Background: an optimization exercise with open tools, aiming at small area. Do not read the settings as production practice.
Where RTL was checked, it was by simulation tests only, not by an equivalence proof against the original.
Some runs may be left out. An edit can pass the tests and still lose a function that they never use.
No functional check of the RTL was part of run 13.
No driver is modelled on the clock port, so clocking that relies on it looks cheaper here than on a real chip.

**flow/constraint.sdc**
```tcl
create_clock -name core_clock -period 40.0 [get_ports {clk}]
set_input_delay 8.0000 -clock core_clock [delete_from_list [all_inputs] [get_ports {clk}]]
set_output_delay 8.0000 -clock core_clock [all_outputs]
set_load 0.01 [all_outputs]
```
**flow/config.mk**
```make
export PLATFORM = sky130hd
export DESIGN_NAME = top
export DESIGN_NICKNAME = top
export VERILOG_FILES = /design/flow/design.v
export SDC_FILE = /design/flow/constraint.sdc
export NUM_CORES = 4
export LEC_CHECK = 0
export CAP_MARGIN = 20
export CORE_MARGIN = 2
export CORE_UTILIZATION = 40
export SLEW_MARGIN = 20
```
**flow/design.v**
```verilog
module HorizontalCnt(vga_clk, reset, HcntValue, VcntEnable);
input vga_clk, reset;
output reg [9:0] HcntValue;
output reg VcntEnable;
always @(posedge vga_clk or posedge reset)
begin
	if (reset)
	begin
		HcntValue <= 0;
		VcntEnable <= 0;
	end
	else
		begin
			 if(HcntValue < 800)  
			 begin
				  HcntValue <= HcntValue + 1;
				  VcntEnable <= 0;
			 end
			 else
			 begin
				  HcntValue <= 0;
				  VcntEnable <=1;
			 end
		end
end
endmodule
module VerticalCnt(vga_clk, reset, VcntEnable, VcntValue);
input vga_clk, reset, VcntEnable;
output reg [8:0] VcntValue;
always @(posedge vga_clk or posedge reset) 
begin
	if (reset) 
	begin
	VcntValue <= 0;
	end
	else
		begin
		 if(VcntEnable == 1'b1)
			  begin
				if(VcntValue < 449)  
					begin
					 VcntValue <= VcntValue + 1;
					end
				else
					begin
					 VcntValue <= 0;
					end
				end
		end
end
endmodule
module kbd_protocol (reset, clk, ps2clk, ps2data, scancode, found);
  input        reset, clk, ps2clk, ps2data;
  output [7:0] scancode;
  output found;
  reg    [7:0] scancode;
  reg    [7:0] ps2clksamples;  
  reg found;
  always @(posedge clk or posedge reset)
    if (reset) ps2clksamples <= 8'd0;
      else ps2clksamples <= {ps2clksamples[7:0], ps2clk};
  wire fall_edge;  
  assign fall_edge = (ps2clksamples[7:4] == 4'hF) & (ps2clksamples[3:0] == 4'h0);
  reg    [9:0] shift;    
  reg    [3:0] cnt;      
  reg          f0;       
  always @(posedge clk or posedge reset)
    begin
    if (reset) 
      begin
        cnt      <= 4'd0;
        scancode <= 8'd0;
        shift    <= 10'd0;
        f0       <= 1'b0;
        found    <= 1'd0;
      end  
     else begin
      found <= 1'd0;
      if (fall_edge)
         begin
           if (cnt == 4'd10)  
             begin
               cnt <= 0;
               if ((shift[0] == 0) && (ps2data == 1) && (^shift[9:1]==1))  
                 begin
                   if (f0)  
                     begin
                       scancode <= shift[8:1];
                       f0       <= 0;
                       found    <= 1;
                     end
                    else if (shift[8:1] == 8'hF0) f0 <= 1'b1;
                 end  
             end
            else
             begin
               shift <= {ps2data, shift[9:1]};  
               cnt <= cnt+1;
             end
         end
      end
    end
endmodule
module vgasync(reset, clk25, HcntValue, VcntValue, hsync, vsync, red, green, blue, scancode, found);
input clk25, found, reset;
input [7:0] scancode;
input [9:0] HcntValue;
input [8:0] VcntValue;
output hsync, vsync;
output [2:0] red, green, blue;
integer counter;
wire [3:0] section;
reg [8:0] r_rgb1, r_rgb2, r_rgb3, r_rgb4, r_rgb5, r_rgb6, r_rgb7, r_rgb8, r_rgb9;
reg [4:0] zone;
reg flag;
assign hsync = (HcntValue > 15 && HcntValue < 112) ? 0:1;  
assign vsync = (VcntValue > 11 && VcntValue < 14) ? 1:0;  
assign section =	 ((HcntValue > 160 && HcntValue <= 373) && (VcntValue >  48 && VcntValue <= 182)) ? 4'd1 :																	
					 ((HcntValue > 373 && HcntValue <= 586) && (VcntValue >  48 && VcntValue <= 182)) ? 4'd2 : 
					 ((HcntValue > 586 && HcntValue <= 799) && (VcntValue >  48 && VcntValue <= 182)) ? 4'd3 : 
					 ((HcntValue > 160 && HcntValue <= 373) && (VcntValue > 182 && VcntValue <= 315)) ? 4'd4 : 
                	 ((HcntValue > 373 && HcntValue <= 586) && (VcntValue > 182 && VcntValue <= 315)) ? 4'd5 : 
					 ((HcntValue > 586 && HcntValue <= 799) && (VcntValue > 182 && VcntValue <= 315)) ? 4'd6 : 
					 ((HcntValue > 160 && HcntValue <= 373) && (VcntValue > 315 && VcntValue <= 448)) ? 4'd7 : 
					 ((HcntValue > 373 && HcntValue <= 586) && (VcntValue > 315 && VcntValue <= 448)) ? 4'd8 :
					 ((HcntValue > 586 && HcntValue <= 799) && (VcntValue > 315 && VcntValue <= 448)) ? 4'd9 : 4'd0;
always @(posedge clk25 or posedge reset) 
begin
	if(reset)
		begin
			zone<=0;
			flag<=1;
			counter=0;
			r_rgb1<=0; r_rgb2<=0; r_rgb3<=0;
			r_rgb4<=0; r_rgb5<=0; r_rgb6<=0;
			r_rgb7<=0; r_rgb8<=0; r_rgb9<=0;
		end
	else if(found)
	begin
		zone <=	 (scancode == 8'h15) ? 4'd0 :  
				 (scancode == 8'h16) ? 4'd1 :  
				 (scancode == 8'h1E) ? 4'd2 :  
				 (scancode == 8'h26) ? 4'd3 :  
				 (scancode == 8'h25) ? 4'd4 :  
				 (scancode == 8'h2E) ? 4'd5 :  
				 (scancode == 8'h36) ? 4'd6 :  
				 (scancode == 8'h3D) ? 4'd7 :  
				 (scancode == 8'h3E) ? 4'd8 :  
				 (scancode == 8'h46) ? 4'd9 :  
				 (scancode == 8'h35) ? 4'd10 :  
				 (scancode == 8'h3C) ? 4'd11 :  
				 (scancode == 8'h4B) ? 4'd12 : zone; 
		if(zone==1)
			begin
			r_rgb1<= 	(scancode == 8'h2d) ? 9'b111000000 :  
						(scancode == 8'h34) ? 9'b000111000 :  
						(scancode == 8'h24) ? 9'b000111111 :  
						(scancode == 8'h1D) ? 9'b111111111 :  
						(scancode == 8'h32) ? 9'b000000111 : r_rgb1;  
			end
		if(zone==2)
			begin
			r_rgb2<= 	(scancode == 8'h2d) ? 9'b111000000 :
						(scancode == 8'h34) ? 9'b000111000 :
						(scancode == 8'h24) ? 9'b000111111 :
						(scancode == 8'h1D) ? 9'b111111111 :
						(scancode == 8'h32) ? 9'b000000111 : r_rgb2;
			end
		if(zone==3) 
			begin
			r_rgb3<= 	(scancode == 8'h2d) ? 9'b111000000 :
						(scancode == 8'h34) ? 9'b000111000 :
						(scancode == 8'h24) ? 9'b000111111 :
						(scancode == 8'h1D) ? 9'b111111111 :
						(scancode == 8'h32) ? 9'b000000111 : r_rgb3;
			end
		if(zone==4) 
			begin
			r_rgb4<= 	(scancode == 8'h2d) ? 9'b111000000 :
						(scancode == 8'h34) ? 9'b000111000 :
						(scancode == 8'h24) ? 9'b000111111 :
						(scancode == 8'h1D) ? 9'b111111111 :
						(scancode == 8'h32) ? 9'b000000111 : r_rgb4;
			end
		if(zone==5) 
			begin
			r_rgb5<= 	(scancode == 8'h2d) ? 9'b111000000 :
						(scancode == 8'h34) ? 9'b000111000 :
						(scancode == 8'h24) ? 9'b000111111 :
						(scancode == 8'h1D) ? 9'b111111111 :
						(scancode == 8'h32) ? 9'b000000111 : r_rgb5;
			end
		if(zone==6) 
			begin
			r_rgb6<= 	(scancode == 8'h2d) ? 9'b111000000 :
						(scancode == 8'h34) ? 9'b000111000 :
						(scancode == 8'h24) ? 9'b000111111 :
						(scancode == 8'h1D) ? 9'b111111111 :
						(scancode == 8'h32) ? 9'b000000111 : r_rgb6;
			end
		if(zone==7) 
			begin
			r_rgb7<= 	(scancode == 8'h2d) ? 9'b111000000 :
						(scancode == 8'h34) ? 9'b000111000 :
						(scancode == 8'h24) ? 9'b000111111 :
						(scancode == 8'h1D) ? 9'b111111111 :
						(scancode == 8'h32) ? 9'b000000111 : r_rgb7;
			end
		if(zone==8) 
			begin
			r_rgb8<= 	(scancode == 8'h2d) ? 9'b111000000 :
						(scancode == 8'h34) ? 9'b000111000 :
						(scancode == 8'h24) ? 9'b000111111 :
						(scancode == 8'h1D) ? 9'b111111111 :
						(scancode == 8'h32) ? 9'b000000111 : r_rgb8;
			end
		if(zone==9) 
			begin
			r_rgb9<= 	(scancode == 8'h2d) ? 9'b111000000 :
						(scancode == 8'h34) ? 9'b000111000 :
						(scancode == 8'h24) ? 9'b000111111 :
						(scancode == 8'h1D) ? 9'b111111111 :
						(scancode == 8'h32) ? 9'b000000111 : r_rgb9;
			end
		if(zone == 0)  
			begin
				r_rgb1 <= 9'b000000000;
				r_rgb2 <= 9'b000000000;
				r_rgb3 <= 9'b000000000;
				r_rgb4 <= 9'b000000000;
				r_rgb5 <= 9'b000000000;
				r_rgb6 <= 9'b000000000;
				r_rgb7 <= 9'b000000000;
				r_rgb8 <= 9'b000000000;
				r_rgb9 <= 9'b000000000;
				flag <= 1;
			end
		if(zone == 10)  
			begin
				r_rgb1 <= 9'b111111111;
				r_rgb3 <= 9'b111111111;
				r_rgb7 <= 9'b111111111;
				r_rgb9 <= 9'b111111111;
				r_rgb2 <= 9'b000111111;
				r_rgb4 <= 9'b000111111;
				r_rgb5 <= 9'b000111111;
				r_rgb6 <= 9'b000111111;
				r_rgb8 <= 9'b000111111;
			end
		if(zone == 12)  
			begin
				flag <= 0;
			end
		if(zone == 11)  
		begin
				r_rgb1 <= 9'b111000000;
				r_rgb2 <= 9'b110000000;
				r_rgb3 <= 9'b101000000;
				r_rgb6 <= 9'b100000000;
				r_rgb9 <= 9'b011000000;
				r_rgb8 <= 9'b010000000;
				r_rgb7 <= 9'b001000000;
				r_rgb4 <= 9'b000000000;
		end
	end
		else if(flag==0)
					begin
					if(counter == 5499999)  
					begin
						counter = 0;  
						r_rgb1 <= r_rgb2;
						r_rgb2 <= r_rgb3;
						r_rgb3 <= r_rgb6;
						r_rgb6 <= r_rgb9;
						r_rgb9 <= r_rgb8;
						r_rgb8 <= r_rgb7;
						r_rgb7 <= r_rgb4;
						r_rgb4 <= r_rgb1;
					end
					else
					begin
						counter = counter + 1;
					end
					end
end
assign {red, green, blue} = 		 (section == 4'd1) ? r_rgb1 :
									 (section == 4'd2) ? r_rgb2 :
									 (section == 4'd3) ? r_rgb3 :
									 (section == 4'd4) ? r_rgb4 :
									 (section == 4'd5) ? r_rgb5 :
									 (section == 4'd6) ? r_rgb6 :
									 (section == 4'd7) ? r_rgb7 :
									 (section == 4'd8) ? r_rgb8 :
									 (section == 4'd9) ? r_rgb9 : {3'h0, 3'h0, 3'h0};
endmodule
module top(reset, clk, ps2clk, ps2data, hsync, vsync, red, green, blue);
input reset, clk;
input ps2clk, ps2data;
output hsync, vsync;
output [2:0] red, green, blue;
wire [9:0] Hcount;
wire [8:0] Vcount;
wire found;
wire Venable;
wire [7:0]scancode;
HorizontalCnt hcnt(clk, reset, Hcount, Venable);
VerticalCnt vcnt(clk, reset, Venable, Vcount);
kbd_protocol kbdp (reset, clk, ps2clk, ps2data, scancode, found);
vgasync vga(reset, clk, Hcount, Vcount, hsync, vsync, red, green, blue, scancode, found);
endmodule
```
**flow/run.sh**
```bash
#!/bin/bash
# synth_recipe.tcl (not shown) runs the flow's synth.tcl, then flattens the netlist and writes it again
# the make line also repeats each setting of config.mk as NAME=value (left out here)
make -C /OpenROAD-flow-scripts/flow DESIGN_CONFIG=/design/flow/config.mk WORK_HOME=/design/flow/orfs CLKGATE_MAP_FILE= SYNTH_SCRIPT=/design/flow/synth_recipe.tcl finish
```
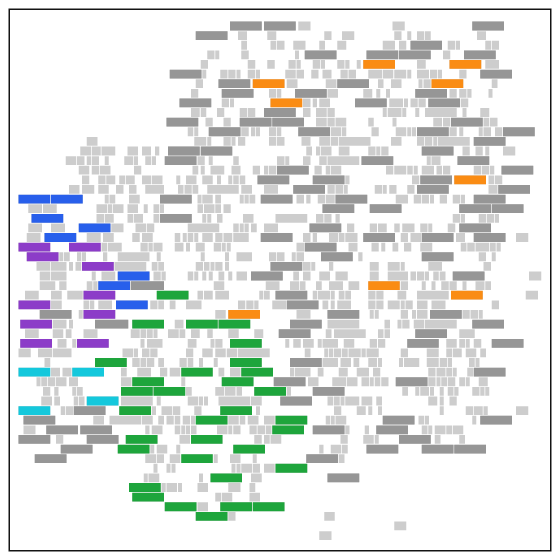
Fig. 1. Sequential cells grouped by signal name (run 1).
Other sequential cells in the stronger grey, the rest of the logic in the fainter grey.
Blue is `kbdp.scancode`, flops 8, where middle left. Orange is `vga.r_rgb4`, flops 9. Purple is `kbdp.shift`, flops 10, where middle left. Green is `vga.counter`, flops 32. Cyan is `kbdp.cnt`, flops 4.

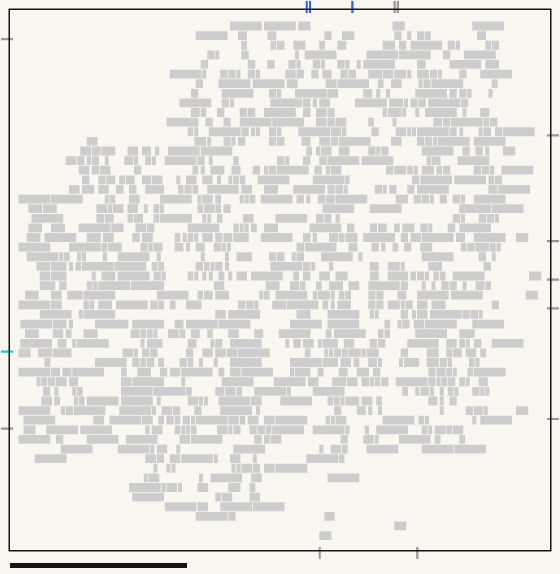
Fig. 2. I/O pins on the die edge (run 1).
Scale bar: 50 um. Pins as bars across the die edge, other pins in grey.
Blue is `red`, pins 3, direction output, edge top. Cyan is `ps2data`, pins 1, direction input, edge left.
All pins by edge: 5 right, 5 top, 3 left, 2 bottom.

==> impl_metrics.toml, run 1 <==
[detailed_routing]
firstDrtPassIters = 6
wl_per_cell_um = 16.34
drt_iter0_drc = 474

[timing]
finalSetupViolCount = 0
hold_violations = 0
report.final.slew_viol_count = 0

[logic_synthesis]
ys_types = 79
yosys-top-cells-count = "dfrtp_1 (163), nor2_1 (105), nand2_1 (72), nand2b_1 (72), a31oi_1 (53)"
syn_area_um2 = 8852

[setup_path]
crit_type = "flop to output pin"
arrival_ps = 3850
critPathMaxFanout = 9
rrSetupSlack_ps = 36590
cp-start-kind = "flop"

[cts]
numCtsBuffers = 17
holdBufCountCts = 0
clk_pin_slew_worst_paths_ps = 70

[grt]
grt_max_degree = 96
antenna_found_initial = 0
grt_pass1_wl_um = 34200

[outcome]
outcome = "timing/DRC/antenna clean"

[die]
core_um2 = 21760
dieHeight_um = 152.8

[placement]
placed_cell_area_um2 = 9148

[power]
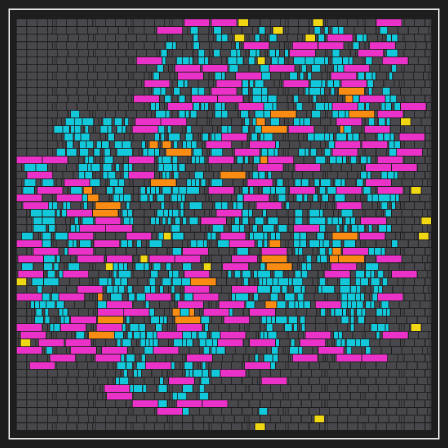
Fig. 3. Cells coloured by class (run 1).
Fill, decap, tap and diode cells in grey.
Magenta is sequential cells, cells 164. Orange is clock drivers and dummy loads, cells 32. Yellow is remaining buffers and delay cells, cells 19. Cyan is combinational and other logic, cells 721.

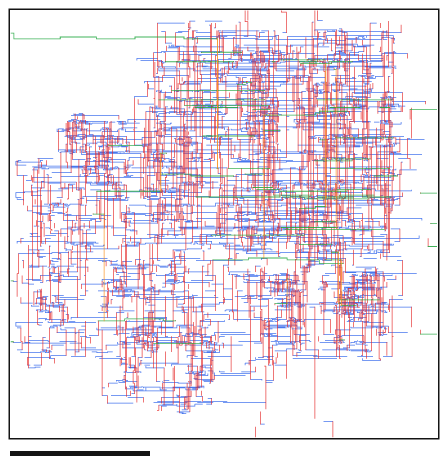
Fig. 4. Metal layers overlaid (run 1).
Scale bar: 50 um.
Orange is metal 4, wire length 300 um. Red is metal 2, wire length 9130 um. Green is metal 3, wire length 990 um. Blue is metal 1, wire length 9450 um.

-- run 1: critical path: stages (launching register included) --
cell	delay, ps
dfrtp_1	430
ha_1	270
nand3b_1	170
a221oi_1	440
or2b_1	320
nor2_2	420
a221oi_1	160
a2111o_1	410
a41oi_1	230
clkdlybuf4s50_1	570
-- run 1: registers in the layout, indices dropped and copies added, names as in the netlist --
name,cells
vga.r_rgb9,9
vga.counter,32
vga.r_rgb8,9
vga.zone,4
kbdp.cnt,4
vga.r_rgb5,3
vga.r_rgb3,9
vcnt.VcntValue,9
hcnt.VcntEnable,1
vga.flag,1
kbdp.scancode,8
kbdp.shift,10
vga.r_rgb6,9
vga.r_rgb4,9
kbdp.ps2clksamples,8
kbdp.f0,1
vga.r_rgb2,9
hcnt.HcntValue,10
vga.r_rgb7,9
vga.r_rgb1,9
kbdp.found,1
-- run 1: final timing paths --
kind,cells past startpoint,endpoint,startpoint
setup / recovery,9,blue[1],vcnt.VcntValue[0]
min in group asynchronous,2,vga.counter[23],reset
hold / removal,0,kbdp.ps2clksamples[6],kbdp.ps2clksamples[5]
max in group asynchronous,3,vga.zone[0],reset
hold reg to reg,0,kbdp.ps2clksamples[6],kbdp.ps2clksamples[5]
setup reg to reg,6,vga.r_rgb1[4],kbdp.scancode[5]
-- run 1: layout by cell type (no fill, tap or decap), types with 8 or more instances in the layout --
cell type	Yosys	final
nand2_1	72	72
o21ai_0	50	50
mux2_2	28	28
nor3_1	11	11
dfrtp_1	163	162
a21o_1	20	20
clkdlybuf4s50_1	0	14
ha_1	10	10
a221oi_1	11	11
xnor2_1	26	26
nand2b_1	72	72
nor2b_1	11	11
nor2_1	105	105
clkbuf_16	0	17
xor2_1	18	18
a222oi_1	8	8
inv_1	24	23
a21oi_1	31	31
a31oi_1	53	53
nand3_1	25	25
nand4_1	13	13
and2_1	9	9
-- run 1: routing by layer --
metal  part of all wire, %  vias to the layer above  GRT usage [%]
met5                     0                        -              0
met4                   1.5                        0          4.674
met3                   5.0                       22          3.498
met2                    46                      140          27.48
met1                    48                     3345          25.66
li1                      -                     3344              -
-- run 1: area by class of cell --
| class | count | area (um2) |
|---|---|---|
| multi-input combinational | 696 | 4414 |
| inverter | 25 | 98.84 |
| tap | 280 | 350.3 |
| clock buffer | 18 | 429.2 |
| sequential | 164 | 4106 |
| fill | 2101 | 12060 |
| clock inverter | 14 | 118.9 |
| timing repair buffer | 19 | 177.7 |
-- run 1: through the flow --
stage | utilization (%) | std cells | hold WS, ps
after floorplan | - | 939 | 346.6
after global placement | 42.05 | 1184 | 353.3
after detailed placement | 42.05 | 1184 | 358.9
after CTS | 44.57 | 1216 | 379.8
after global routing | 44.57 | 1216 | 383.5
final | 44.57 | 1216 | 374.7
-- run 1: logic make-up after synthesis --
family / Yosys count / share of synthesized area, %
buffers and inverters: 79 / 3.830
AOI/OAI and AO/OA: 238 / 18.35
muxes: 30 / 3.788
and+or+nand+nor: 374 / 21.89
xor gates and xnor gates: 44 / 4.353
adders and majority gates: 10 / 1.413
DFF: 164 / 46.37
==> run 2: a larger rewrite; changed files in full <==
==> flow/design.v <==
module top(reset, clk, ps2clk, ps2data, hsync, vsync, red, green, blue);
input reset, clk;
input ps2clk, ps2data;
output hsync, vsync;
output [2:0] red, green, blue;
reg [1:0] hs;
reg [7:0] hb;
reg [8:0] V;       
reg       ven;     
wire      hw = &hb;
always @(posedge clk or posedge reset)
  if (reset) begin
    hs <= 2'd0; hb <= 8'd95; ven <= 1'b0; V <= 9'd0;
  end else begin
    hb <= hw ? ((hs == 2'd3) ? 8'd94 : 8'd43) : hb + 8'd1;
    if (hw) hs <= hs + 2'd1;
    ven <= (hs == 2'd0) && (hb == 8'd94);
    if (ven) V <= (V == 9'd449) ? 9'd0 : V + 9'd1;
  end
assign hsync = ~(hs == 2'd0 && hb >= 8'd111 && hb <= 8'd206);    
assign vsync = (V == 9'd12) || (V == 9'd13);
wire r1 = V > 9'd48  && V <= 9'd182;
wire r2 = V > 9'd182 && V <= 9'd315;
wire r3 = V > 9'd315 && V <= 9'd448;
reg [3:0] ps;
wire fe = (ps == 4'd8);
always @(posedge clk or posedge reset)
  if (reset) ps <= 4'd0;
  else if (ps2clk) ps <= (ps < 4'd4) ? ps + 4'd1 : (ps == 4'd4) ? 4'd4 : 4'd1;
  else ps <= (ps >= 4'd4 && ps < 4'd8) ? ps + 4'd1 : 4'd0;
reg [8:0] shift;
reg [3:0] cnt;
reg       f0, found, p;
wire      stop = cnt == 4'd10;
wire      good = ~shift[0] & ps2data & p;
wire [7:0] code = shift[8:1];
always @(posedge clk)
  if (fe && cnt < 4'd9) shift <= {ps2data, shift[8:1]};
always @(posedge clk or posedge reset)
  if (reset) begin
    cnt <= 4'd0; f0 <= 1'b0; found <= 1'b0; p <= 1'b0;
  end else begin
    found <= 1'b0;
    if (fe) begin
      p <= stop ? 1'b0 : p ^ ps2data;
      if (stop) begin
        cnt <= 4'd0;
        if (good) begin
          if (f0) begin f0 <= 1'b0; found <= 1'b1; end
          else if (code == 8'hF0) f0 <= 1'b1;
        end
      end else cnt <= cnt + 4'd1;
    end
  end
reg [3:0] zone;
reg       flag;
reg [22:0] counter;
reg [2:0] k;
reg [2:0] s0, s1, s2, s3, s4, s5, s6, s7, cc;
reg       zk;
reg [3:0] zv;
always @* begin
  zk = 1'b1;
  case (code)
    8'h15: zv = 4'b1000;
    8'h16: zv = 4'b0000;
    8'h1E: zv = 4'b0001;
    8'h26: zv = 4'b0010;
    8'h25: zv = 4'b0111;
    8'h2E: zv = 4'b1001;
    8'h36: zv = 4'b0011;
    8'h3D: zv = 4'b0110;
    8'h3E: zv = 4'b0101;
    8'h46: zv = 4'b0100;
    8'h35: zv = 4'b1010;
    8'h3C: zv = 4'b1011;
    8'h4B: zv = 4'b1100;
    default: begin zv = 4'bxxxx; zk = 1'b0; end
  endcase
end
reg       hit;
reg [2:0] ncol;
always @*
  case (code)
    8'h2D: begin hit = 1'b1; ncol = 3'b100; end
    8'h34: begin hit = 1'b1; ncol = 3'b010; end
    8'h24: begin hit = 1'b1; ncol = 3'b011; end
    8'h1D: begin hit = 1'b1; ncol = 3'b111; end
    8'h32: begin hit = 1'b1; ncol = 3'b001; end
    default: begin hit = 1'b0; ncol = 3'bxxx; end
  endcase
wire zQ = zone == 4'b1000;
wire zC = zone == 4'b1001;
wire zY = zone == 4'b1010;
wire zU = zone == 4'b1011;
wire zL = zone == 4'b1100;
wire [2:0] wslot = zone[2:0] + k;
wire       wr    = found & hit & ~zone[3];
wire       ldall = found & (zQ | zY | zU);
wire [7:0] ld    = ({8{wr}} & (8'd1 << wslot)) | {8{ldall}};
wire [2:0] dE    = zQ ? 3'b000 : zY ? 3'b111 : zU ? 3'b101 : ncol;
wire [2:0] dO    = zQ ? 3'b000 : zY ? 3'b011 : zU ? 3'b101 : ncol;
wire       ldc   = found & (zQ | zY | (zC & hit));
wire [2:0] dc    = zQ ? 3'b000 : zY ? 3'b011 : ncol;
wire        en    = !found && !flag;
wire        step  = en && (counter == 23'h4691b0);
wire [22:0] cnext = {counter[21:0], ~(counter[22] ^ counter[17])};
always @(posedge clk or posedge reset)
  if (reset) begin
    zone <= 4'b1000; flag <= 1'b1; counter <= 23'd0; k <= 3'd0;
    s0 <= 3'd0; s1 <= 3'd0; s2 <= 3'd0; s3 <= 3'd0;
    s4 <= 3'd0; s5 <= 3'd0; s6 <= 3'd0; s7 <= 3'd0; cc <= 3'd0;
  end else begin
    if (found & zk) zone <= zv;
    if (found & zQ) flag <= 1'b1;
    if (found & zL) flag <= 1'b0;
    if (en) counter <= step ? 23'd0 : cnext;
    if (found & (zY | zU)) k <= 3'd0;
    else if (step) k <= k + 3'd1;
    if (ld[0]) s0 <= dE;
    if (ld[1]) s1 <= dO;
    if (ld[2]) s2 <= dE;
    if (ld[3]) s3 <= dO;
    if (ld[4]) s4 <= dE;
    if (ld[5]) s5 <= dO;
    if (ld[6]) s6 <= dE;
    if (ld[7]) s7 <= dO;
    if (ldc) cc <= dc;
  end
reg [2:0] rpos;    
always @*
  case ({r1, r2, r3, hs})
    5'b10001: rpos = 3'd0;
    5'b10010: rpos = 3'd1;
    5'b10011: rpos = 3'd2;
    5'b01011: rpos = 3'd3;
    5'b00111: rpos = 3'd4;
    5'b00110: rpos = 3'd5;
    5'b00101: rpos = 3'd6;
    default:  rpos = 3'd7;
  endcase
wire inarea = (r1 | r2 | r3) & (hs != 2'd0);
wire centre = r2 & (hs == 2'd2);
wire [2:0] rslot = rpos + k;
reg  [2:0] rc;
always @*
  case (rslot)
    3'd0: rc = s0; 3'd1: rc = s1; 3'd2: rc = s2; 3'd3: rc = s3;
    3'd4: rc = s4; 3'd5: rc = s5; 3'd6: rc = s6; default: rc = s7;
  endcase
wire [2:0] col = !inarea ? 3'd0 : centre ? cc : rc;
wire snake = col == 3'b101;
assign red   = snake ? ~rslot : {3{col[2]}};
assign green = {3{col[1]}};
assign blue  = {3{col[0] & ~snake}};
endmodule
==> flow/config.mk <==
export PLATFORM = sky130hd
export DESIGN_NAME = top
export DESIGN_NICKNAME = top
export VERILOG_FILES = /design/flow/design.v
export SDC_FILE = /design/flow/constraint.sdc
export NUM_CORES = 4
export LEC_CHECK = 0
export CAP_MARGIN = 20
export CORE_MARGIN = 2
export CORE_UTILIZATION = 70
export CTS_BUF_LIST = sky130_fd_sc_hd__clkbuf_4 sky130_fd_sc_hd__clkbuf_8
export SLEW_MARGIN = 20
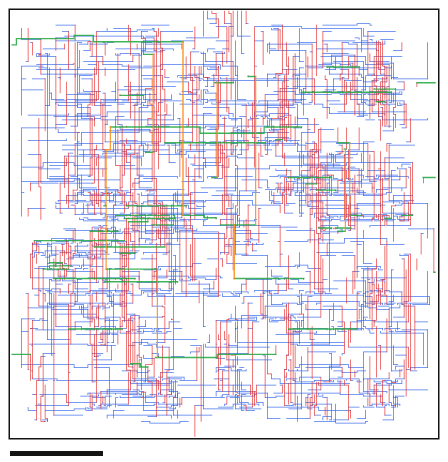
Fig. 5. Metal layers overlaid (run 2).
Scale bar: 20 um.
Red is metal 2, wire length 4600 um. Green is metal 3, wire length 431 um. Orange is metal 4, wire length 206 um. Blue is metal 1, wire length 4750 um.

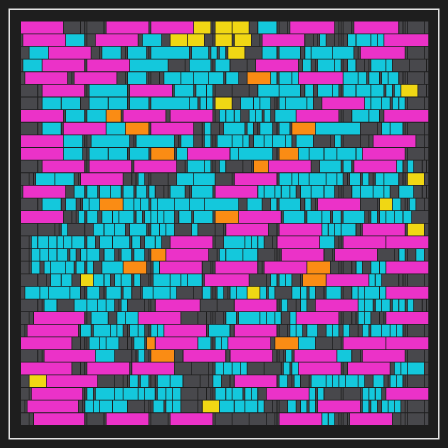
Fig. 6. Cells coloured by class (run 2).
Fill, decap, tap and diode cells in grey.
Cyan is combinational and other logic, cells 428. Magenta is sequential cells, cells 98. Yellow is remaining buffers and delay cells, cells 17. Orange is clock drivers and dummy loads, cells 16.

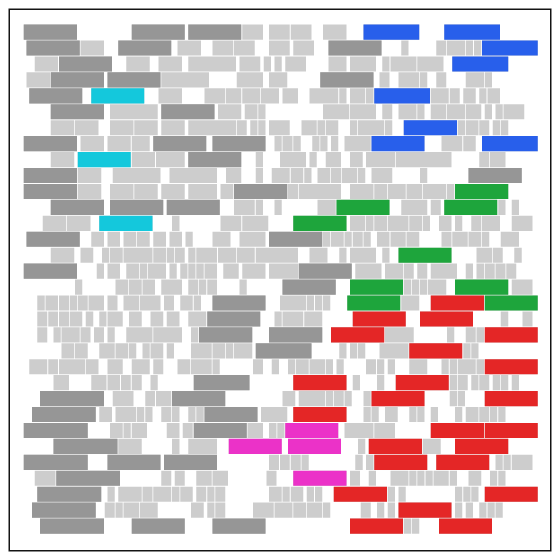
Fig. 7. Sequential cells grouped by signal name (run 2).
Other sequential cells in the stronger grey, the rest of the logic in the fainter grey.
Register Area: 2507 um2
Final Util: 75.57%
sequential fraction of total cell area: 43.39%

==> run 2 against run 1 <==
Net effect:
- still clean on timing, DRC and antenna
- sequential cell count fell by 66
- final cell count fell by 46%
- register-to-register slack improved by 730 ps
- worst hold slack improved by 120 ps
- sequential share of layout area rose by 1.0 points
- non-clock buffer count fell by 2
- worst setup slack got worse by 1200 ps
- wire length fell by 50%
- cell area fell by 40%
- critical path type unchanged
- critical endpoint is now blue[2]
- largest cell class unchanged
- highest routed layer unchanged
==> impl_metrics.toml, run 2 <==
[outcome]
outcome = "timing/DRC/antenna clean"

[logic_synthesis]
ys_types = 70
yosys-top-cells-count = "nand2_1 (111), dfrtp_1 (81), nor2_1 (33), inv_1 (25), mux2_2 (25)"
synth_most_common_cell = "nand2_1"
syn_area_um2 = 5443
synth_edf_count = 9

[timing]
worst_pin_slew_ps = 834.5
max_freq_mhz = 76.38
report.final.slew_viol_count = 0
finalSetupViolCount = 0

[layout]
largest_reg_flops = 23
layout_commonest_cell = "nand2_1"
multi_input_area_um2 = 2693
num-fill-cells = 529
final_cell_mix = "nand2_1 (111), dfrtp_1 (81), nor2_1 (33)"

[cts]
numCtsBuffers = 9
holdBufCountCts = 0
clk_pin_slew_worst_paths_ps = 90

[detailed_routing]
via_per_inst = 6.044
drt_iter0_drc = 195
wl_per_cell_um = 15.11
dr_total_vias = 3995
firstDrtPassIters = 4

[grt]
antenna_found_initial = 0
grt_pass1_wl_um = 17520
grt_max_degree = 51

[hold_path]
holdCritPathClass = "flop to flop"

[setup_path]
arrival_ps = 5090
crit_type = "flop to output pin"
critPathMaxFanout = 10
crit_required_ps = 32000
cp-start-kind = "flop"
end_kind = "output pin"

[die]
core_um2 = 7647
dieHeight_um = 92.18
-- run 2: cell types whose count changed after synthesis, moves of 16 or more --
cell	previous run	this run
nand2_1	72	111
o21ai_0	50	24
nand2b_1	72	8
a31oi_1	53	18
a21o_1	20	4
nor2_1	105	33
dfrtp_1	163	81
-- run 2: area by class of cell --
type,instances,area share (%)
multi-input combinational,403,46.59
sequential,98,43.39
timing repair buffer,17,2.814
clock buffer,11,2.620
tap,102,2.208
inverter,25,1.645
clock inverter,5,0.7361
-- run 2: routing by layer --
metal  global-route usage, %  share of wire, %
met4                   9.826               2.1
met2                   39.28                46
met1                   36.75                48
met5                       0                 0
met3                   5.341               4.3
-- run 2: kinds of logic (layout without fill, tap and decap cells) --
family,Yosys count,after routing,synth area share [%]
AOI/OAI and AO/OA,103,103,13.08
xor gates and xnor gates,18,18,2.897
adders and majority gates,16,16,3.954
buffers and inverters,53,58,4.460
DFF,98,98,46.07
muxes,38,38,8.966
and+or+nand+nor,228,228,20.57
-- run 2: worst paths after layout --
kind	startpoint	endpoint	slack, ps	cells after the start
worst max-delay path	V[2]	blue[2]	26910	12
worst min-delay path	p	p	500	1
worst max register to register	shift[2]	cc[0]	37320	7
worst min register to register	p	p	500	1
max in group asynchronous	reset	k[1]	30930	3
min in group asynchronous	reset	counter[7]	8010	2
-- run 2: worst max-delay path, stage by stage, from the launching register on --
cell             delay (ps)
dfrtp_1                 490
or4_1                   600
or3_1                   330
a31oi_1                 230
nand2b_1                170
o21ai_0                 100
a211oi_1                270
fa_1                    650
mux4_2                  510
and3_1                  200
o31ai_2                 390
o211a_1                 220
clkdlybuf4s50_1         550
-- run 2: per-stage QoR --
stage	area [um2]	cells	hold slack, ps
2_1_floorplan	5443	554	434.9
6_report	5779	661	499.1
5_1_grt	5779	661	524.1
4_1_cts	5779	661	504.1
3_3_place_gp	5585	645	464.9
3_5_place_dp	5585	645	477.0
==> run 3: changes to the inputs <==
==> flow/flow/run.sh (new file) <==
#!/bin/bash
# Own layout flow: the standard flow with
#  - an area-oriented ABC script in synthesis (flow/synth.tcl, flow/area.abc),
#  - the smallest buffer on every port,
#  - clock tree synthesis without dummy loads.
set -euo pipefail
W=$PWD
export AREA_ABC_SCRIPT=$W/flow/area.abc
export FLOW_SYNTH_TCL=$W/synth_recipe.tcl
export BUFFER_PORTS_ARGS="-buffer_cell sky130_fd_sc_hd__buf_1"
export CTS_ARGS="-sink_clustering_enable -repair_clock_nets -dont_use_dummy_load -buf_list sky130_fd_sc_hd__clkbuf_8 -sink_clustering_size 50 -sink_clustering_max_diameter 200"
bash standard.sh SYNTH_SCRIPT=$W/flow/synth.tcl synth > $W/synth.log 2>&1
bash standard.sh SYNTH_SCRIPT=$W/flow/synth.tcl finish > $W/layout.log 2>&1
==> flow/flow/area.abc (new file) <==
strash
&get -n
&fraig -x
&put
scorr
dc2
strash
&get -n
&deepsyn -T 30
&put
strash
&get -n
&dch -f
&nf -a
&put
topo
dnsize
==> flow/flow/synth.tcl (new file) <==
# synth_recipe.tcl with an area-oriented ABC script for the technology mapping.
proc abc {args} {
  set new {}
  set i 0
  while {$i < [llength $args]} {
    set a [lindex $args $i]
    if {$a eq "-script"} {
      lappend new -script $::env(AREA_ABC_SCRIPT)
      incr i 2
    } elseif {$a eq "-D"} {
      lappend new -D 40000
      incr i 2
    } else {
      lappend new $a
      incr i
    }
  }
  yosys abc {*}$new
}
source $::env(FLOW_SYNTH_TCL)
==> flow/standard.sh (new file) <==
#!/bin/bash
# synth_recipe.tcl (not shown) runs the flow's synth.tcl, then flattens the netlist and writes it again
# the make line also repeats each setting of config.mk as NAME=value (left out here)
make -C /OpenROAD-flow-scripts/flow DESIGN_CONFIG=/design/flow/config.mk WORK_HOME=/design/flow/orfs CLKGATE_MAP_FILE= SYNTH_SCRIPT=/design/flow/synth_recipe.tcl "${@:-finish}"
--- a/flow/config.mk
+++ b/flow/config.mk
@@ -10,3 +10,2 @@
 export CORE_UTILIZATION = 70
-export CTS_BUF_LIST = sky130_fd_sc_hd__clkbuf_4 sky130_fd_sc_hd__clkbuf_8
 export SLEW_MARGIN = 20
removed: flow/run.sh
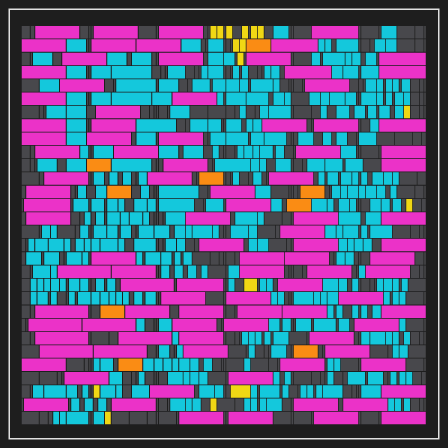
Fig. 8. Cells coloured by class (run 3).
Fill, decap, tap and diode cells in grey.
Magenta is sequential cells, cells 98. Orange is clock drivers, cells 9. Cyan is combinational and other logic, cells 355. Yellow is remaining buffers and delay cells, cells 16.

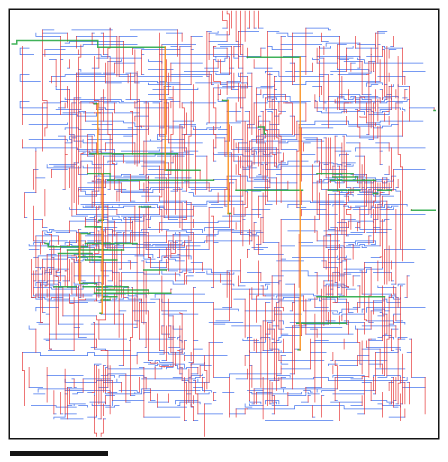
Fig. 9. Metal layers overlaid (run 3).
Scale bar: 20 um.
drt total wl: 8764 um
Vias: 3452
Wirelength per Cell: 15.71 um

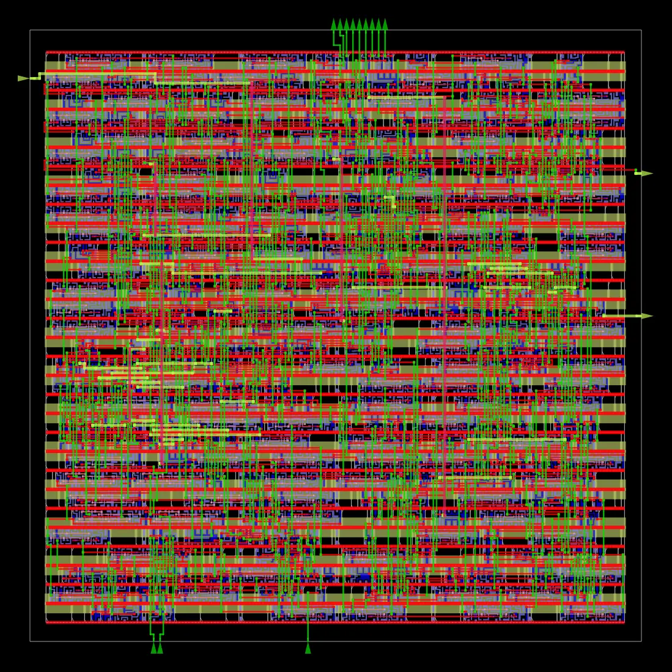
Fig. 10. Signal routing as the flow saved it (run 3).
routed length on met2: 4158 um
Total GRT Usage: 25.74%
uppermost layer routed: met4
met1 wire length: 4162 um

==> run 3 against run 2 <==
Net effect:
- critical endpoint is now red[2]
- final cell count down 16%
- highest routed layer unchanged
- first-iteration DRC count down 1.5%
- register-to-register slack better by 20 ps
- sequential cell count unchanged
- worst hold slack worse by 12 ps
- wire length down 12%
- clock skew up 9.6 ps
- largest cell class is now flip-flops and latches
- still clean
==> impl_metrics.toml, run 3 <==
[timing]
report.final.slew_viol_count = 0
fin_tns_setup_ps = 0
finalSetupViolCount = 0
max_freq_mhz = 78.23
worst_pin_slew_ps = 947.2
hold_violations = 0

[layout]
final_cell_mix = "dfrtp_1 (81), nor2_1 (66), nand2_1 (41)"
largest_reg_flops = 23
layout_commonest_cell = "dfrtp_1"
final_area_um2 = 5154
ff_latch_area_um2 = 2507
multi_input_area_um2 = 2290
num-fill-cells = 460

[logic_synthesis]
synth_mux_area_share_pct = 10.71
synth_simple_gate_area_share_pct = 17.86
synth_top_family_by_area = "simple AND/OR/NAND/NOR gates"
synth-compound-area-share_pct = 10.76
synthAdderAreaFrac_pct = 4.408
yosys-top-cells-count = "dfrtp_1 (81), nor2_1 (66), nand2_1 (41), a21oi_1 (31), mux2_1 (30)"
syn_area_um2 = 4882
synth_edf_count = 9
ys_types = 48
synth-main-ff-cell = "dfrtp_1"
syn-num-nets = 477

[setup_path]
arrival_ps = 4780
crit_path_top_delay_cell = "fa_1"
rrSetupSlack_ps = 37340
end_kind = "output pin"
crit_required_ps = 32000
cp-start-kind = "flop"
critical_path.max_stage_delay_ps = 790
reg2reg_depth = 9
crit_type = "flop to output pin"
reg2reg_from = "shift[6]"
critPathMaxFanout = 7
cp_cell_sequence = "and3_1 > a311o_1 > a311o_1 > a21oi_1 > nor2_1 > o21ai_0 > ha_1 > clkinv_1 > fa_1 > mux4_2 > mux2i_1 > a211oi_1 > a211oi_1 > a31o_1 > buf_1"

[cts]
numCtsBuffers = 9
clk_pin_slew_worst_paths_ps = 90
holdBufCountCts = 0
cts-root-buf = "clkbuf_8"

[grt]
grt_pass1_wl_um = 15380
antenna_found_initial = 0
grt_max_degree = 90

[placement]
place_congestion = 0.8466
port_buffers = 14
placed_cell_area_um2 = 5021

[hold_path]
hp-start = "flag"
holdCritPathClass = "flop to flop"

[outcome]
outcome = "timing/DRC/antenna clean"

[die]
core_um2 = 6756

[detailed_routing]
via_per_inst = 6.186
firstDrtPassIters = 4
drt_iter0_drc = 192
[run 3: cell types whose count changed after synthesis, sizes merged, moves of 11 or more]
| cell | previous run | this run |
|---|---|---|
| nand2 | 111 | 41 |
| nor2 | 33 | 66 |
| inv | 25 | 0 |
| clkinv | 0 | 16 |
| clkbuf | 14 | 0 |
| a31oi | 19 | 7 |
| a21oi | 20 | 31 |
[run 3: cell type report]
class,count,area share [%]
multi-input cells,339,44.43
well taps,80,1.942
clock buffers,9,2.404
repair buffers,16,1.384
flip-flops and latches,98,48.65
inverters,16,1.190
[run 3: per-layer routing]
metal	track usage [%]	routed length [um]
met3	3.981	286
met4	9.790	157
met1	37.78	4162
met2	39.26	4158
met5	0	0
[run 3: kinds of logic (layout without fill, tap and decap cells)]
kind of cell,after synthesis,count (layout)
buf+inv,20,41
simple gates,182,182
mux,41,41
fa+ha+maj,16,16
compound gates,83,83
flops,98,98
xor+xnor,17,17
[run 3: critical path: cells and delay by family, from the launching register on]
| kind | cells | cell delay, ps |
|---|---|---|
| mux | 2 | 720 |
| compound gates | 7 | 1780 |
| fa+ha+maj | 2 | 970 |
| simple gates | 2 | 300 |
| buf+inv | 2 | 220 |
| flops | 1 | 440 |
[run 3: stage by stage]
| step | hold WS (ps) | utilization (%) | worst slack, ps | cells |
|---|---|---|---|---|
| global placement | 472.0 | 74.31 | 27830 | 549 |
| global route | 508.9 | 76.28 | 26930 | 558 |
| detailed placement | 479.2 | 74.31 | 27650 | 549 |
| floorplan | 451.6 | - | 28130 | 457 |
| finish | 486.9 | 76.28 | 27220 | 558 |
| CTS | 491.7 | 76.15 | 27250 | 558 |
[run 3: worst max path at each step]
stage / depth (start not counted) / endpoint / from
floorplan: 14 / red[0] / V[2]
global placement: 15 / red[1] / V[2]
detailed placement: 15 / red[2] / V[2]
CTS: 15 / red[2] / V[2]
global route: 15 / red[0] / V[2]
finish: 15 / red[2] / V[2]
==> run 4: changes to the inputs <==
--- a/flow/flow/run.sh
+++ b/flow/flow/run.sh
@@ -10,3 +10,3 @@
 export BUFFER_PORTS_ARGS="-buffer_cell sky130_fd_sc_hd__buf_1"
-export CTS_ARGS="-sink_clustering_enable -repair_clock_nets -dont_use_dummy_load -buf_list sky130_fd_sc_hd__clkbuf_8 -sink_clustering_size 50 -sink_clustering_max_diameter 200"
+export CTS_ARGS="-sink_clustering_enable -repair_clock_nets -dont_use_dummy_load -buf_list sky130_fd_sc_hd__clkbuf_8 -sink_clustering_size 25 -sink_clustering_max_diameter 60"
 bash standard.sh SYNTH_SCRIPT=$W/flow/synth.tcl synth > $W/synth.log 2>&1
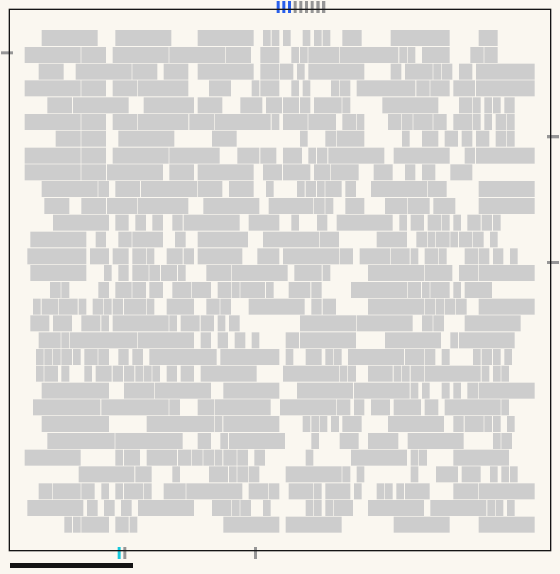
Fig. 11. I/O pins on the die edge (run 4).
Scale bar: 20 um. Pins as bars across the die edge, other pins in grey.
Blue is `red`, pins 3, direction output, edge top. Cyan is `ps2data`, pins 1, direction input, edge bottom.

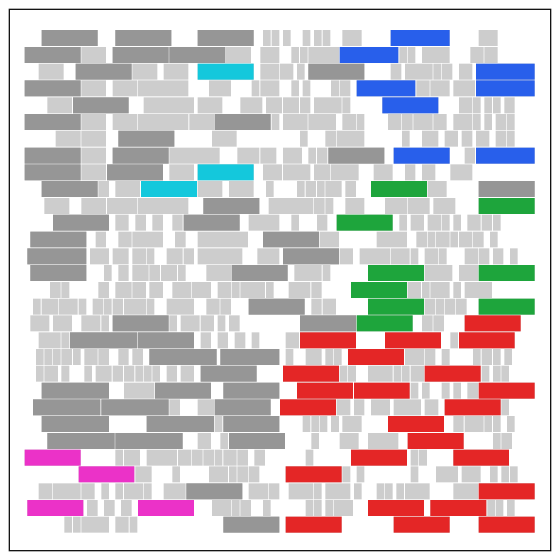
Fig. 12. Sequential cells grouped by signal name (run 4).
Other sequential cells in the stronger grey, the rest of the logic in the fainter grey.
Final Util: 76.28%
sequential fraction of total cell area: 48.65%

==> run 4 against run 3 <==
Net effect:
- still clean on timing, DRC and antenna
- register-to-register slack barely moved
- first-iteration DRC count unchanged
- maximum frequency stayed put
- non-clock buffer count is the same
- die area did not move
- utilization unchanged
- via count unchanged
- critical path type unchanged
- largest cell class unchanged
==> impl_metrics.toml, run 4 <==
[setup_path]
critPathBufInv = 2
arrival_ps = 4780
critical_path.max_stage_delay_ps = 790
critPathMaxFanout = 7
end_kind = "output pin"
cp_cell_sequence = "and3_1 > a311o_1 > a311o_1 > a21oi_1 > nor2_1 > o21ai_0 > ha_1 > clkinv_1 > fa_1 > mux4_2 > mux2i_1 > a211oi_1 > a211oi_1 > a31o_1 > buf_1"
crit_type = "flop to output pin"
crit_required_ps = 32000
crit_path_top_delay_cell = "fa_1"

[logic_synthesis]
yosys-top-cells-count = "dfrtp_1 (81), nor2_1 (66), nand2_1 (41), a21oi_1 (31), mux2_1 (30)"
synth_most_common_cell = "dfrtp_1"
syn_area_um2 = 4882
synth-main-ff-cell = "dfrtp_1"
ys_types = 48

[layout]
layout_commonest_cell = "dfrtp_1"
ff_latch_area_um2 = 2507
fin_cells = 558
num-fill-cells = 460
largest_reg_flops = 23
final_cell_mix = "dfrtp_1 (81), nor2_1 (66), nand2_1 (41)"

[grt]
grt_pass1_wl_um = 15380
grt_usage_pct = 25.74
grt_max_degree = 90
antenna_found_initial = 0

[timing]
finalSetupViolCount = 0
fin_tns_setup_ps = 0
report.final.slew_viol_count = 0
worst_pin_slew_ps = 947.2
hold_violations = 0
worst_hold_slack_ps = 486.9

[detailed_routing]
via_per_inst = 6.186
firstDrtPassIters = 4
dr_total_vias = 3452
drt_iter0_drc = 192

[placement]
port_buffers = 14
dpl.cell_count = 549

[hold_path]
holdCritPathClass = "flop to flop"

[cts]
numCtsBuffers = 9
clk_pin_slew_worst_paths_ps = 90

[die]
core_um2 = 6756
dieHeight_um = 87.52

[outcome]
outcome = "timing/DRC/antenna clean"
[run 4: per-stage QoR]
stage	setup WS [ps]	utilization [%]	cell area (um2)
after detailed placement	27650	74.31	5021
after floorplan	28130	-	4882
after global routing	26930	76.28	5154
after CTS	27250	76.15	5145
after global placement	27830	74.31	5021
final	27220	76.28	5154
[run 4: tightest hold or removal path: cells and delay by family (launching register included)]
family | cells | cell delay (ps)
AND/OR/NAND/NOR | 1 | 40
flip-flops | 1 | 370
AO/OA/AOI/OAI | 1 | 70
[run 4: path summary, 6_finish.rpt]
check	from	to	slack, ps	cells after the start
worst max-delay path	V[2]	red[2]	27220	15
worst min-delay path	flag	flag	490	2
worst max register to register	shift[6]	s3[2]	37340	9
worst min register to register	flag	flag	490	2
max in group asynchronous	reset	zone[0]	31640	3
min in group asynchronous	reset	counter[11]	7790	3
[run 4: kinds of logic after synthesis]
family          count (synthesis)  synth area share [%]
simple gates                  182                 17.86
flops                          98                 51.36
compound gates                 83                 10.76
mux                            41                 10.71
buf+inv                        20                 1.845
xor+xnor                       17                 3.050
fa+ha+maj                      16                 4.408
[run 4: routing by layer]
metal / part of all wire, % / track usage [%]
met1: 47 / 37.78
met2: 47 / 39.26
met3: 3.3 / 3.981
met4: 1.8 / 9.790
met5: 0 / 0
[run 4: cell type report]
class / instances / share of cell area [%]
clock buffers: 9 / 2.404
inverters: 16 / 1.190
multi-input cells: 339 / 44.43
flip-flops and latches: 98 / 48.65
well taps: 80 / 1.942
repair buffers: 16 / 1.384
==> run 5: changes to the inputs <==
--- a/flow/design.v
+++ b/flow/design.v
@@ -7,8 +7,9 @@
 reg [7:0] hb;
-reg [8:0] V;       
-reg       ven;     
+reg [1:0] vs;
+reg [7:0] vb;
 wire      hw = &hb;
+wire      vw = &vb;
 always @(posedge clk or posedge reset)
   if (reset) begin
-    hs <= 2'd0; hb <= 8'd95; ven <= 1'b0; V <= 9'd0;
+    hs <= 2'd0; hb <= 8'd95; vs <= 2'd0; vb <= 8'd206;
   end else begin
@@ -16,10 +17,12 @@
     if (hw) hs <= hs + 2'd1;
-    ven <= (hs == 2'd0) && (hb == 8'd94);
-    if (ven) V <= (V == 9'd449) ? 9'd0 : V + 9'd1;
+    if (hs == 2'd0 && hb == 8'd95) begin
+      vb <= vw ? ((vs == 2'd3) ? 8'd206 : (vs == 2'd0) ? 8'd122 : 8'd123) : vb + 8'd1;
+      if (vw) vs <= vs + 2'd1;
+    end
   end
-assign hsync = ~(hs == 2'd0 && hb >= 8'd111 && hb <= 8'd206);    
-assign vsync = (V == 9'd12) || (V == 9'd13);
-wire r1 = V > 9'd48  && V <= 9'd182;
-wire r2 = V > 9'd182 && V <= 9'd315;
-wire r3 = V > 9'd315 && V <= 9'd448;
+assign hsync = ~(hs == 2'd0 && hb >= 8'd111 && hb <= 8'd206);
+assign vsync = (vs == 2'd0) && (vb == 8'd219 || vb == 8'd220);
+wire r1 = vs == 2'd1;
+wire r2 = vs == 2'd2;
+wire r3 = vs == 2'd3;
 reg [3:0] ps;
@@ -32,3 +35,4 @@
 reg [3:0] cnt;
-reg       f0, found, p;
+reg       f0, p;
+wire      found = cnt == 4'd11;    
 wire      stop = cnt == 4'd10;
@@ -40,5 +44,5 @@
   if (reset) begin
-    cnt <= 4'd0; f0 <= 1'b0; found <= 1'b0; p <= 1'b0;
+    cnt <= 4'd0; f0 <= 1'b0; p <= 1'b0;
   end else begin
-    found <= 1'b0;
+    if (found) cnt <= 4'd0;
     if (fe) begin
@@ -48,3 +52,3 @@
         if (good) begin
-          if (f0) begin f0 <= 1'b0; found <= 1'b1; end
+          if (f0) begin f0 <= 1'b0; cnt <= 4'd11; end
           else if (code == 8'hF0) f0 <= 1'b1;
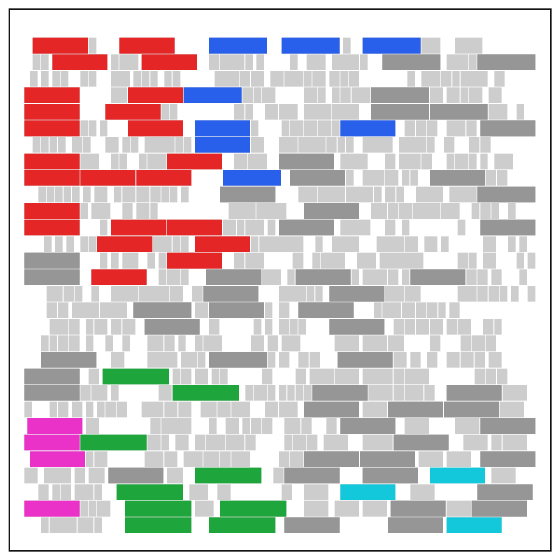
Fig. 13. Sequential cells grouped by signal name (run 5).
Other sequential cells in the stronger grey, the rest of the logic in the fainter grey.
Blue is `vb`, flops 8, where top centre. Magenta is `ps`, flops 4, where lower left. Green is `shift`, flops 9, where lower left. Red is `counter`, flops 23. Cyan is `s4`, flops 3.
Another 50 sequential cells are not coloured.

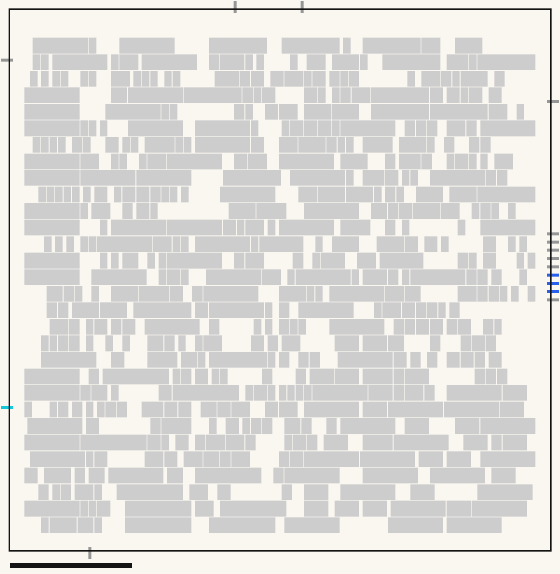
Fig. 14. I/O pins on the die edge (run 5).
Scale bar: 20 um. Pins as bars across the die edge, other pins in grey.
Cyan is `ps2data`, pins 1, direction input, edge left. Blue is `red`, pins 3, direction output, edge right.
All pins by edge: 10 right, 2 left, 2 top, 1 bottom.

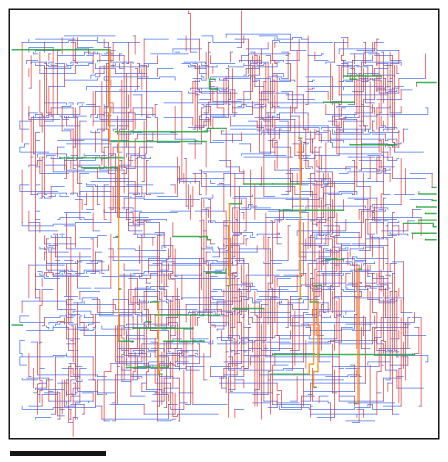
Fig. 15. Metal layers overlaid (run 5).
Scale bar: 20 um.
Red is metal 2, wire length 4590 um. Green is metal 3, wire length 293 um. Blue is metal 1, wire length 4380 um. Orange is metal 4, wire length 194 um.

==> run 5 against run 4 <==
Net effect:
- synthesized cell count up 12%
- sequential cell count decreased by 1
- critical path type unchanged
- synthesized area rose by 3.2%
==> impl_metrics.toml, run 5 <==
[logic_synthesis]
syn_area_um2 = 5037
synth_edf_count = 9
synth_most_common_cell = "nand2_1"
ys_types = 50

[grt]
met1_usage_pct = 35.90
grt_usage_pct = 26.14
grt_max_degree = 89

[outcome]
outcome = "timing/DRC/antenna clean"

[setup_path]
end_kind = "output pin"
cp-start-kind = "flop"
cp_cell_sequence = "clkinv_1 > ha_1 > or3_1 > o21ai_0 > nor2_1 > o21ai_0 > ha_1 > clkinv_1 > fa_1 > xnor2_1 > xor2_1 > nand3_1 > nand4_1 > a31o_1 > nor2_1 > nor3_1 > buf_1"
critical_path.max_stage_delay_ps = 740

[layout]
fin_cells = 629
multi_input_area_um2 = 2429
num-fill-cells = 455

[detailed_routing]
dr_total_vias = 3798

[timing]
report.final.slew_viol_count = 0
fin_tns_setup_ps = 0
max_freq_mhz = 79.98
finalSetupViolCount = 0

[hold_path]
holdCritPathClass = "flop to flop"

[placement]
dpl.cell_count = 619
port_buffers = 14

[cts]
holdBufCountCts = 0
[run 5: metal layers]
layer | up-vias | part of all wire (%)
li1 | 1856 | -
met1 | 1850 | 46
met2 | 73 | 49
met3 | 19 | 3.1
met4 | 0 | 2.0
met5 | - | 0
[run 5: metrics by stage]
stage / hold WS (ps) / utilization (%) / instance area (um2)
2_1_floorplan: 439.6 / - / 5037
3_3_place_gp: 454.3 / 75.54 / 5189
3_5_place_dp: 462.9 / 75.54 / 5189
4_1_cts: 483.3 / 77.34 / 5313
5_1_grt: 509.6 / 77.47 / 5321
6_report: 479.7 / 77.47 / 5321
[run 5: kinds of logic after synthesis]
kind of cell,after synthesis,share of synthesized area (%)
xor+xnor,18,3.130
flops,97,49.40
fa+ha+maj,24,6.259
buf+inv,28,2.385
simple gates,229,22.35
mux,26,5.812
compound gates,90,10.66
[run 5: critical path, delay by kind of cell, from the launching register on]
kind,cells,cell delay (ps)
and+or+nand+nor,6,1100
buffers and inverters,3,390
xor gates and xnor gates,2,1000
adders and majority gates,3,830
AOI/OAI and AO/OA,3,410
DFF,1,430
[run 5: path summary, 6_finish.rpt]
kind	from	endpoint	cells after the start
max	hs[0]	blue[1]	17
min	cc[2]	cc[2]	2
max reg2reg	shift[4]	s5[1]	8
min reg2reg	cc[2]	cc[2]	2
max in group asynchronous	reset	s1[1]	3
min in group asynchronous	reset	counter[4]	3
[run 5: final cells by class]
cell class	count	share of cell area [%]
Sequential cell	97	46.77
Clock buffer	9	2.328
Multi-Input combinational cell	387	45.64
Tap cell	96	2.257
Timing Repair Buffer	16	1.293
Inverter	24	1.716
==> run 6: changes to the inputs <==
==> flow/flow/run.sh (replaced) <==
#!/bin/bash
# Own layout flow: the standard flow with
#  - an area-oriented ABC script in synthesis (flow/synth.tcl, flow/area.abc),
#    with adders left to ABC (no ORFS adder or Kogge-Stone carry mapping),
#  - the smallest buffer on every port,
#  - clock tree synthesis without dummy loads.
set -euo pipefail
W=$PWD
export AREA_ABC_SCRIPT=$W/flow/area.abc
export FLOW_SYNTH_TCL=$W/synth_recipe.tcl
export SYNTH_OPERATIONS_ARGS="-noshare"
export BUFFER_PORTS_ARGS="-buffer_cell sky130_fd_sc_hd__buf_1"
export CTS_ARGS="-sink_clustering_enable -repair_clock_nets -dont_use_dummy_load -buf_list sky130_fd_sc_hd__clkbuf_8 -sink_clustering_size 25 -sink_clustering_max_diameter 60"
bash standard.sh SYNTH_SCRIPT=$W/flow/synth.tcl ADDER_MAP_FILE= synth > $W/synth.log 2>&1
bash standard.sh SYNTH_SCRIPT=$W/flow/synth.tcl ADDER_MAP_FILE= finish > $W/layout.log 2>&1
--- a/flow/flow/area.abc
+++ b/flow/flow/area.abc
@@ -13,4 +13,18 @@
 &dch -f
-&nf -a
+&nf -a -F 10 -A 10
 &put
+mfs3 -ae -K 8 -H 6 -R 4
+strash
+&get -n
+&dch -f
+&nf -a -F 10 -A 10
+&put
+mfs3 -ae -K 8 -H 6 -R 4
+mfs3 -aer -K 8 -H 6 -R 4
+strash
+&get -n
+&dch -f
+&nf -a -F 10 -A 10
+&put
+mfs3 -ae -K 8 -H 6 -R 4
 topo
==> run 6 against run 5 <==
Net effect:
- the flow now stops in synthesis
==> impl_metrics.toml, run 6 <==
[outcome]
outcome = "aborted with a tool error"
stop_stage = "synthesis"
stop_error = "ERROR: ABC failed with status 6"

[logic_synthesis]
yosys_warnings = 1
==> run 7: changes to the inputs <==
==> flow/flow/area.abc (replaced) <==
strash
&get -n
&fraig -x
&put
scorr
dc2
strash
&get -n
&deepsyn -T 30
&put
strash
&get -n
&dch -f
&nf -a -F 10 -A 10
&put
mfs3 -ae -K 8 -H 6 -R 4
topo
dnsize
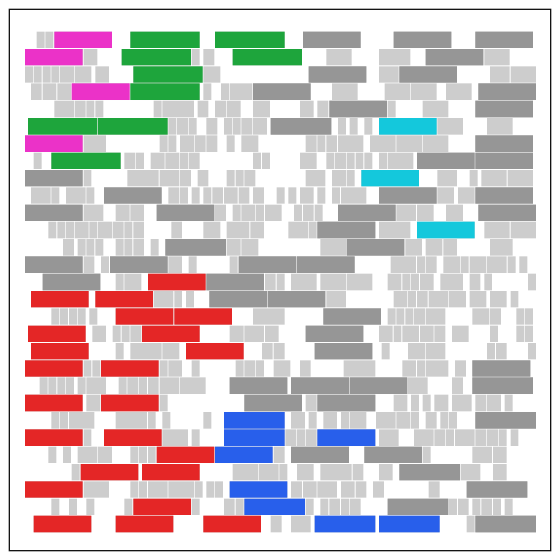
Fig. 16. Sequential cells grouped by signal name (run 7).
Other sequential cells in the stronger grey, the rest of the logic in the fainter grey.
Blue is `vb`, flops 8, where bottom centre. Red is `counter`, flops 23. Cyan is `s4`, flops 3. Magenta is `ps`, flops 4, where upper left. Green is `shift`, flops 9.
Another 50 sequential cells are not coloured.

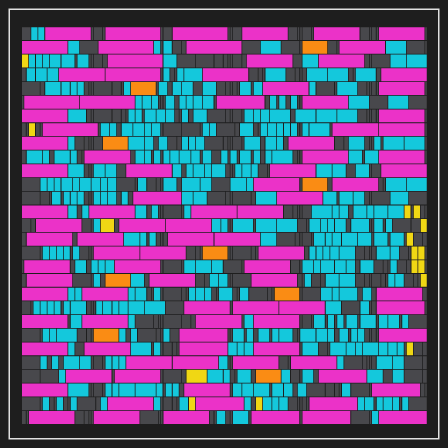
Fig. 17. Cells coloured by class (run 7).
Fill, decap, tap and diode cells in grey.
Yellow is remaining buffers and delay cells, cells 16. Cyan is combinational and other logic, cells 358. Magenta is sequential cells, cells 97. Orange is clock drivers, cells 9.

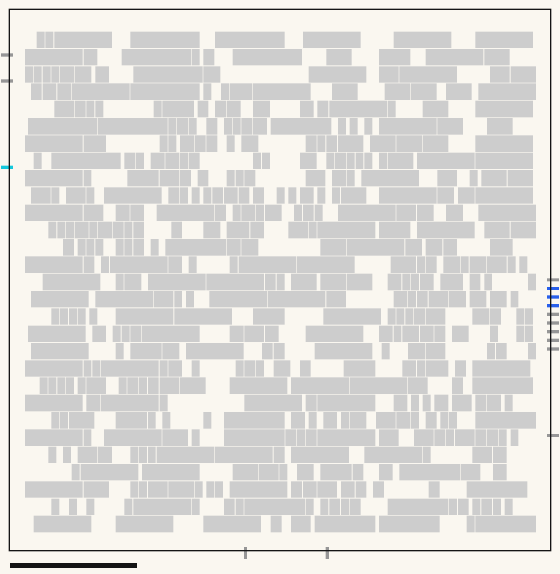
Fig. 18. I/O pins on the die edge (run 7).
Scale bar: 20 um. Pins as bars across the die edge, other pins in grey.
Die X: 84.94 um
die height: 84.94 um
buffers added on ports: 14

==> run 7 against run 6 <==
Net effect:
- now clean on timing, DRC and antenna
==> impl_metrics.toml, run 7 <==
[setup_path]
cp-start-kind = "flop"
arrival_ps = 4260
reg2reg_depth = 11
rrSetupSlack_ps = 36710
crit_required_ps = 32000
critPathMaxFanout = 7

[layout]
multi_input_area_um2 = 2034
fin_cells = 557

[cts]
holdBufCountCts = 0

[hold_path]
hold_end = "s2[0]"
holdCritPathClass = "flop to flop"

[outcome]
outcome = "timing/DRC/antenna clean"

[logic_synthesis]
ys_types = 40
yosys-top-cells-count = "nor2_1 (87), dfrtp_1 (75), nand2_1 (52), mux2_1 (30), o21ai_0 (25)"
synth-main-ff-cell = "dfrtp_1"

[detailed_routing]
drt_iter0_drc = 203
wl_per_cell_um = 15.81

[placement]
place_ws_ps = 28180
place_congestion = 0.9401

[timing]
report.final.slew_viol_count = 0

[grt]
antenna_found_initial = 0
grt_pass1_wl_um = 15370
-- run 7: stage by stage --
stage	util [%]	instance area, um2
6_report	76.43	4853
3_3_place_gp	74.34	4721
3_5_place_dp	74.34	4721
4_1_cts	76.30	4845
2_1_floorplan	-	4586
5_1_grt	76.43	4853
-- run 7: critical path, stage by stage, from the launching register on --
cell and delay (ps):
dfrtp_1 430, and2_0 320, nor2_1 100, o21a_1 200, or3_1 430, nand2_1 140
a21oi_1 180, nor2_1 340, nand2b_1 160, a21oi_1 70, xnor2_1 440, a31oi_1 140
a22oi_1 370, clkinv_1 150, o211ai_1 160, o41ai_1 120, buf_1 150
-- run 7: cell families (layout without fill, tap and decap cells) --
group,Yosys count,in the layout,share of synthesized area (%)
AND/OR/NAND/NOR,207,207,20.33
flip-flops,97,97,54.27
AO/OA/AOI/OAI,90,90,12.47
multiplexers,33,33,8.022
XOR/XNOR,18,18,3.438
buffers and inverters,14,35,1.474
-- run 7: worst max path at each step --
stage / startpoint / end / slack [ps]
finish: hs[0] / red[1] / 27740
global route: hs[0] / blue[1] / 27200
CTS: hs[0] / red[1] / 27780
detailed placement: hs[0] / red[1] / 28180
global placement: hs[0] / red[1] / 28380
floorplan: hs[0] / blue[1] / 28550
-- run 7: final cells by class --
cell class / instances / area share [%]
Sequential cell: 97 / 51.28
Multi-Input combinational cell: 348 / 41.92
Clock buffer: 9 / 2.552
Tap cell: 77 / 1.985
Timing Repair Buffer: 16 / 1.469
Inverter: 10 / 0.7992
-- run 7: routing by layer --
metal | routed length (um) | GRT usage (%) | part of all wire, % | vias up
li1 | - | - | - | 1674
met1 | 3889 | 36.30 | 44 | 1642
met2 | 4271 | 42.23 | 49 | 107
met3 | 394 | 4.572 | 4.5 | 25
met4 | 250 | 13.71 | 2.8 | 0
met5 | 0 | 0 | 0 | -
==> run 8: changes to the inputs <==
--- a/flow/flow/run.sh
+++ b/flow/flow/run.sh
@@ -2,3 +2,4 @@
 # Own layout flow: the standard flow with
-#  - an area-oriented ABC script in synthesis (flow/synth.tcl, flow/area.abc),
+#  - area-oriented ABC scripts in synthesis, the smallest result kept
+#    (flow/synth.tcl, flow/area*.abc),
 #    with adders left to ABC (no ORFS adder or Kogge-Stone carry mapping),
@@ -8,3 +9,3 @@
 W=$PWD
-export AREA_ABC_SCRIPT=$W/flow/area.abc
+export AREA_ABC_SCRIPTS="$W/flow/area1.abc $W/flow/area2.abc $W/flow/area3.abc $W/flow/area4.abc"
 export FLOW_SYNTH_TCL=$W/synth_recipe.tcl
==> flow/flow/area1.abc (new file) <==
strash
&get -n
&fraig -x
&put
scorr
dc2
strash
&get -n
&deepsyn -T 30
&put
strash
&get -n
&dch -f
&nf -a -F 10 -A 10
&put
mfs3 -ae -K 8 -H 6 -R 4
strash
&get -n
&dch -f
&nf -a -F 10 -A 10
&put
mfs3 -ae -K 8 -H 6 -R 4
strash
&get -n
&dch -f
&nf -a -F 10 -A 10
&put
mfs3 -ae -K 8 -H 6 -R 4
topo
dnsize
==> flow/flow/area2.abc (new file) <==
strash
&get -n
&fraig -x
&put
scorr
dc2
strash
&get -n
&deepsyn -T 60
&put
strash
&get -n
&dch -f
&nf -a -F 10 -A 10
&put
mfs3 -ae -K 8 -H 6 -R 4
strash
&get -n
&dch -f
&nf -a -F 10 -A 10
&put
mfs3 -ae -K 8 -H 6 -R 4
strash
&get -n
&dch -f
&nf -a -F 10 -A 10
&put
mfs3 -ae -K 8 -H 6 -R 4
strash
&get -n
&dch -f
&nf -a -F 10 -A 10
&put
mfs3 -ae -K 8 -H 6 -R 4
strash
&get -n
&dch -f
&nf -a -F 10 -A 10
&put
mfs3 -ae -K 8 -H 6 -R 4
topo
dnsize
==> flow/flow/area3.abc (new file) <==
strash
&get -n
&fraig -x
&put
scorr
dc2
strash
&get -n
&deepsyn -T 30
&put
strash
&get -n
&dch -f
&nf -a -F 10 -A 10
&put
mfs3 -ae -K 8 -H 6 -R 4
topo
dnsize
==> flow/flow/area4.abc (new file) <==
strash
&get -n
&fraig -x
&put
scorr
dc2
strash
&get -n
&deepsyn -T 30
&put
strash
&get -n
&dch -f
&nf -a
&put
topo
dnsize
==> flow/flow/synth.tcl (replaced) <==
# synth_recipe.tcl with area-oriented technology mapping. The logic that
# ORFS hands to ABC is saved, and ABC is run on it once per script in
# AREA_ABC_SCRIPTS, each in a yosys process of its own (a script that fails
# there is skipped). The smallest mapped result replaces the design; if
# every script fails, the standard ABC call runs instead.
proc abc {args} {
  set std $args
  set rest {}
  set i 0
  while {$i < [llength $args]} {
    set a [lindex $args $i]
    if {$a eq "-script" || $a eq "-D"} {
      incr i 2
    } else {
      lappend rest $a
      incr i
    }
  }
  set dir $::env(OBJECTS_DIR)/area_abc
  file mkdir $dir
  yosys write_rtlil $dir/pre.il
  set lib [lindex $::env(LIB_FILES) 0]
  set best ""
  set best_area 1e12
  set n 0
  foreach s $::env(AREA_ABC_SCRIPTS) {
    incr n
    set ys $dir/try$n.ys
    set fh [open $ys w]
    puts $fh "read_rtlil $dir/pre.il"
    puts $fh "abc -script $s -D 40000 [join $rest { }]"
    puts $fh "write_rtlil $dir/try$n.il"
    puts $fh "tee -q -o $dir/try$n.stat stat -liberty $lib"
    close $fh
    if {[catch {exec $::env(YOSYS_EXE) -q -l $dir/try$n.log -s $ys} err]} {
      puts "area abc: $s failed"
      continue
    }
    set fh [open $dir/try$n.stat r]
    set txt [read $fh]
    close $fh
    if {![regexp {Chip area for module [^:]*: ([0-9.]+)} $txt -> a]} {
      puts "area abc: $s gave no area"
      continue
    }
    puts "area abc: $s gives $a"
    if {$a < $best_area} {
      set best_area $a
      set best $dir/try$n.il
    }
  }
  if {$best eq ""} {
    yosys abc {*}$std
  } else {
    puts "area abc: keeping $best ($best_area)"
    yosys design -reset
    yosys read_rtlil $best
  }
}
source $::env(FLOW_SYNTH_TCL)
removed: flow/flow/area.abc
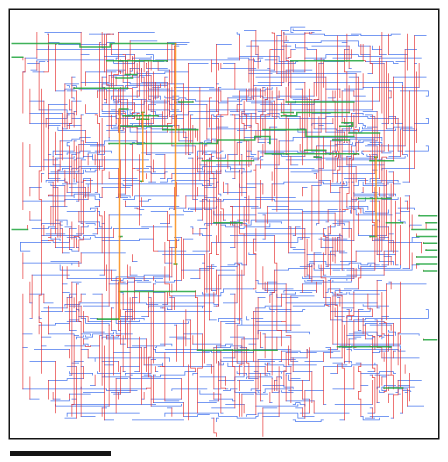
Fig. 19. Metal layers overlaid (run 8).
Scale bar: 20 um.
Blue is metal 1, wire length 3940 um. Red is metal 2, wire length 4020 um. Orange is metal 4, wire length 114 um. Green is metal 3, wire length 347 um.

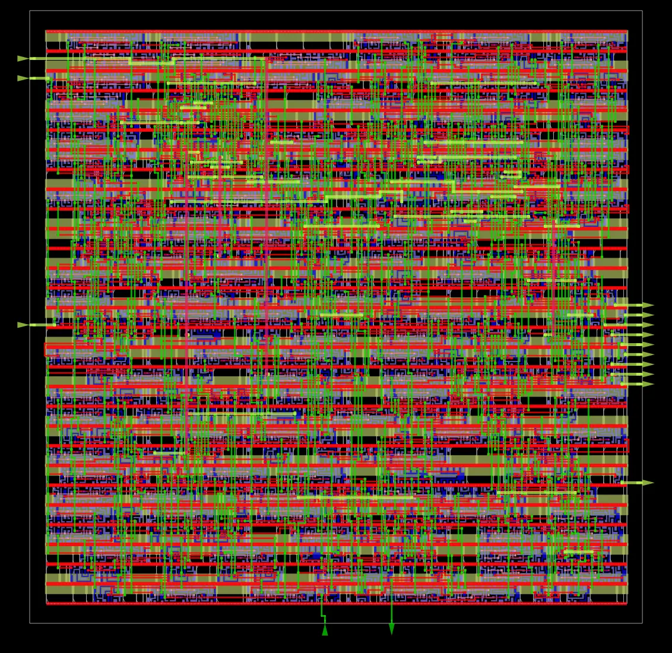
Fig. 20. Signal routing as the flow saved it (run 8).
drt total wl: 8424 um
Vias: 3317

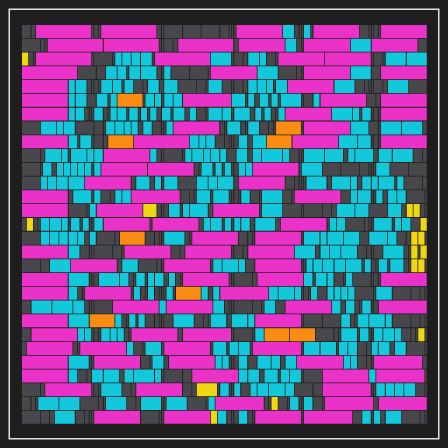
Fig. 21. Cells coloured by class (run 8).
Fill, decap, tap and diode cells in grey.
Magenta is sequential cells, cells 97. Orange is clock drivers, cells 9. Cyan is combinational and other logic, cells 330. Yellow is remaining buffers and delay cells, cells 16.

==> run 8 against run 7 <==
Net effect:
- clock skew increased by 10 ps
- synthesized area decreased by 1.1%
- worst hold slack got worse by 25 ps
- final cell count decreased by 5.0%
- global-route usage decreased by 1.1 points
- critical endpoint unchanged
- worst setup slack got worse by 130 ps
- sequential cell count unchanged
- critical path depth decreased by 3
- utilization decreased by 0.39 points
==> impl_metrics.toml, run 8 <==
[outcome]
outcome = "timing/DRC/antenna clean"

[cts]
cts-root-buf = "clkbuf_8"

[grt]
grt_max_degree = 89

[hold_path]
hp-start = "hb[0]"

[placement]
place_congestion = 0.9445

[setup_path]
cp_cell_sequence = "a21oi_1 > or3_1 > a211o_1 > nand2_1 > nor2_1 > nor3_1 > a21oi_1 > xnor2_1 > mux2i_1 > mux2_1 > o211ai_1 > o31ai_1 > buf_1"
reg2reg_to = "vb[0]"
arrival_ps = 4390
reg2reg_from = "hb[0]"
critPathBufInv = 1
cp_top_family = "simple AND/OR/NAND/NOR gates"

[timing]
max_freq_mhz = 80.69
worst_pin_slew_ps = 999.3

[logic_synthesis]
syn_area_um2 = 4533
syn-num-nets = 435
synth_edf_count = 9
yosys-top-cells-count = "dfrtp_1 (75), nand2_1 (59), nor2_1 (40), mux2_1 (39)"
synth_most_common_cell = "dfrtp_1"

[detailed_routing]
drt_iter0_drc = 200
via_per_inst = 6.270

[die]
dieHeight_um = 84.47
## run 8: per-stage QoR
stage | setup slack, ps | area [um2] | utilization [%]
after floorplan | 28520 | 4533 | -
after global placement | 28250 | 4668 | 73.94
after detailed placement | 28070 | 4673 | 74.02
after CTS | 27670 | 4797 | 75.98
after global routing | 27250 | 4801 | 76.04
final | 27610 | 4801 | 76.04
## run 8: area by class of cell
| type | instances | area (um2) | share of cell area (%) |
|---|---|---|---|
| Inverter | 8 | 31.28 | 0.6516 |
| Clock buffer | 9 | 123.9 | 2.580 |
| Tap cell | 77 | 96.34 | 2.007 |
| Multi-Input combinational cell | 322 | 1989 | 41.44 |
| Timing Repair Buffer | 16 | 71.32 | 1.486 |
| Sequential cell | 97 | 2489 | 51.84 |
## run 8: worst max path at each step
stage,start,to,slack [ps],cells past startpoint
after floorplan,vs[0],green[1],28520,12
final,hs[0],red[1],27610,13
after CTS,hs[0],red[2],27670,13
after global placement,vs[0],red[1],28250,13
after global routing,hs[0],red[2],27250,13
after detailed placement,vs[0],red[0],28070,13
## run 8: cells by family after synthesis
family / after synthesis / share of synthesized area [%]
AND/OR/NAND/NOR: 165 / 16.56
flip-flops: 97 / 54.90
XOR/XNOR: 18 / 3.478
multiplexers: 42 / 10.35
AO/OA/AOI/OAI: 97 / 13.39
buffers and inverters: 12 / 1.325
## run 8: routing by layer
metal,global-route usage [%],wire length (um)
met1,34.94,3942
met2,43.15,4021
met3,5.310,346
met4,6.782,114
met5,0,0
==> run 9: changes to the inputs <==
--- a/flow/flow/run.sh
+++ b/flow/flow/run.sh
@@ -6,3 +6,4 @@
 #  - the smallest buffer on every port,
-#  - clock tree synthesis without dummy loads.
+#  - clock tree synthesis without dummy loads, then clock buffers shrunk
+#    where the clock pin slew allows (flow/resize_clk.tcl).
 set -euo pipefail
@@ -15,2 +16,5 @@
 bash standard.sh SYNTH_SCRIPT=$W/flow/synth.tcl ADDER_MAP_FILE= synth > $W/synth.log 2>&1
+bash standard.sh SYNTH_SCRIPT=$W/flow/synth.tcl ADDER_MAP_FILE= cts > $W/cts.log 2>&1
+export RESULTS=$W/orfs/results/$FLOW_PLATFORM/top/base
+openroad -no_init -exit $W/flow/resize_clk.tcl > $W/resize_clk.log 2>&1
 bash standard.sh SYNTH_SCRIPT=$W/flow/synth.tcl ADDER_MAP_FILE= finish > $W/layout.log 2>&1
==> flow/flow/resize_clk.tcl (new file) <==
# Shrink clock-tree buffers after CTS: each buffer CTS made (clkbuf_*) is
# given the smallest of clkbuf_2 / clkbuf_4 that keeps every flip-flop
# clock pin's estimated slew under 110 ps; otherwise it keeps its size.
# The buffers keep their places, so the placement stays legal.
set P $::env(FLOW_HOME)/platforms/$::env(FLOW_PLATFORM)
set R $::env(RESULTS)
read_lef $P/lef/sky130_fd_sc_hd.tlef
read_lef $P/lef/sky130_fd_sc_hd_merged.lef
read_liberty $P/lib/sky130_fd_sc_hd__tt_025C_1v80.lib
read_db $R/4_cts.odb
read_sdc $R/4_cts.sdc
source $P/setRC.tcl
estimate_parasitics -placement
proc maxslew {} {
  set mx 0
  foreach pin [get_pins */CLK] {
    set s [get_property $pin slew_max]
    if {$s > $mx} { set mx $s }
  }
  return $mx
}
puts "clock pin slew before: [maxslew]"
foreach inst [get_cells clkbuf_*] {
  set old [get_property $inst ref_name]
  foreach cand {sky130_fd_sc_hd__clkbuf_2 sky130_fd_sc_hd__clkbuf_4} {
    if {$cand eq $old} { break }
    replace_cell $inst $cand
    estimate_parasitics -placement
    set m [maxslew]
    if {$m < 0.110} {
      puts "[get_property $inst name]: $old -> $cand, clock pin slew $m"
      set old $cand
      break
    }
    replace_cell $inst $old
  }
}
estimate_parasitics -placement
puts "clock pin slew after: [maxslew]"
write_db $R/4_cts.odb
--- a/flow/config.mk
+++ b/flow/config.mk
@@ -9,3 +9,3 @@
 export CORE_MARGIN = 2
-export CORE_UTILIZATION = 70
+export CORE_UTILIZATION = 85
 export SLEW_MARGIN = 20
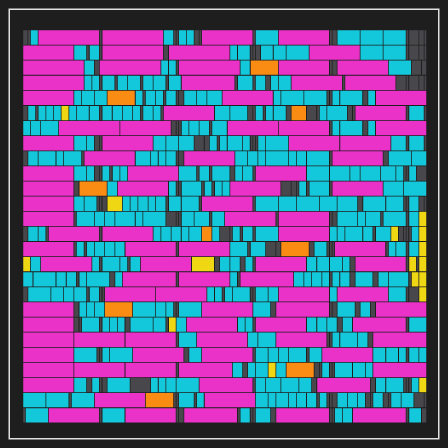
Fig. 22. Cells coloured by class (run 9).
Fill, decap, tap and diode cells in grey.
sequential fraction of total cell area: 52.10%
Final Util: 92.94%

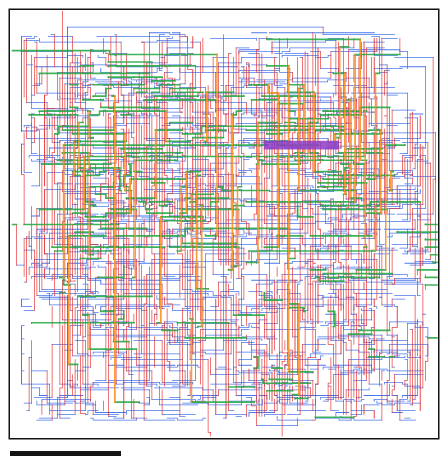
Fig. 23. Metal layers overlaid (run 9).
Scale bar: 20 um.
Red is metal 2, wire length 6010 um. Blue is metal 1, wire length 4290 um. Green is metal 3, wire length 1310 um. Orange is metal 4, wire length 767 um. Purple is metal 5, wire length 12.0 um.

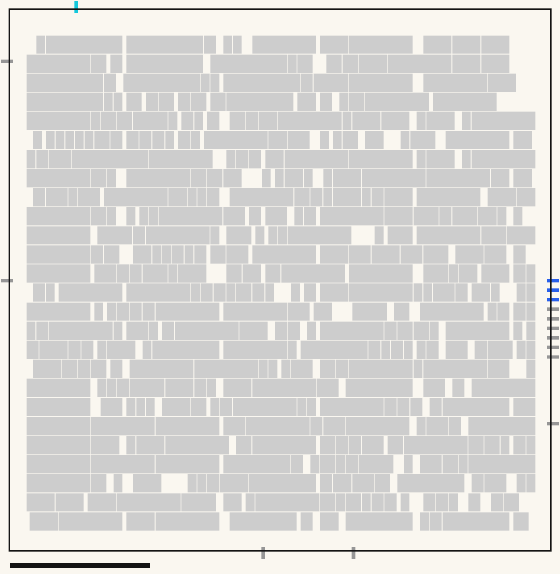
Fig. 24. I/O pins on the die edge (run 9).
Scale bar: 20 um. Pins as bars across the die edge, other pins in grey.
Blue is `red`, pins 3, direction output, edge right. Cyan is `ps2data`, pins 1, direction input, edge top.
All pins by edge: 10 right, 2 left, 2 bottom, 1 top.

==> run 9 against run 8 <==
Net effect:
- die area is 17% lower
- global-route usage rose by 20 points
- worst setup slack got worse by 430 ps
- clock skew hardly changed
- final cell count decreased by 1.3%
- maximum frequency is 3.4% lower
- sequential share of layout area increased by 0.26 points
- non-clock buffer count did not move
- utilization grew 17 points
- critical path type unchanged
- highest routed layer is now met5
==> impl_metrics.toml, run 9 <==
[die]
core_um2 = 5140
fp.dieW_um = 77.03

[timing]
fin_tns_setup_ps = 0
max_freq_mhz = 77.96
worst_pin_slew_ps = 1070
hold_violations = 0
report.final.slew_viol_count = 0

[setup_path]
critPathBufInv = 1
arrival_ps = 4830
crit_path_top_delay_cell = "nor3_1"
end_kind = "output pin"
critical_path_depth = 13
startpoint = "vs[0]"
critPathMaxFanout = 9
crit_required_ps = 32000
reg2reg_to = "vs[1]"
cp_cell_sequence = "and3_1 > or3_1 > a211o_1 > nand2_1 > nor2_1 > nor3_1 > a21oi_1 > xnor2_1 > mux2i_1 > mux2_1 > o211ai_1 > o21ai_0 > buf_1"
cp_top_family = "simple AND/OR/NAND/NOR gates"
cp-endpoint = "red[0]"

[logic_synthesis]
synth_most_common_cell = "dfrtp_1"
yosys-top-cells-count = "dfrtp_1 (75), nand2_1 (59), nor2_1 (40), mux2_1 (39)"
ys_types = 40
syn_area_um2 = 4533
synth_edf_count = 9
yosys_warnings = 1

[cts]
clk_pin_slew_worst_paths_ps = 100
holdBufCountCts = 0
numCtsBuffers = 9

[outcome]
outcome = "timing/DRC/antenna clean"

[grt]
grt_usage_pct = 45.46
grt_max_degree = 89
antenna_found_initial = 1

[layout]
layout_commonest_cell = "dfrtp_1"
final_cell_mix = "dfrtp_1 (75), nand2_1 (59), nor2_1 (40)"

[detailed_routing]
firstDrtPassIters = 8
drt_wl_total_um = 12390
wl_per_cell_um = 23.74

[placement]
port_buffers = 14
place_congestion = 0.8816
-- run 9: logic make-up after synthesis --
group / Yosys count / share of synthesized area (%)
compound gates: 97 / 13.39
xor+xnor: 18 / 3.478
buf+inv: 12 / 1.325
flops: 97 / 54.90
mux: 42 / 10.35
simple gates: 165 / 16.56
-- run 9: metrics by stage --
stage	hold WS (ps)	area [um2]	cells	setup slack, ps	utilization (%)
final	490.3	4777	522	27170	92.94
after global routing	505.1	4777	522	26950	92.94
after CTS	486.8	4783	522	27480	93.06
after detailed placement	465.1	4659	513	27890	90.65
after global placement	433.3	4659	513	28300	90.65
after floorplan	426.7	4533	431	28520	-
-- run 9: routing by layer --
| metal | GRT usage (%) | wire length (um) | vias to the layer above |
|---|---|---|---|
| li1 | - | - | 1616 |
| met4 | 26.25 | 766 | 2 |
| met1 | 55.78 | 4288 | 1851 |
| met2 | 74.04 | 6010 | 351 |
| met3 | 11.41 | 1313 | 105 |
| met5 | 0 | 11 | - |
-- run 9: cell type report --
class,instances,area [um2]
sequential,97,2489
multi-input combinational,322,1989
fill,175,362.8
clock buffer,9,108.9
tap,70,87.58
timing repair buffer,16,71.32
inverter,8,31.28
-- run 9: worst register-to-register path, cell delays in order, from the launching register on --
cell      delay, ps
dfstp_2         560
nand2_1          80
xor2_1          200
and3_1          260
and2_0          290
nand3_1         110
nor3_1          440
and3_1          300
and3_1          220
and3_1          290
nand4_1         290
nand2b_1        320
o21ai_0         210
-- run 9: worst min-delay path by stage --
| stage | startpoint | endpoint | slack [ps] | cells past startpoint |
|---|---|---|---|---|
| 2_1_floorplan | hb[0] | hb[0] | 430 | 1 |
| 3_3_place_gp | hb[0] | hb[0] | 430 | 1 |
| 3_5_place_dp | hb[0] | hb[0] | 470 | 1 |
| 4_1_cts | hb[0] | hb[0] | 490 | 1 |
| 5_1_grt | hb[0] | hb[0] | 510 | 1 |
| 6_report | hb[0] | hb[0] | 490 | 1 |
==> run 10: changes to the inputs <==
--- a/flow/config.mk
+++ b/flow/config.mk
@@ -9,3 +9,3 @@
 export CORE_MARGIN = 2
-export CORE_UTILIZATION = 85
+export CORE_UTILIZATION = 70
 export SLEW_MARGIN = 20
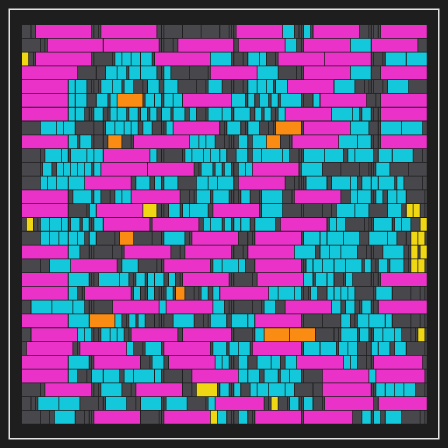
Fig. 25. Cells coloured by class (run 10).
Fill, decap, tap and diode cells in grey.
design area: 4773 um2
# rows: 29
Final Util: 75.60%
Core Footprint: 6314 um2

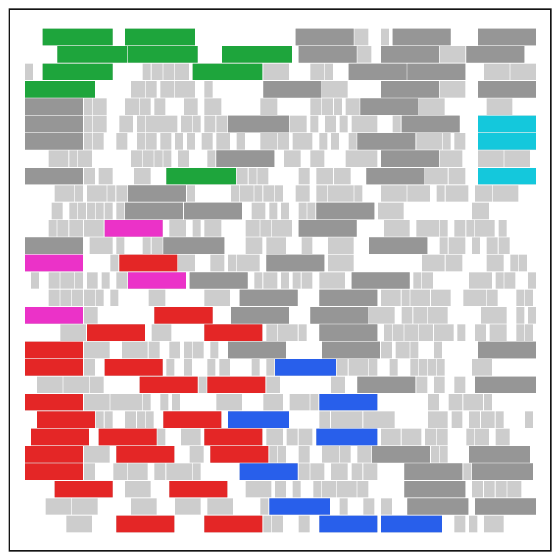
Fig. 26. Sequential cells grouped by signal name (run 10).
Other sequential cells in the stronger grey, the rest of the logic in the fainter grey.
Red is `counter`, flops 23. Green is `shift`, flops 9. Cyan is `s4`, flops 3. Magenta is `ps`, flops 4, where middle left. Blue is `vb`, flops 8, where bottom centre.
Another 50 sequential cells are not coloured.

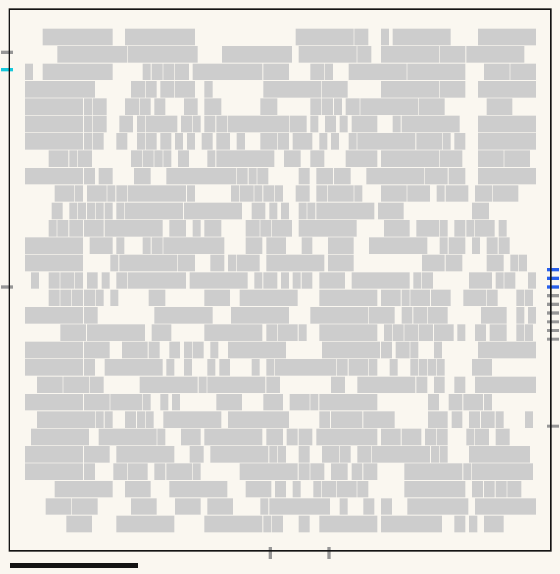
Fig. 27. I/O pins on the die edge (run 10).
Scale bar: 20 um. Pins as bars across the die edge, other pins in grey.
Blue is `red`, pins 3, direction output, edge right. Cyan is `ps2data`, pins 1, direction input, edge left.
All pins by edge: 10 right, 3 left, 2 bottom.

==> run 10 against run 9 <==
Net effect:
- utilization down 17 points
- still clean on timing, DRC and antenna
- via count down 15%
- synthesized area unchanged
- first-iteration DRC count down 71%
- final cell count up 1.3%
- cell area about the same
- worst hold slack worse by 24 ps
==> impl_metrics.toml, run 10 <==
[timing]
finalSetupViolCount = 0
worst_pin_slew_ps = 949.6
hold_violations = 0
report.final.slew_viol_count = 0

[die]
fp.dieW_um = 84.47
dieHeight_um = 84.47

[cts]
clk_pin_slew_worst_paths_ps = 100
numCtsBuffers = 9

[layout]
num-fill-cells = 444
largest_reg_flops = 23
final_cell_mix = "dfrtp_1 (75), nand2_1 (59), nor2_1 (40)"

[placement]
place_congestion = 0.9445
port_buffers = 14

[hold_path]
hold_depth = 1
holdCritPathClass = "flop to flop"
hp-start = "hb[0]"

[detailed_routing]
met2_length_um = 3948
firstDrtPassIters = 6
wl_per_cell_um = 15.88
via_per_inst = 6.274
wl_met3_um = 408
drt_wl_total_um = 8400

[setup_path]
arrival_ps = 4480
cp_cell_sequence = "a21oi_1 > or3_1 > a211o_1 > nand2_1 > nor2_1 > nor3_1 > a21oi_1 > xnor2_1 > mux2i_1 > mux2_1 > o211ai_1 > o21ai_0 > buf_1"
cp-start-kind = "flop"
critical_path.max_stage_delay_ps = 690
reg2reg_from = "hb[0]"
critPathMaxFanout = 9
cpMostUsedCell = "a21oi_1"
crit_path_top_delay_cell = "nor3_1"
crit_required_ps = 32000
rrSetupSlack_ps = 36540
reg2reg_to = "vb[0]"

[logic_synthesis]
synth-main-ff-cell = "dfrtp_1"
yosys_warnings = 1

[outcome]
outcome = "timing/DRC/antenna clean"

[grt]
grt_usage_pct = 25.69
grt_max_degree = 89
grt_pass1_wl_um = 14730
antenna_found_initial = 0
==> run 10: final cells by class <==
| type | instances | area (um2) | share of cell area [%] |
|---|---|---|---|
| well taps | 77 | 96.34 | 2.018 |
| clock buffers | 9 | 96.34 | 2.018 |
| flip-flops and latches | 97 | 2489 | 52.14 |
| inverters | 8 | 31.28 | 0.6553 |
| repair buffers | 16 | 71.32 | 1.494 |
| multi-input cells | 322 | 1989 | 41.68 |
==> run 10: stage by stage <==
stage	cells	setup slack [ps]	utilization [%]	hold WS, ps
after global placement	520	28250	73.94	433.9
after detailed placement	520	28070	74.02	448.9
after floorplan	431	28520	-	426.7
after CTS	529	27670	75.98	471.6
after global routing	529	27090	75.60	488.1
final	529	27520	75.60	466.7
==> run 10: kinds of logic (layout without fill, tap and decap cells) <==
| group | count (synthesis) | count (layout) | synth area share (%) |
|---|---|---|---|
| XOR/XNOR | 18 | 18 | 3.478 |
| AO/OA/AOI/OAI | 97 | 97 | 13.39 |
| AND/OR/NAND/NOR | 165 | 165 | 16.56 |
| multiplexers | 42 | 42 | 10.35 |
| flip-flops | 97 | 97 | 54.90 |
| buffers and inverters | 12 | 33 | 1.325 |
==> run 10: per-layer routing <==
metal | vias to the layer above | GRT usage, %
met2 | 83 | 43.15
met1 | 1598 | 34.94
met5 | - | 0
met4 | 0 | 6.782
met3 | 12 | 5.015
li1 | 1626 | -
==> run 10: how the worst max path moves through the flow <==
stage,from,to
after floorplan,vs[0],green[1]
after detailed placement,vs[0],red[0]
after global placement,vs[0],red[1]
after global routing,hs[0],red[2]
after CTS,hs[0],red[2]
final,hs[0],red[2]
==> run 10: worst reg2reg max path, cell delays in order, from the launching register on <==
cell	delay, ps
dfstp_2	550
nand2_1	70
xor2_1	190
and3_1	250
and2_0	280
nand3_1	110
nor3_1	410
and3_1	280
and3_1	210
and3_1	270
nand4_1	270
nand2b_1	300
o21ai_0	190
==> run 11: changes to the inputs <==
--- a/flow/config.mk
+++ b/flow/config.mk
@@ -7,5 +7,6 @@
 export LEC_CHECK = 0
-export CAP_MARGIN = 20
+export CAP_MARGIN = 0
 export CORE_MARGIN = 2
 export CORE_UTILIZATION = 70
-export SLEW_MARGIN = 20
+export GPL_TIMING_DRIVEN = 0
+export SLEW_MARGIN = 0
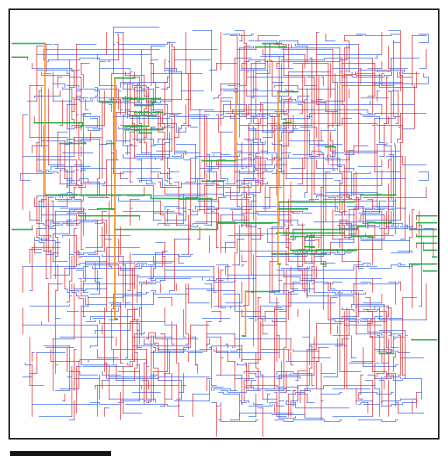
Fig. 28. Metal layers overlaid (run 11).
Scale bar: 20 um.
Total GRT Usage: 25.20%
Wirelength per Cell: 15.79 um
Vias: 3319
drt total wl: 8387 um

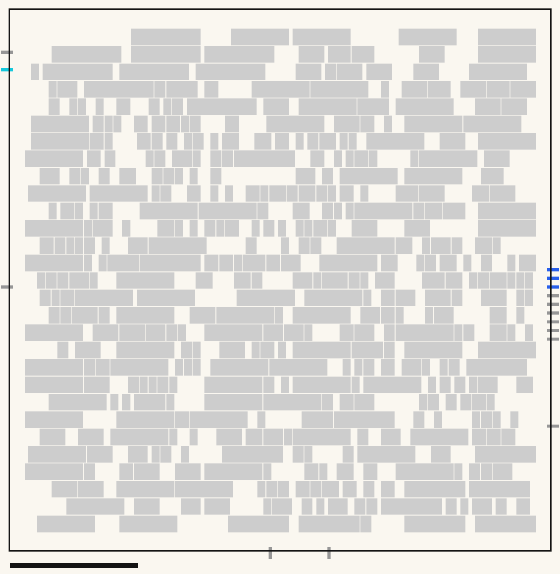
Fig. 29. I/O pins on the die edge (run 11).
Scale bar: 20 um. Pins as bars across the die edge, other pins in grey.
Blue is `red`, pins 3, direction output, edge right. Cyan is `ps2data`, pins 1, direction input, edge left.

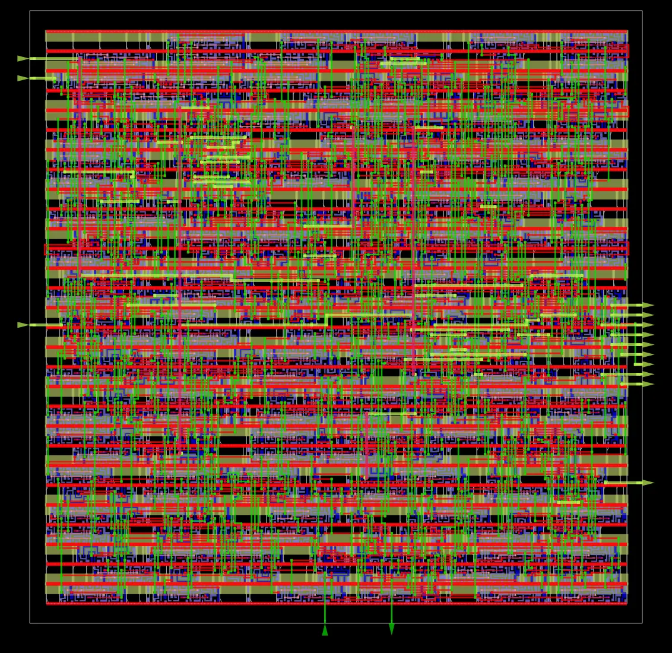
Fig. 30. Signal routing as the flow saved it (run 11).
routed length on met2: 3964 um
DR WL met3: 327 um
met1 wire length: 3962 um

==> run 11 against run 10 <==
Net effect:
- clock skew is 9.3 ps lower
- utilization grew 0.32 points
- wire length decreased by 0.15%
- critical path depth is the same
- sequential cell count is the same
- largest cell class unchanged
- highest routed layer unchanged
==> impl_metrics.toml, run 11 <==
[outcome]
outcome = "timing/DRC/antenna clean"

[setup_path]
reg2reg_to = "vs[1]"
cp-endpoint = "green[1]"
critPathMaxFanout = 9
startpoint = "vs[0]"
reg2reg_from = "hb[0]"
end_kind = "output pin"
crit_required_ps = 32000
cp_cell_sequence = "and3_1 > or3_1 > a211o_1 > nand2_1 > nor2_1 > nor3_1 > a21oi_1 > xnor2_1 > mux2i_1 > mux2i_1 > nor3_1 > buf_4 > buf_1"
reg2reg_depth = 12

[die]
core_um2 = 6314
dieHeight_um = 84.47
rows = 29

[cts]
numCtsBuffers = 9
holdBufCountCts = 0
clk_pin_slew_worst_paths_ps = 90
cts-root-buf = "clkbuf_8"

[logic_synthesis]
yosys-top-cells-count = "dfrtp_1 (75), nand2_1 (59), nor2_1 (40), mux2_1 (39)"
synth_most_common_cell = "dfrtp_1"
synth_edf_count = 9
synth-main-ff-cell = "dfrtp_1"
syn_area_um2 = 4533

[grt]
antenna_found_initial = 0
grt_pass1_wl_um = 14320
grt_max_degree = 89

[detailed_routing]
firstDrtPassIters = 5
via_per_inst = 6.250

[layout]
largest_reg_flops = 23
num-fill-cells = 457

[timing]
report.final.slew_viol_count = 0
max_freq_mhz = 77.41
finalSetupViolCount = 0

[hold_path]
holdCritPathClass = "flop to flop"
hold_depth = 1
run 11: cell counts after synthesis:
Identical to the previous run, type by type.
run 11: cell families after synthesis:
| group | after synthesis | share of synthesized area, % |
|---|---|---|
| mux | 42 | 10.35 |
| xor+xnor | 18 | 3.478 |
| simple gates | 165 | 16.56 |
| flops | 97 | 54.90 |
| buf+inv | 12 | 1.325 |
| compound gates | 97 | 13.39 |
run 11: worst min path at each step:
stage,endpoint,from
after floorplan,hb[0],hb[0]
after global placement,hb[0],hb[0]
after detailed placement,hb[0],hb[0]
after CTS,ps[1],ps[3]
after global routing,hb[0],hb[0]
final,hb[0],hb[0]
run 11: critical path, delay by kind of cell, from the launching register on:
kind / cells / cell delay (ps)
AND/OR/NAND/NOR: 6 / 2220
XOR/XNOR: 1 / 510
flip-flops: 1 / 480
AO/OA/AOI/OAI: 2 / 440
multiplexers: 2 / 430
buffers and inverters: 2 / 310
run 11: area by class of cell:
cell class	count	area, um2	share of cell area [%]
Clock buffer	9	102.6	2.140
Sequential cell	97	2489	51.92
Multi-Input combinational cell	322	1988	41.48
Timing Repair Buffer	14	52.55	1.096
Buffer	4	30.03	0.6265
Inverter	8	35.03	0.7309
Tap cell	77	96.34	2.010
run 11: metrics by stage:
stage                     utilization [%]  setup slack (ps)  area [um2]  std cells  hold WS (ps)
after floorplan                         -             28520        4533        431         426.7
after detailed placement            74.30             27670        4691        522         467.0
after CTS                           76.26             27260        4815        531         487.2
after global placement              74.16             27800        4682        522         435.1
final                               75.92             27080        4793        531         484.0
after global routing                75.92             26700        4793        531         493.4
run 11: routing by layer:
metal / vias to the layer above / track usage, %
li1: 1612 / -
met1: 1609 / 35.23
met2: 83 / 40.19
met3: 15 / 4.425
met4: 0 / 9.524
met5: - / 0
==> run 12: changes to the inputs <==
--- a/flow/config.mk
+++ b/flow/config.mk
@@ -10,3 +10,2 @@
 export CORE_UTILIZATION = 70
-export GPL_TIMING_DRIVEN = 0
 export SLEW_MARGIN = 0
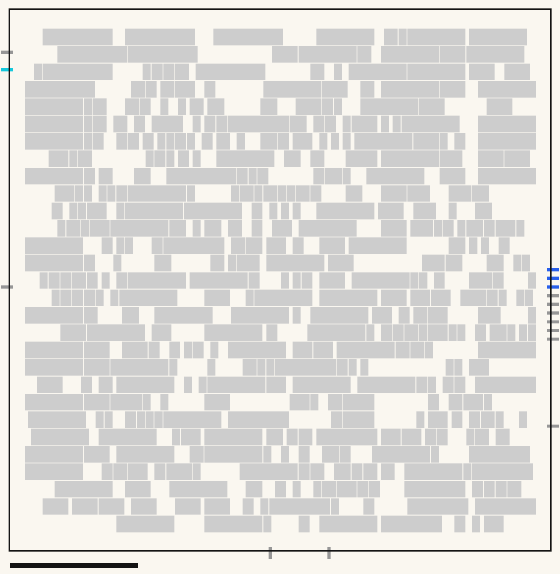
Fig. 31. I/O pins on the die edge (run 12).
Scale bar: 20 um. Pins as bars across the die edge, other pins in grey.
Blue is `red`, pins 3, direction output, edge right. Cyan is `ps2data`, pins 1, direction input, edge left.

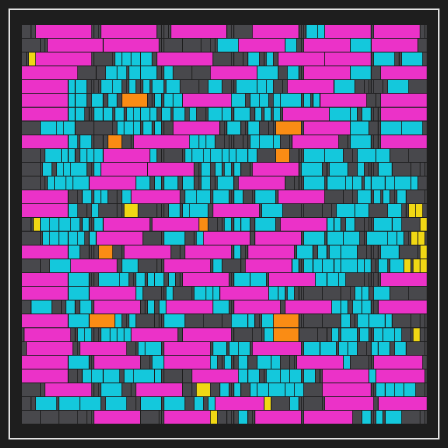
Fig. 32. Cells coloured by class (run 12).
Fill, decap, tap and diode cells in grey.
Yellow is remaining buffers and delay cells, cells 16. Orange is clock drivers, cells 9. Cyan is combinational and other logic, cells 330. Magenta is sequential cells, cells 97.

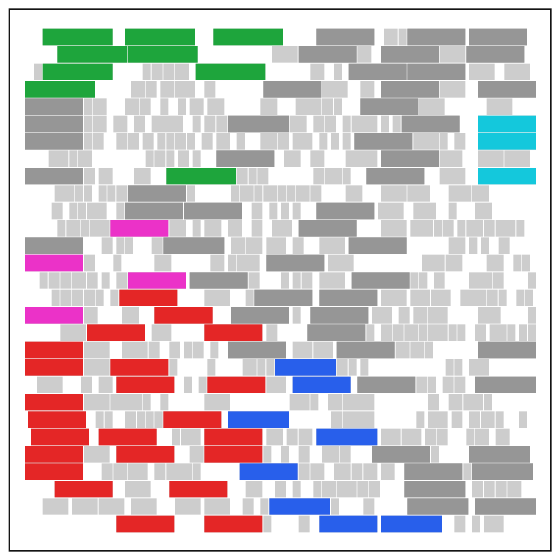
Fig. 33. Sequential cells grouped by signal name (run 12).
Other sequential cells in the stronger grey, the rest of the logic in the fainter grey.
sequential fraction of total cell area: 52.23%
Final Util: 75.47%

==> run 12 against run 11 <==
Net effect:
- global-route usage rose by 0.34 points
- critical path depth did not move
- maximum frequency rose by 3.5%
- count of clock-buffer cells in the layout did not move
- via count rose by 1.4%
- first-iteration DRC count rose by 15%
- synthesized area did not move
- worst hold slack got worse by 24 ps
- critical path type unchanged
==> impl_metrics.toml, run 12 <==
[outcome]
outcome = "timing/DRC/antenna clean"

[logic_synthesis]
synth-main-ff-cell = "dfrtp_1"
yosys_warnings = 1
yosys-top-cells-count = "dfrtp_1 (75), nand2_1 (59), nor2_1 (40), mux2_1 (39)"
syn-num-nets = 435

[setup_path]
crit_path_top_delay_cell = "nor3_1"
cp-start-kind = "flop"
arrival_ps = 4480
cp_top_family = "simple AND/OR/NAND/NOR gates"
end_kind = "output pin"
cp_cell_sequence = "a21oi_1 > or3_1 > a211o_1 > nand2_1 > nor2_1 > nor3_1 > a21oi_1 > xnor2_1 > mux2i_1 > mux2_1 > o211ai_1 > o21ai_0 > buf_1"
crit_required_ps = 32000

[timing]
fin_tns_setup_ps = 0
hold_violations = 0

[cts]
holdBufCountCts = 0
numCtsBuffers = 9
clk_pin_slew_worst_paths_ps = 100

[detailed_routing]
dr_total_vias = 3364
drt_wl_total_um = 8362

[layout]
layout_commonest_cell = "dfrtp_1"
final_area_um2 = 4765

[grt]
grt_max_degree = 89
grt_pass1_wl_um = 14680

[die]
dieHeight_um = 84.47
fp.dieW_um = 84.47
## run 12: worst register-to-register path: cells and delay by family, from the launching register on
| family | cells | cell delay, ps |
|---|---|---|
| AND/OR/NAND/NOR | 10 | 2460 |
| AO/OA/AOI/OAI | 1 | 190 |
| XOR/XNOR | 1 | 190 |
| flip-flops | 1 | 550 |
## run 12: area by class of cell
type	instances	area (um2)
clock buffers	9	96.34
multi-input cells	322	1984
fillers	435	1549
repair buffers	16	67.56
well taps	77	96.34
inverters	8	31.28
flip-flops and latches	97	2489
## run 12: logic make-up (layout without fill, tap and decap cells)
family | after synthesis | in the layout | synth area share, %
AND/OR/NAND/NOR | 165 | 165 | 16.56
AO/OA/AOI/OAI | 97 | 97 | 13.39
flip-flops | 97 | 97 | 54.90
multiplexers | 42 | 42 | 10.35
XOR/XNOR | 18 | 18 | 3.478
buffers and inverters | 12 | 33 | 1.325
## run 12: path summary, 6_finish.rpt
| check | end | start | cells past startpoint | slack [ps] |
|---|---|---|---|---|
| min | ps[1] | ps[3] | 1 | 460 |
| max in group asynchronous | zone[2] | reset | 3 | 31500 |
| min in group asynchronous | counter[9] | reset | 3 | 7820 |
| max reg2reg | vb[0] | hb[0] | 12 | 36540 |
| min reg2reg | ps[1] | ps[3] | 1 | 460 |
| max | red[2] | hs[0] | 13 | 27520 |
## run 12: through the flow
stage,cells,hold slack (ps),utilization [%]
CTS,529,463.6,75.90
global placement,520,433.9,73.94
finish,529,460.2,75.47
detailed placement,520,448.0,73.94
floorplan,431,426.7,-
global route,529,479.0,75.47
## run 12: layer usage
| layer | wire, um | global-route usage, % | up-vias |
|---|---|---|---|
| met3 | 313 | 3.441 | 11 |
| met4 | 123 | 8.225 | 0 |
| met2 | 4074 | 42.71 | 88 |
| met5 | 0 | 0 | - |
| met1 | 3851 | 35.23 | 1649 |
| li1 | - | - | 1616 |
==> run 13: changes to the inputs <==
--- a/flow/design.v
+++ b/flow/design.v
@@ -6,5 +6,7 @@
 reg [1:0] hs;
-reg [7:0] hb;
+reg [7:0] hbq;
 reg [1:0] vs;
-reg [7:0] vb;
+reg [7:0] vbq;
+wire [7:0] hb = hbq ^ 8'd95;
+wire [7:0] vb = vbq ^ 8'd206;
 wire      hw = &hb;
@@ -13,8 +15,8 @@
   if (reset) begin
-    hs <= 2'd0; hb <= 8'd95; vs <= 2'd0; vb <= 8'd206;
+    hs <= 2'd0; hbq <= 8'd0; vs <= 2'd0; vbq <= 8'd0;
   end else begin
-    hb <= hw ? ((hs == 2'd3) ? 8'd94 : 8'd43) : hb + 8'd1;
+    hbq <= (hw ? ((hs == 2'd3) ? 8'd94 : 8'd43) : hb + 8'd1) ^ 8'd95;
     if (hw) hs <= hs + 2'd1;
     if (hs == 2'd0 && hb == 8'd95) begin
-      vb <= vw ? ((vs == 2'd3) ? 8'd206 : (vs == 2'd0) ? 8'd122 : 8'd123) : vb + 8'd1;
+      vbq <= (vw ? ((vs == 2'd3) ? 8'd206 : (vs == 2'd0) ? 8'd122 : 8'd123) : vb + 8'd1) ^ 8'd206;
       if (vw) vs <= vs + 2'd1;
@@ -58,4 +60,6 @@
   end
-reg [3:0] zone;
-reg       flag;
+reg [3:0] zq;      
+reg       run;     
+wire [3:0] zone = zq ^ 4'b1000;
+wire      flag = ~run;
 reg [22:0] counter;
@@ -113,3 +117,3 @@
   if (reset) begin
-    zone <= 4'b1000; flag <= 1'b1; counter <= 23'd0; k <= 3'd0;
+    zq <= 4'b0000; run <= 1'b0; counter <= 23'd0; k <= 3'd0;
     s0 <= 3'd0; s1 <= 3'd0; s2 <= 3'd0; s3 <= 3'd0;
@@ -117,5 +121,5 @@
   end else begin
-    if (found & zk) zone <= zv;
-    if (found & zQ) flag <= 1'b1;
-    if (found & zL) flag <= 1'b0;
+    if (found & zk) zq <= zv ^ 4'b1000;
+    if (found & zQ) run <= 1'b0;
+    if (found & zL) run <= 1'b1;
     if (en) counter <= step ? 23'd0 : cnext;
--- a/flow/config.mk
+++ b/flow/config.mk
@@ -7,5 +7,5 @@
 export LEC_CHECK = 0
-export CAP_MARGIN = 0
+export CAP_MARGIN = 20
 export CORE_MARGIN = 2
 export CORE_UTILIZATION = 70
-export SLEW_MARGIN = 0
+export SLEW_MARGIN = 20
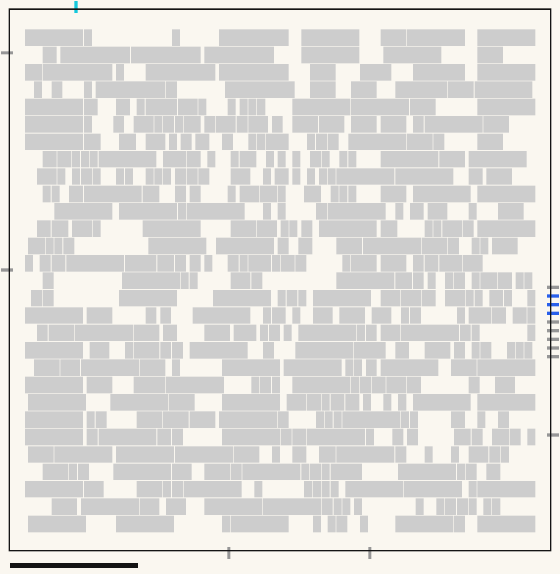
Fig. 34. I/O pins on the die edge (run 13).
Scale bar: 20 um. Pins as bars across the die edge, other pins in grey.
Die X: 84.56 um
die height: 84.56 um

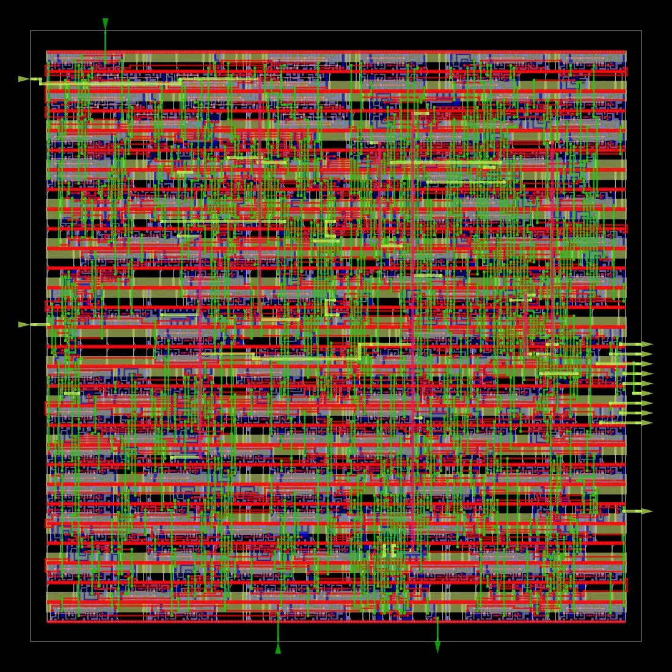
Fig. 35. Signal routing as the flow saved it (run 13).
drt total wl: 8386 um
Wirelength per Cell: 15.73 um

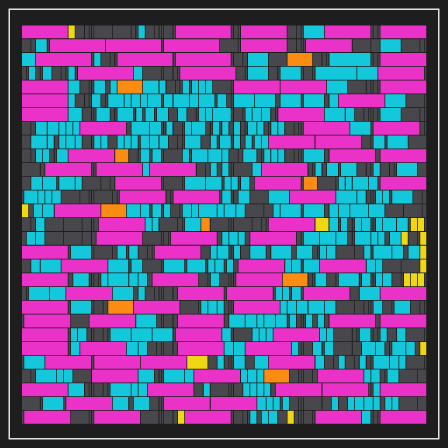
Fig. 36. Cells coloured by class (run 13).
Fill, decap, tap and diode cells in grey.
Yellow is remaining buffers and delay cells, cells 16. Orange is clock drivers, cells 9. Cyan is combinational and other logic, cells 334. Magenta is sequential cells, cells 97.

==> run 13 against run 12 <==
Net effect:
- non-clock buffer count did not move
- final cell count grew 0.76%
- utilization is 0.32 points higher
- count of clock-buffer cells in the layout unchanged
- sequential share of layout area shrank 0.56 points
- synthesized cell count is 0.93% higher
- wire length up 0.29%
==> impl_metrics.toml, run 13 <==
[outcome]
outcome = "timing/DRC/antenna clean"

[logic_synthesis]
synth_edf_count = 9
async_flop_share_pct = 90.72
synth_most_common_cell = "dfrtp_1"
synth-main-ff-cell = "dfrtp_1"
syn-num-nets = 439
yosys-top-cells-count = "dfrtp_1 (88), nand2_1 (68), nor2_1 (51), mux2_1 (44), a21oi_1 (30)"
ys_types = 46
syn_area_um2 = 4543
yosys_warnings = 1

[layout]
multi_input_area_um2 = 2003
largest_reg_flops = 23
utilization_pct = 75.78
final_cell_mix = "dfrtp_1 (88), nand2_1 (68), nor2_1 (51)"
num-fill-cells = 438
ff_latch_area_um2 = 2472
layout_commonest_cell = "dfrtp_1"

[setup_path]
critical_path.max_stage_delay_ps = 770
cp-start-kind = "flop"
reg2reg_depth = 13
crit_type = "flop to output pin"
crit_required_ps = 32000
crit_path_top_delay_cell = "xor2_1"
arrival_ps = 4140
startpoint = "vs[0]"
reg2reg_from = "hbq[1]"
critPathMaxFanout = 14
rrSetupSlack_ps = 35870
reg2reg_to = "vs[1]"
end_kind = "output pin"

[hold_path]
hp-start = "hbq[0]"
holdCritPathClass = "flop to flop"

[die]
rows = 29
core_um2 = 6314

[cts]
holdBufCountCts = 0
clk_pin_slew_worst_paths_ps = 80
cts-root-buf = "clkbuf_8"

[timing]
rsz0062_at_grt = "false"
worst_pin_slew_ps = 952.4
hold_violations = 0
fin_tns_setup_ps = 0
max_freq_mhz = 82.37
finalSetupViolCount = 0
report.final.slew_viol_count = 0

[grt]
grt_pass1_wl_um = 14330
grt_usage_pct = 25.07
grt_max_degree = 89

[detailed_routing]
dr_total_vias = 3266
via_per_inst = 6.128
firstDrtPassIters = 5
remaining_drc_errors = 0
drt_iter0_drc = 174

[placement]
port_buffers = 14
place_congestion = 0.9086
dpl.cell_count = 524
==> run 13: cell count changes in the layout (fill, tap and decap cells not counted), sizes merged, moves of 8 or more <==
cell and delta:
nor2 +11, o21ai -8, nand2 +9, dfstp -13, dfrtp +13
==> run 13: final cells by class <==
class | count | area share [%]
Sequential cell | 97 | 51.67
Multi-Input combinational cell | 324 | 41.87
Clock buffer | 9 | 2.144
Tap cell | 77 | 2.014
Timing Repair Buffer | 16 | 1.491
Inverter | 10 | 0.8107
==> run 13: cell families after synthesis <==
| family | count (synthesis) | synth area share [%] |
|---|---|---|
| AOI/OAI and AO/OA | 90 | 12.56 |
| xor gates and xnor gates | 14 | 2.699 |
| buffers and inverters | 14 | 1.487 |
| DFF | 97 | 54.42 |
| muxes | 47 | 12.12 |
| and+or+nand+nor | 173 | 16.72 |
==> run 13: worst min-delay path by stage <==
| stage | to | slack, ps | cells past startpoint |
|---|---|---|---|
| floorplan | hbq[0] | 420 | 1 |
| global placement | hbq[0] | 440 | 1 |
| detailed placement | hbq[0] | 450 | 1 |
| CTS | hbq[0] | 450 | 1 |
| global route | hbq[0] | 490 | 1 |
| finish | hbq[0] | 450 | 1 |
==> run 13: stage by stage <==
step | worst slack [ps] | cell area (um2)
floorplan | 28900 | 4543
global placement | 28650 | 4678
detailed placement | 28510 | 4678
CTS | 28090 | 4802
global route | 27470 | 4785
finish | 27860 | 4785
==> run 13: worst max-delay path: cells and delay by family, from the launching register on <==
kind,cells,cell delay (ps)
DFF,1,500
xor gates and xnor gates,3,1230
and+or+nand+nor,4,600
AOI/OAI and AO/OA,4,1140
buffers and inverters,1,150
==> run 13: per-layer routing <==
metal / vias up / wire, um / GRT usage [%]
met5: - / 0 / 0
met4: 0 / 176 / 10.53
met3: 17 / 211 / 3.736
met2: 59 / 4012 / 40.23
met1: 1580 / 3985 / 34.64
li1: 1610 / - / -

==> screenshots <==
Signal routing as the flow saved it.
image #1
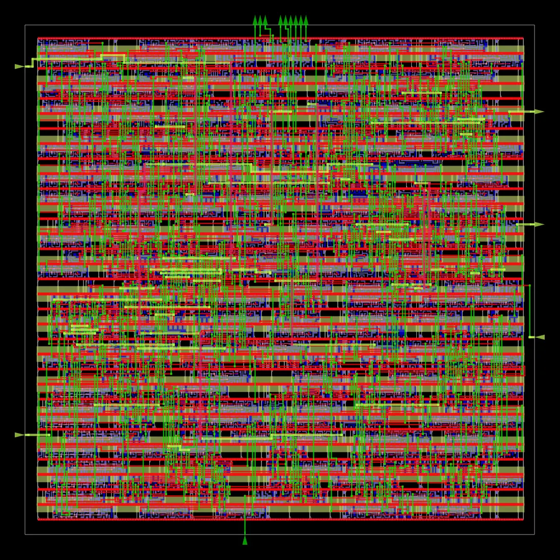
image #2
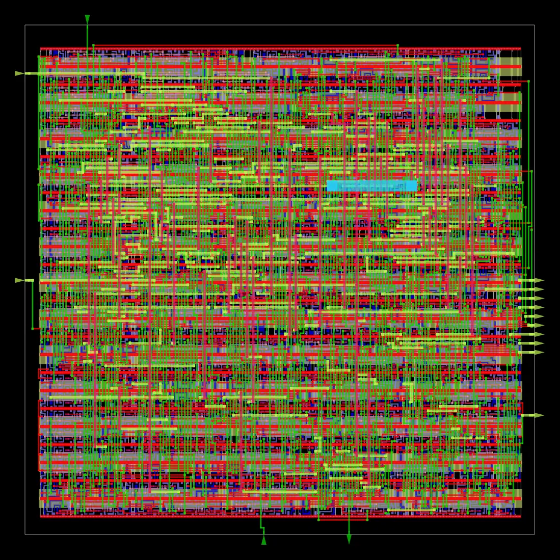
image #3
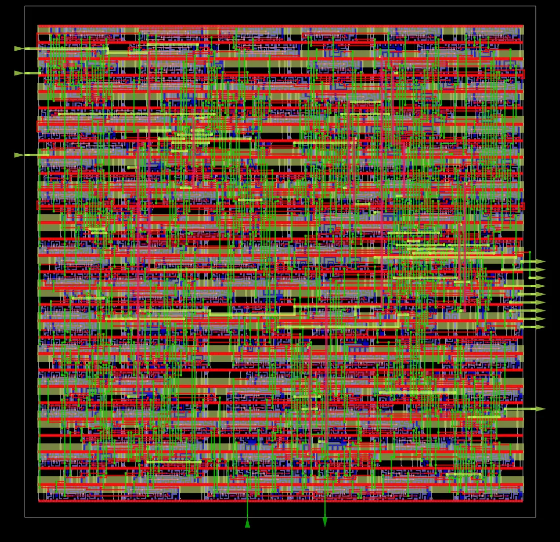
image #4
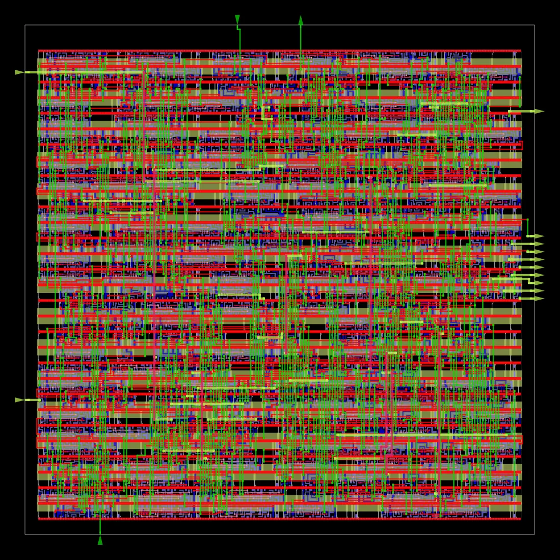
image #5
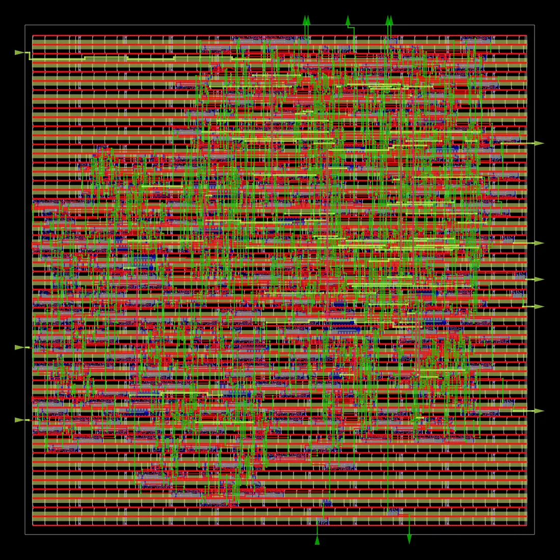
- image #4 = run 5
- image #1 = run 2
- image #5 = run 1
- image #3 = run 7
- image #2 = run 9
Of these, most wire per cell: image #2

==> port drivers added, routing unchanged <==
How much do the figures lean on ideal ports? The routed layouts below were timed once more, with nothing changed but the port constraints. Step 1 (the two cells are an assumption about what drives the block):
set clk [get_ports {clk}]
set_driving_cell -lib_cell sky130_fd_sc_hd__clkbuf_16 $clk
set_driving_cell -lib_cell sky130_fd_sc_hd__buf_2 [delete_from_list [all_inputs] $clk]
Step 2 adds t to the input delays and takes it off the output delays; t is the mean of the earliest and latest rising clock arrival at the registers after step 1. Input paths then give back, and output paths get back, about the clock's delay inside the block. Three values: ideal ports, drivers, drivers and shift; two values: the first two.
run | t (ns) | slack for setup (ns) | slew at the worst register clock pin (ns) | worst data-port slew with drivers (ns)
run 1 | 0.466 | 28.151 / 28.109 / 28.575 | 0.07 / 0.07 | 0.03
run 2 | 0.401 | 26.907 / 26.875 / 27.277 | 0.10 / 0.10 | 0.03
run 3 | 0.381 | 27.218 / 27.188 / 27.569 | 0.10 / 0.10 | 0.03
run 4 | 0.381 | 27.218 / 27.188 / 27.569 | 0.10 / 0.10 | 0.03
run 5 | 0.373 | 27.497 / 27.469 / 27.842 | 0.10 / 0.10 | 0.03
run 7 | 0.380 | 27.738 / 27.707 / 28.087 | 0.09 / 0.09 | 0.03
run 8 | 0.368 | 27.606 / 27.574 / 27.943 | 0.09 / 0.09 | 0.03
run 9 | 0.593 | 27.172 / 27.143 / 27.736 | 0.10 / 0.10 | 0.04
run 10 | 0.520 | 27.520 / 27.491 / 28.011 | 0.11 / 0.11 | 0.03
run 11 | 0.548 | 27.082 / 27.054 / 27.602 | 0.10 / 0.10 | 0.03
run 12 | 0.502 | 27.518 / 27.491 / 27.992 | 0.10 / 0.10 | 0.03
run 13 | 0.554 | 27.860 / 27.831 / 28.385 | 0.11 / 0.11 | 0.03
After both steps every run listed still meets setup and hold.
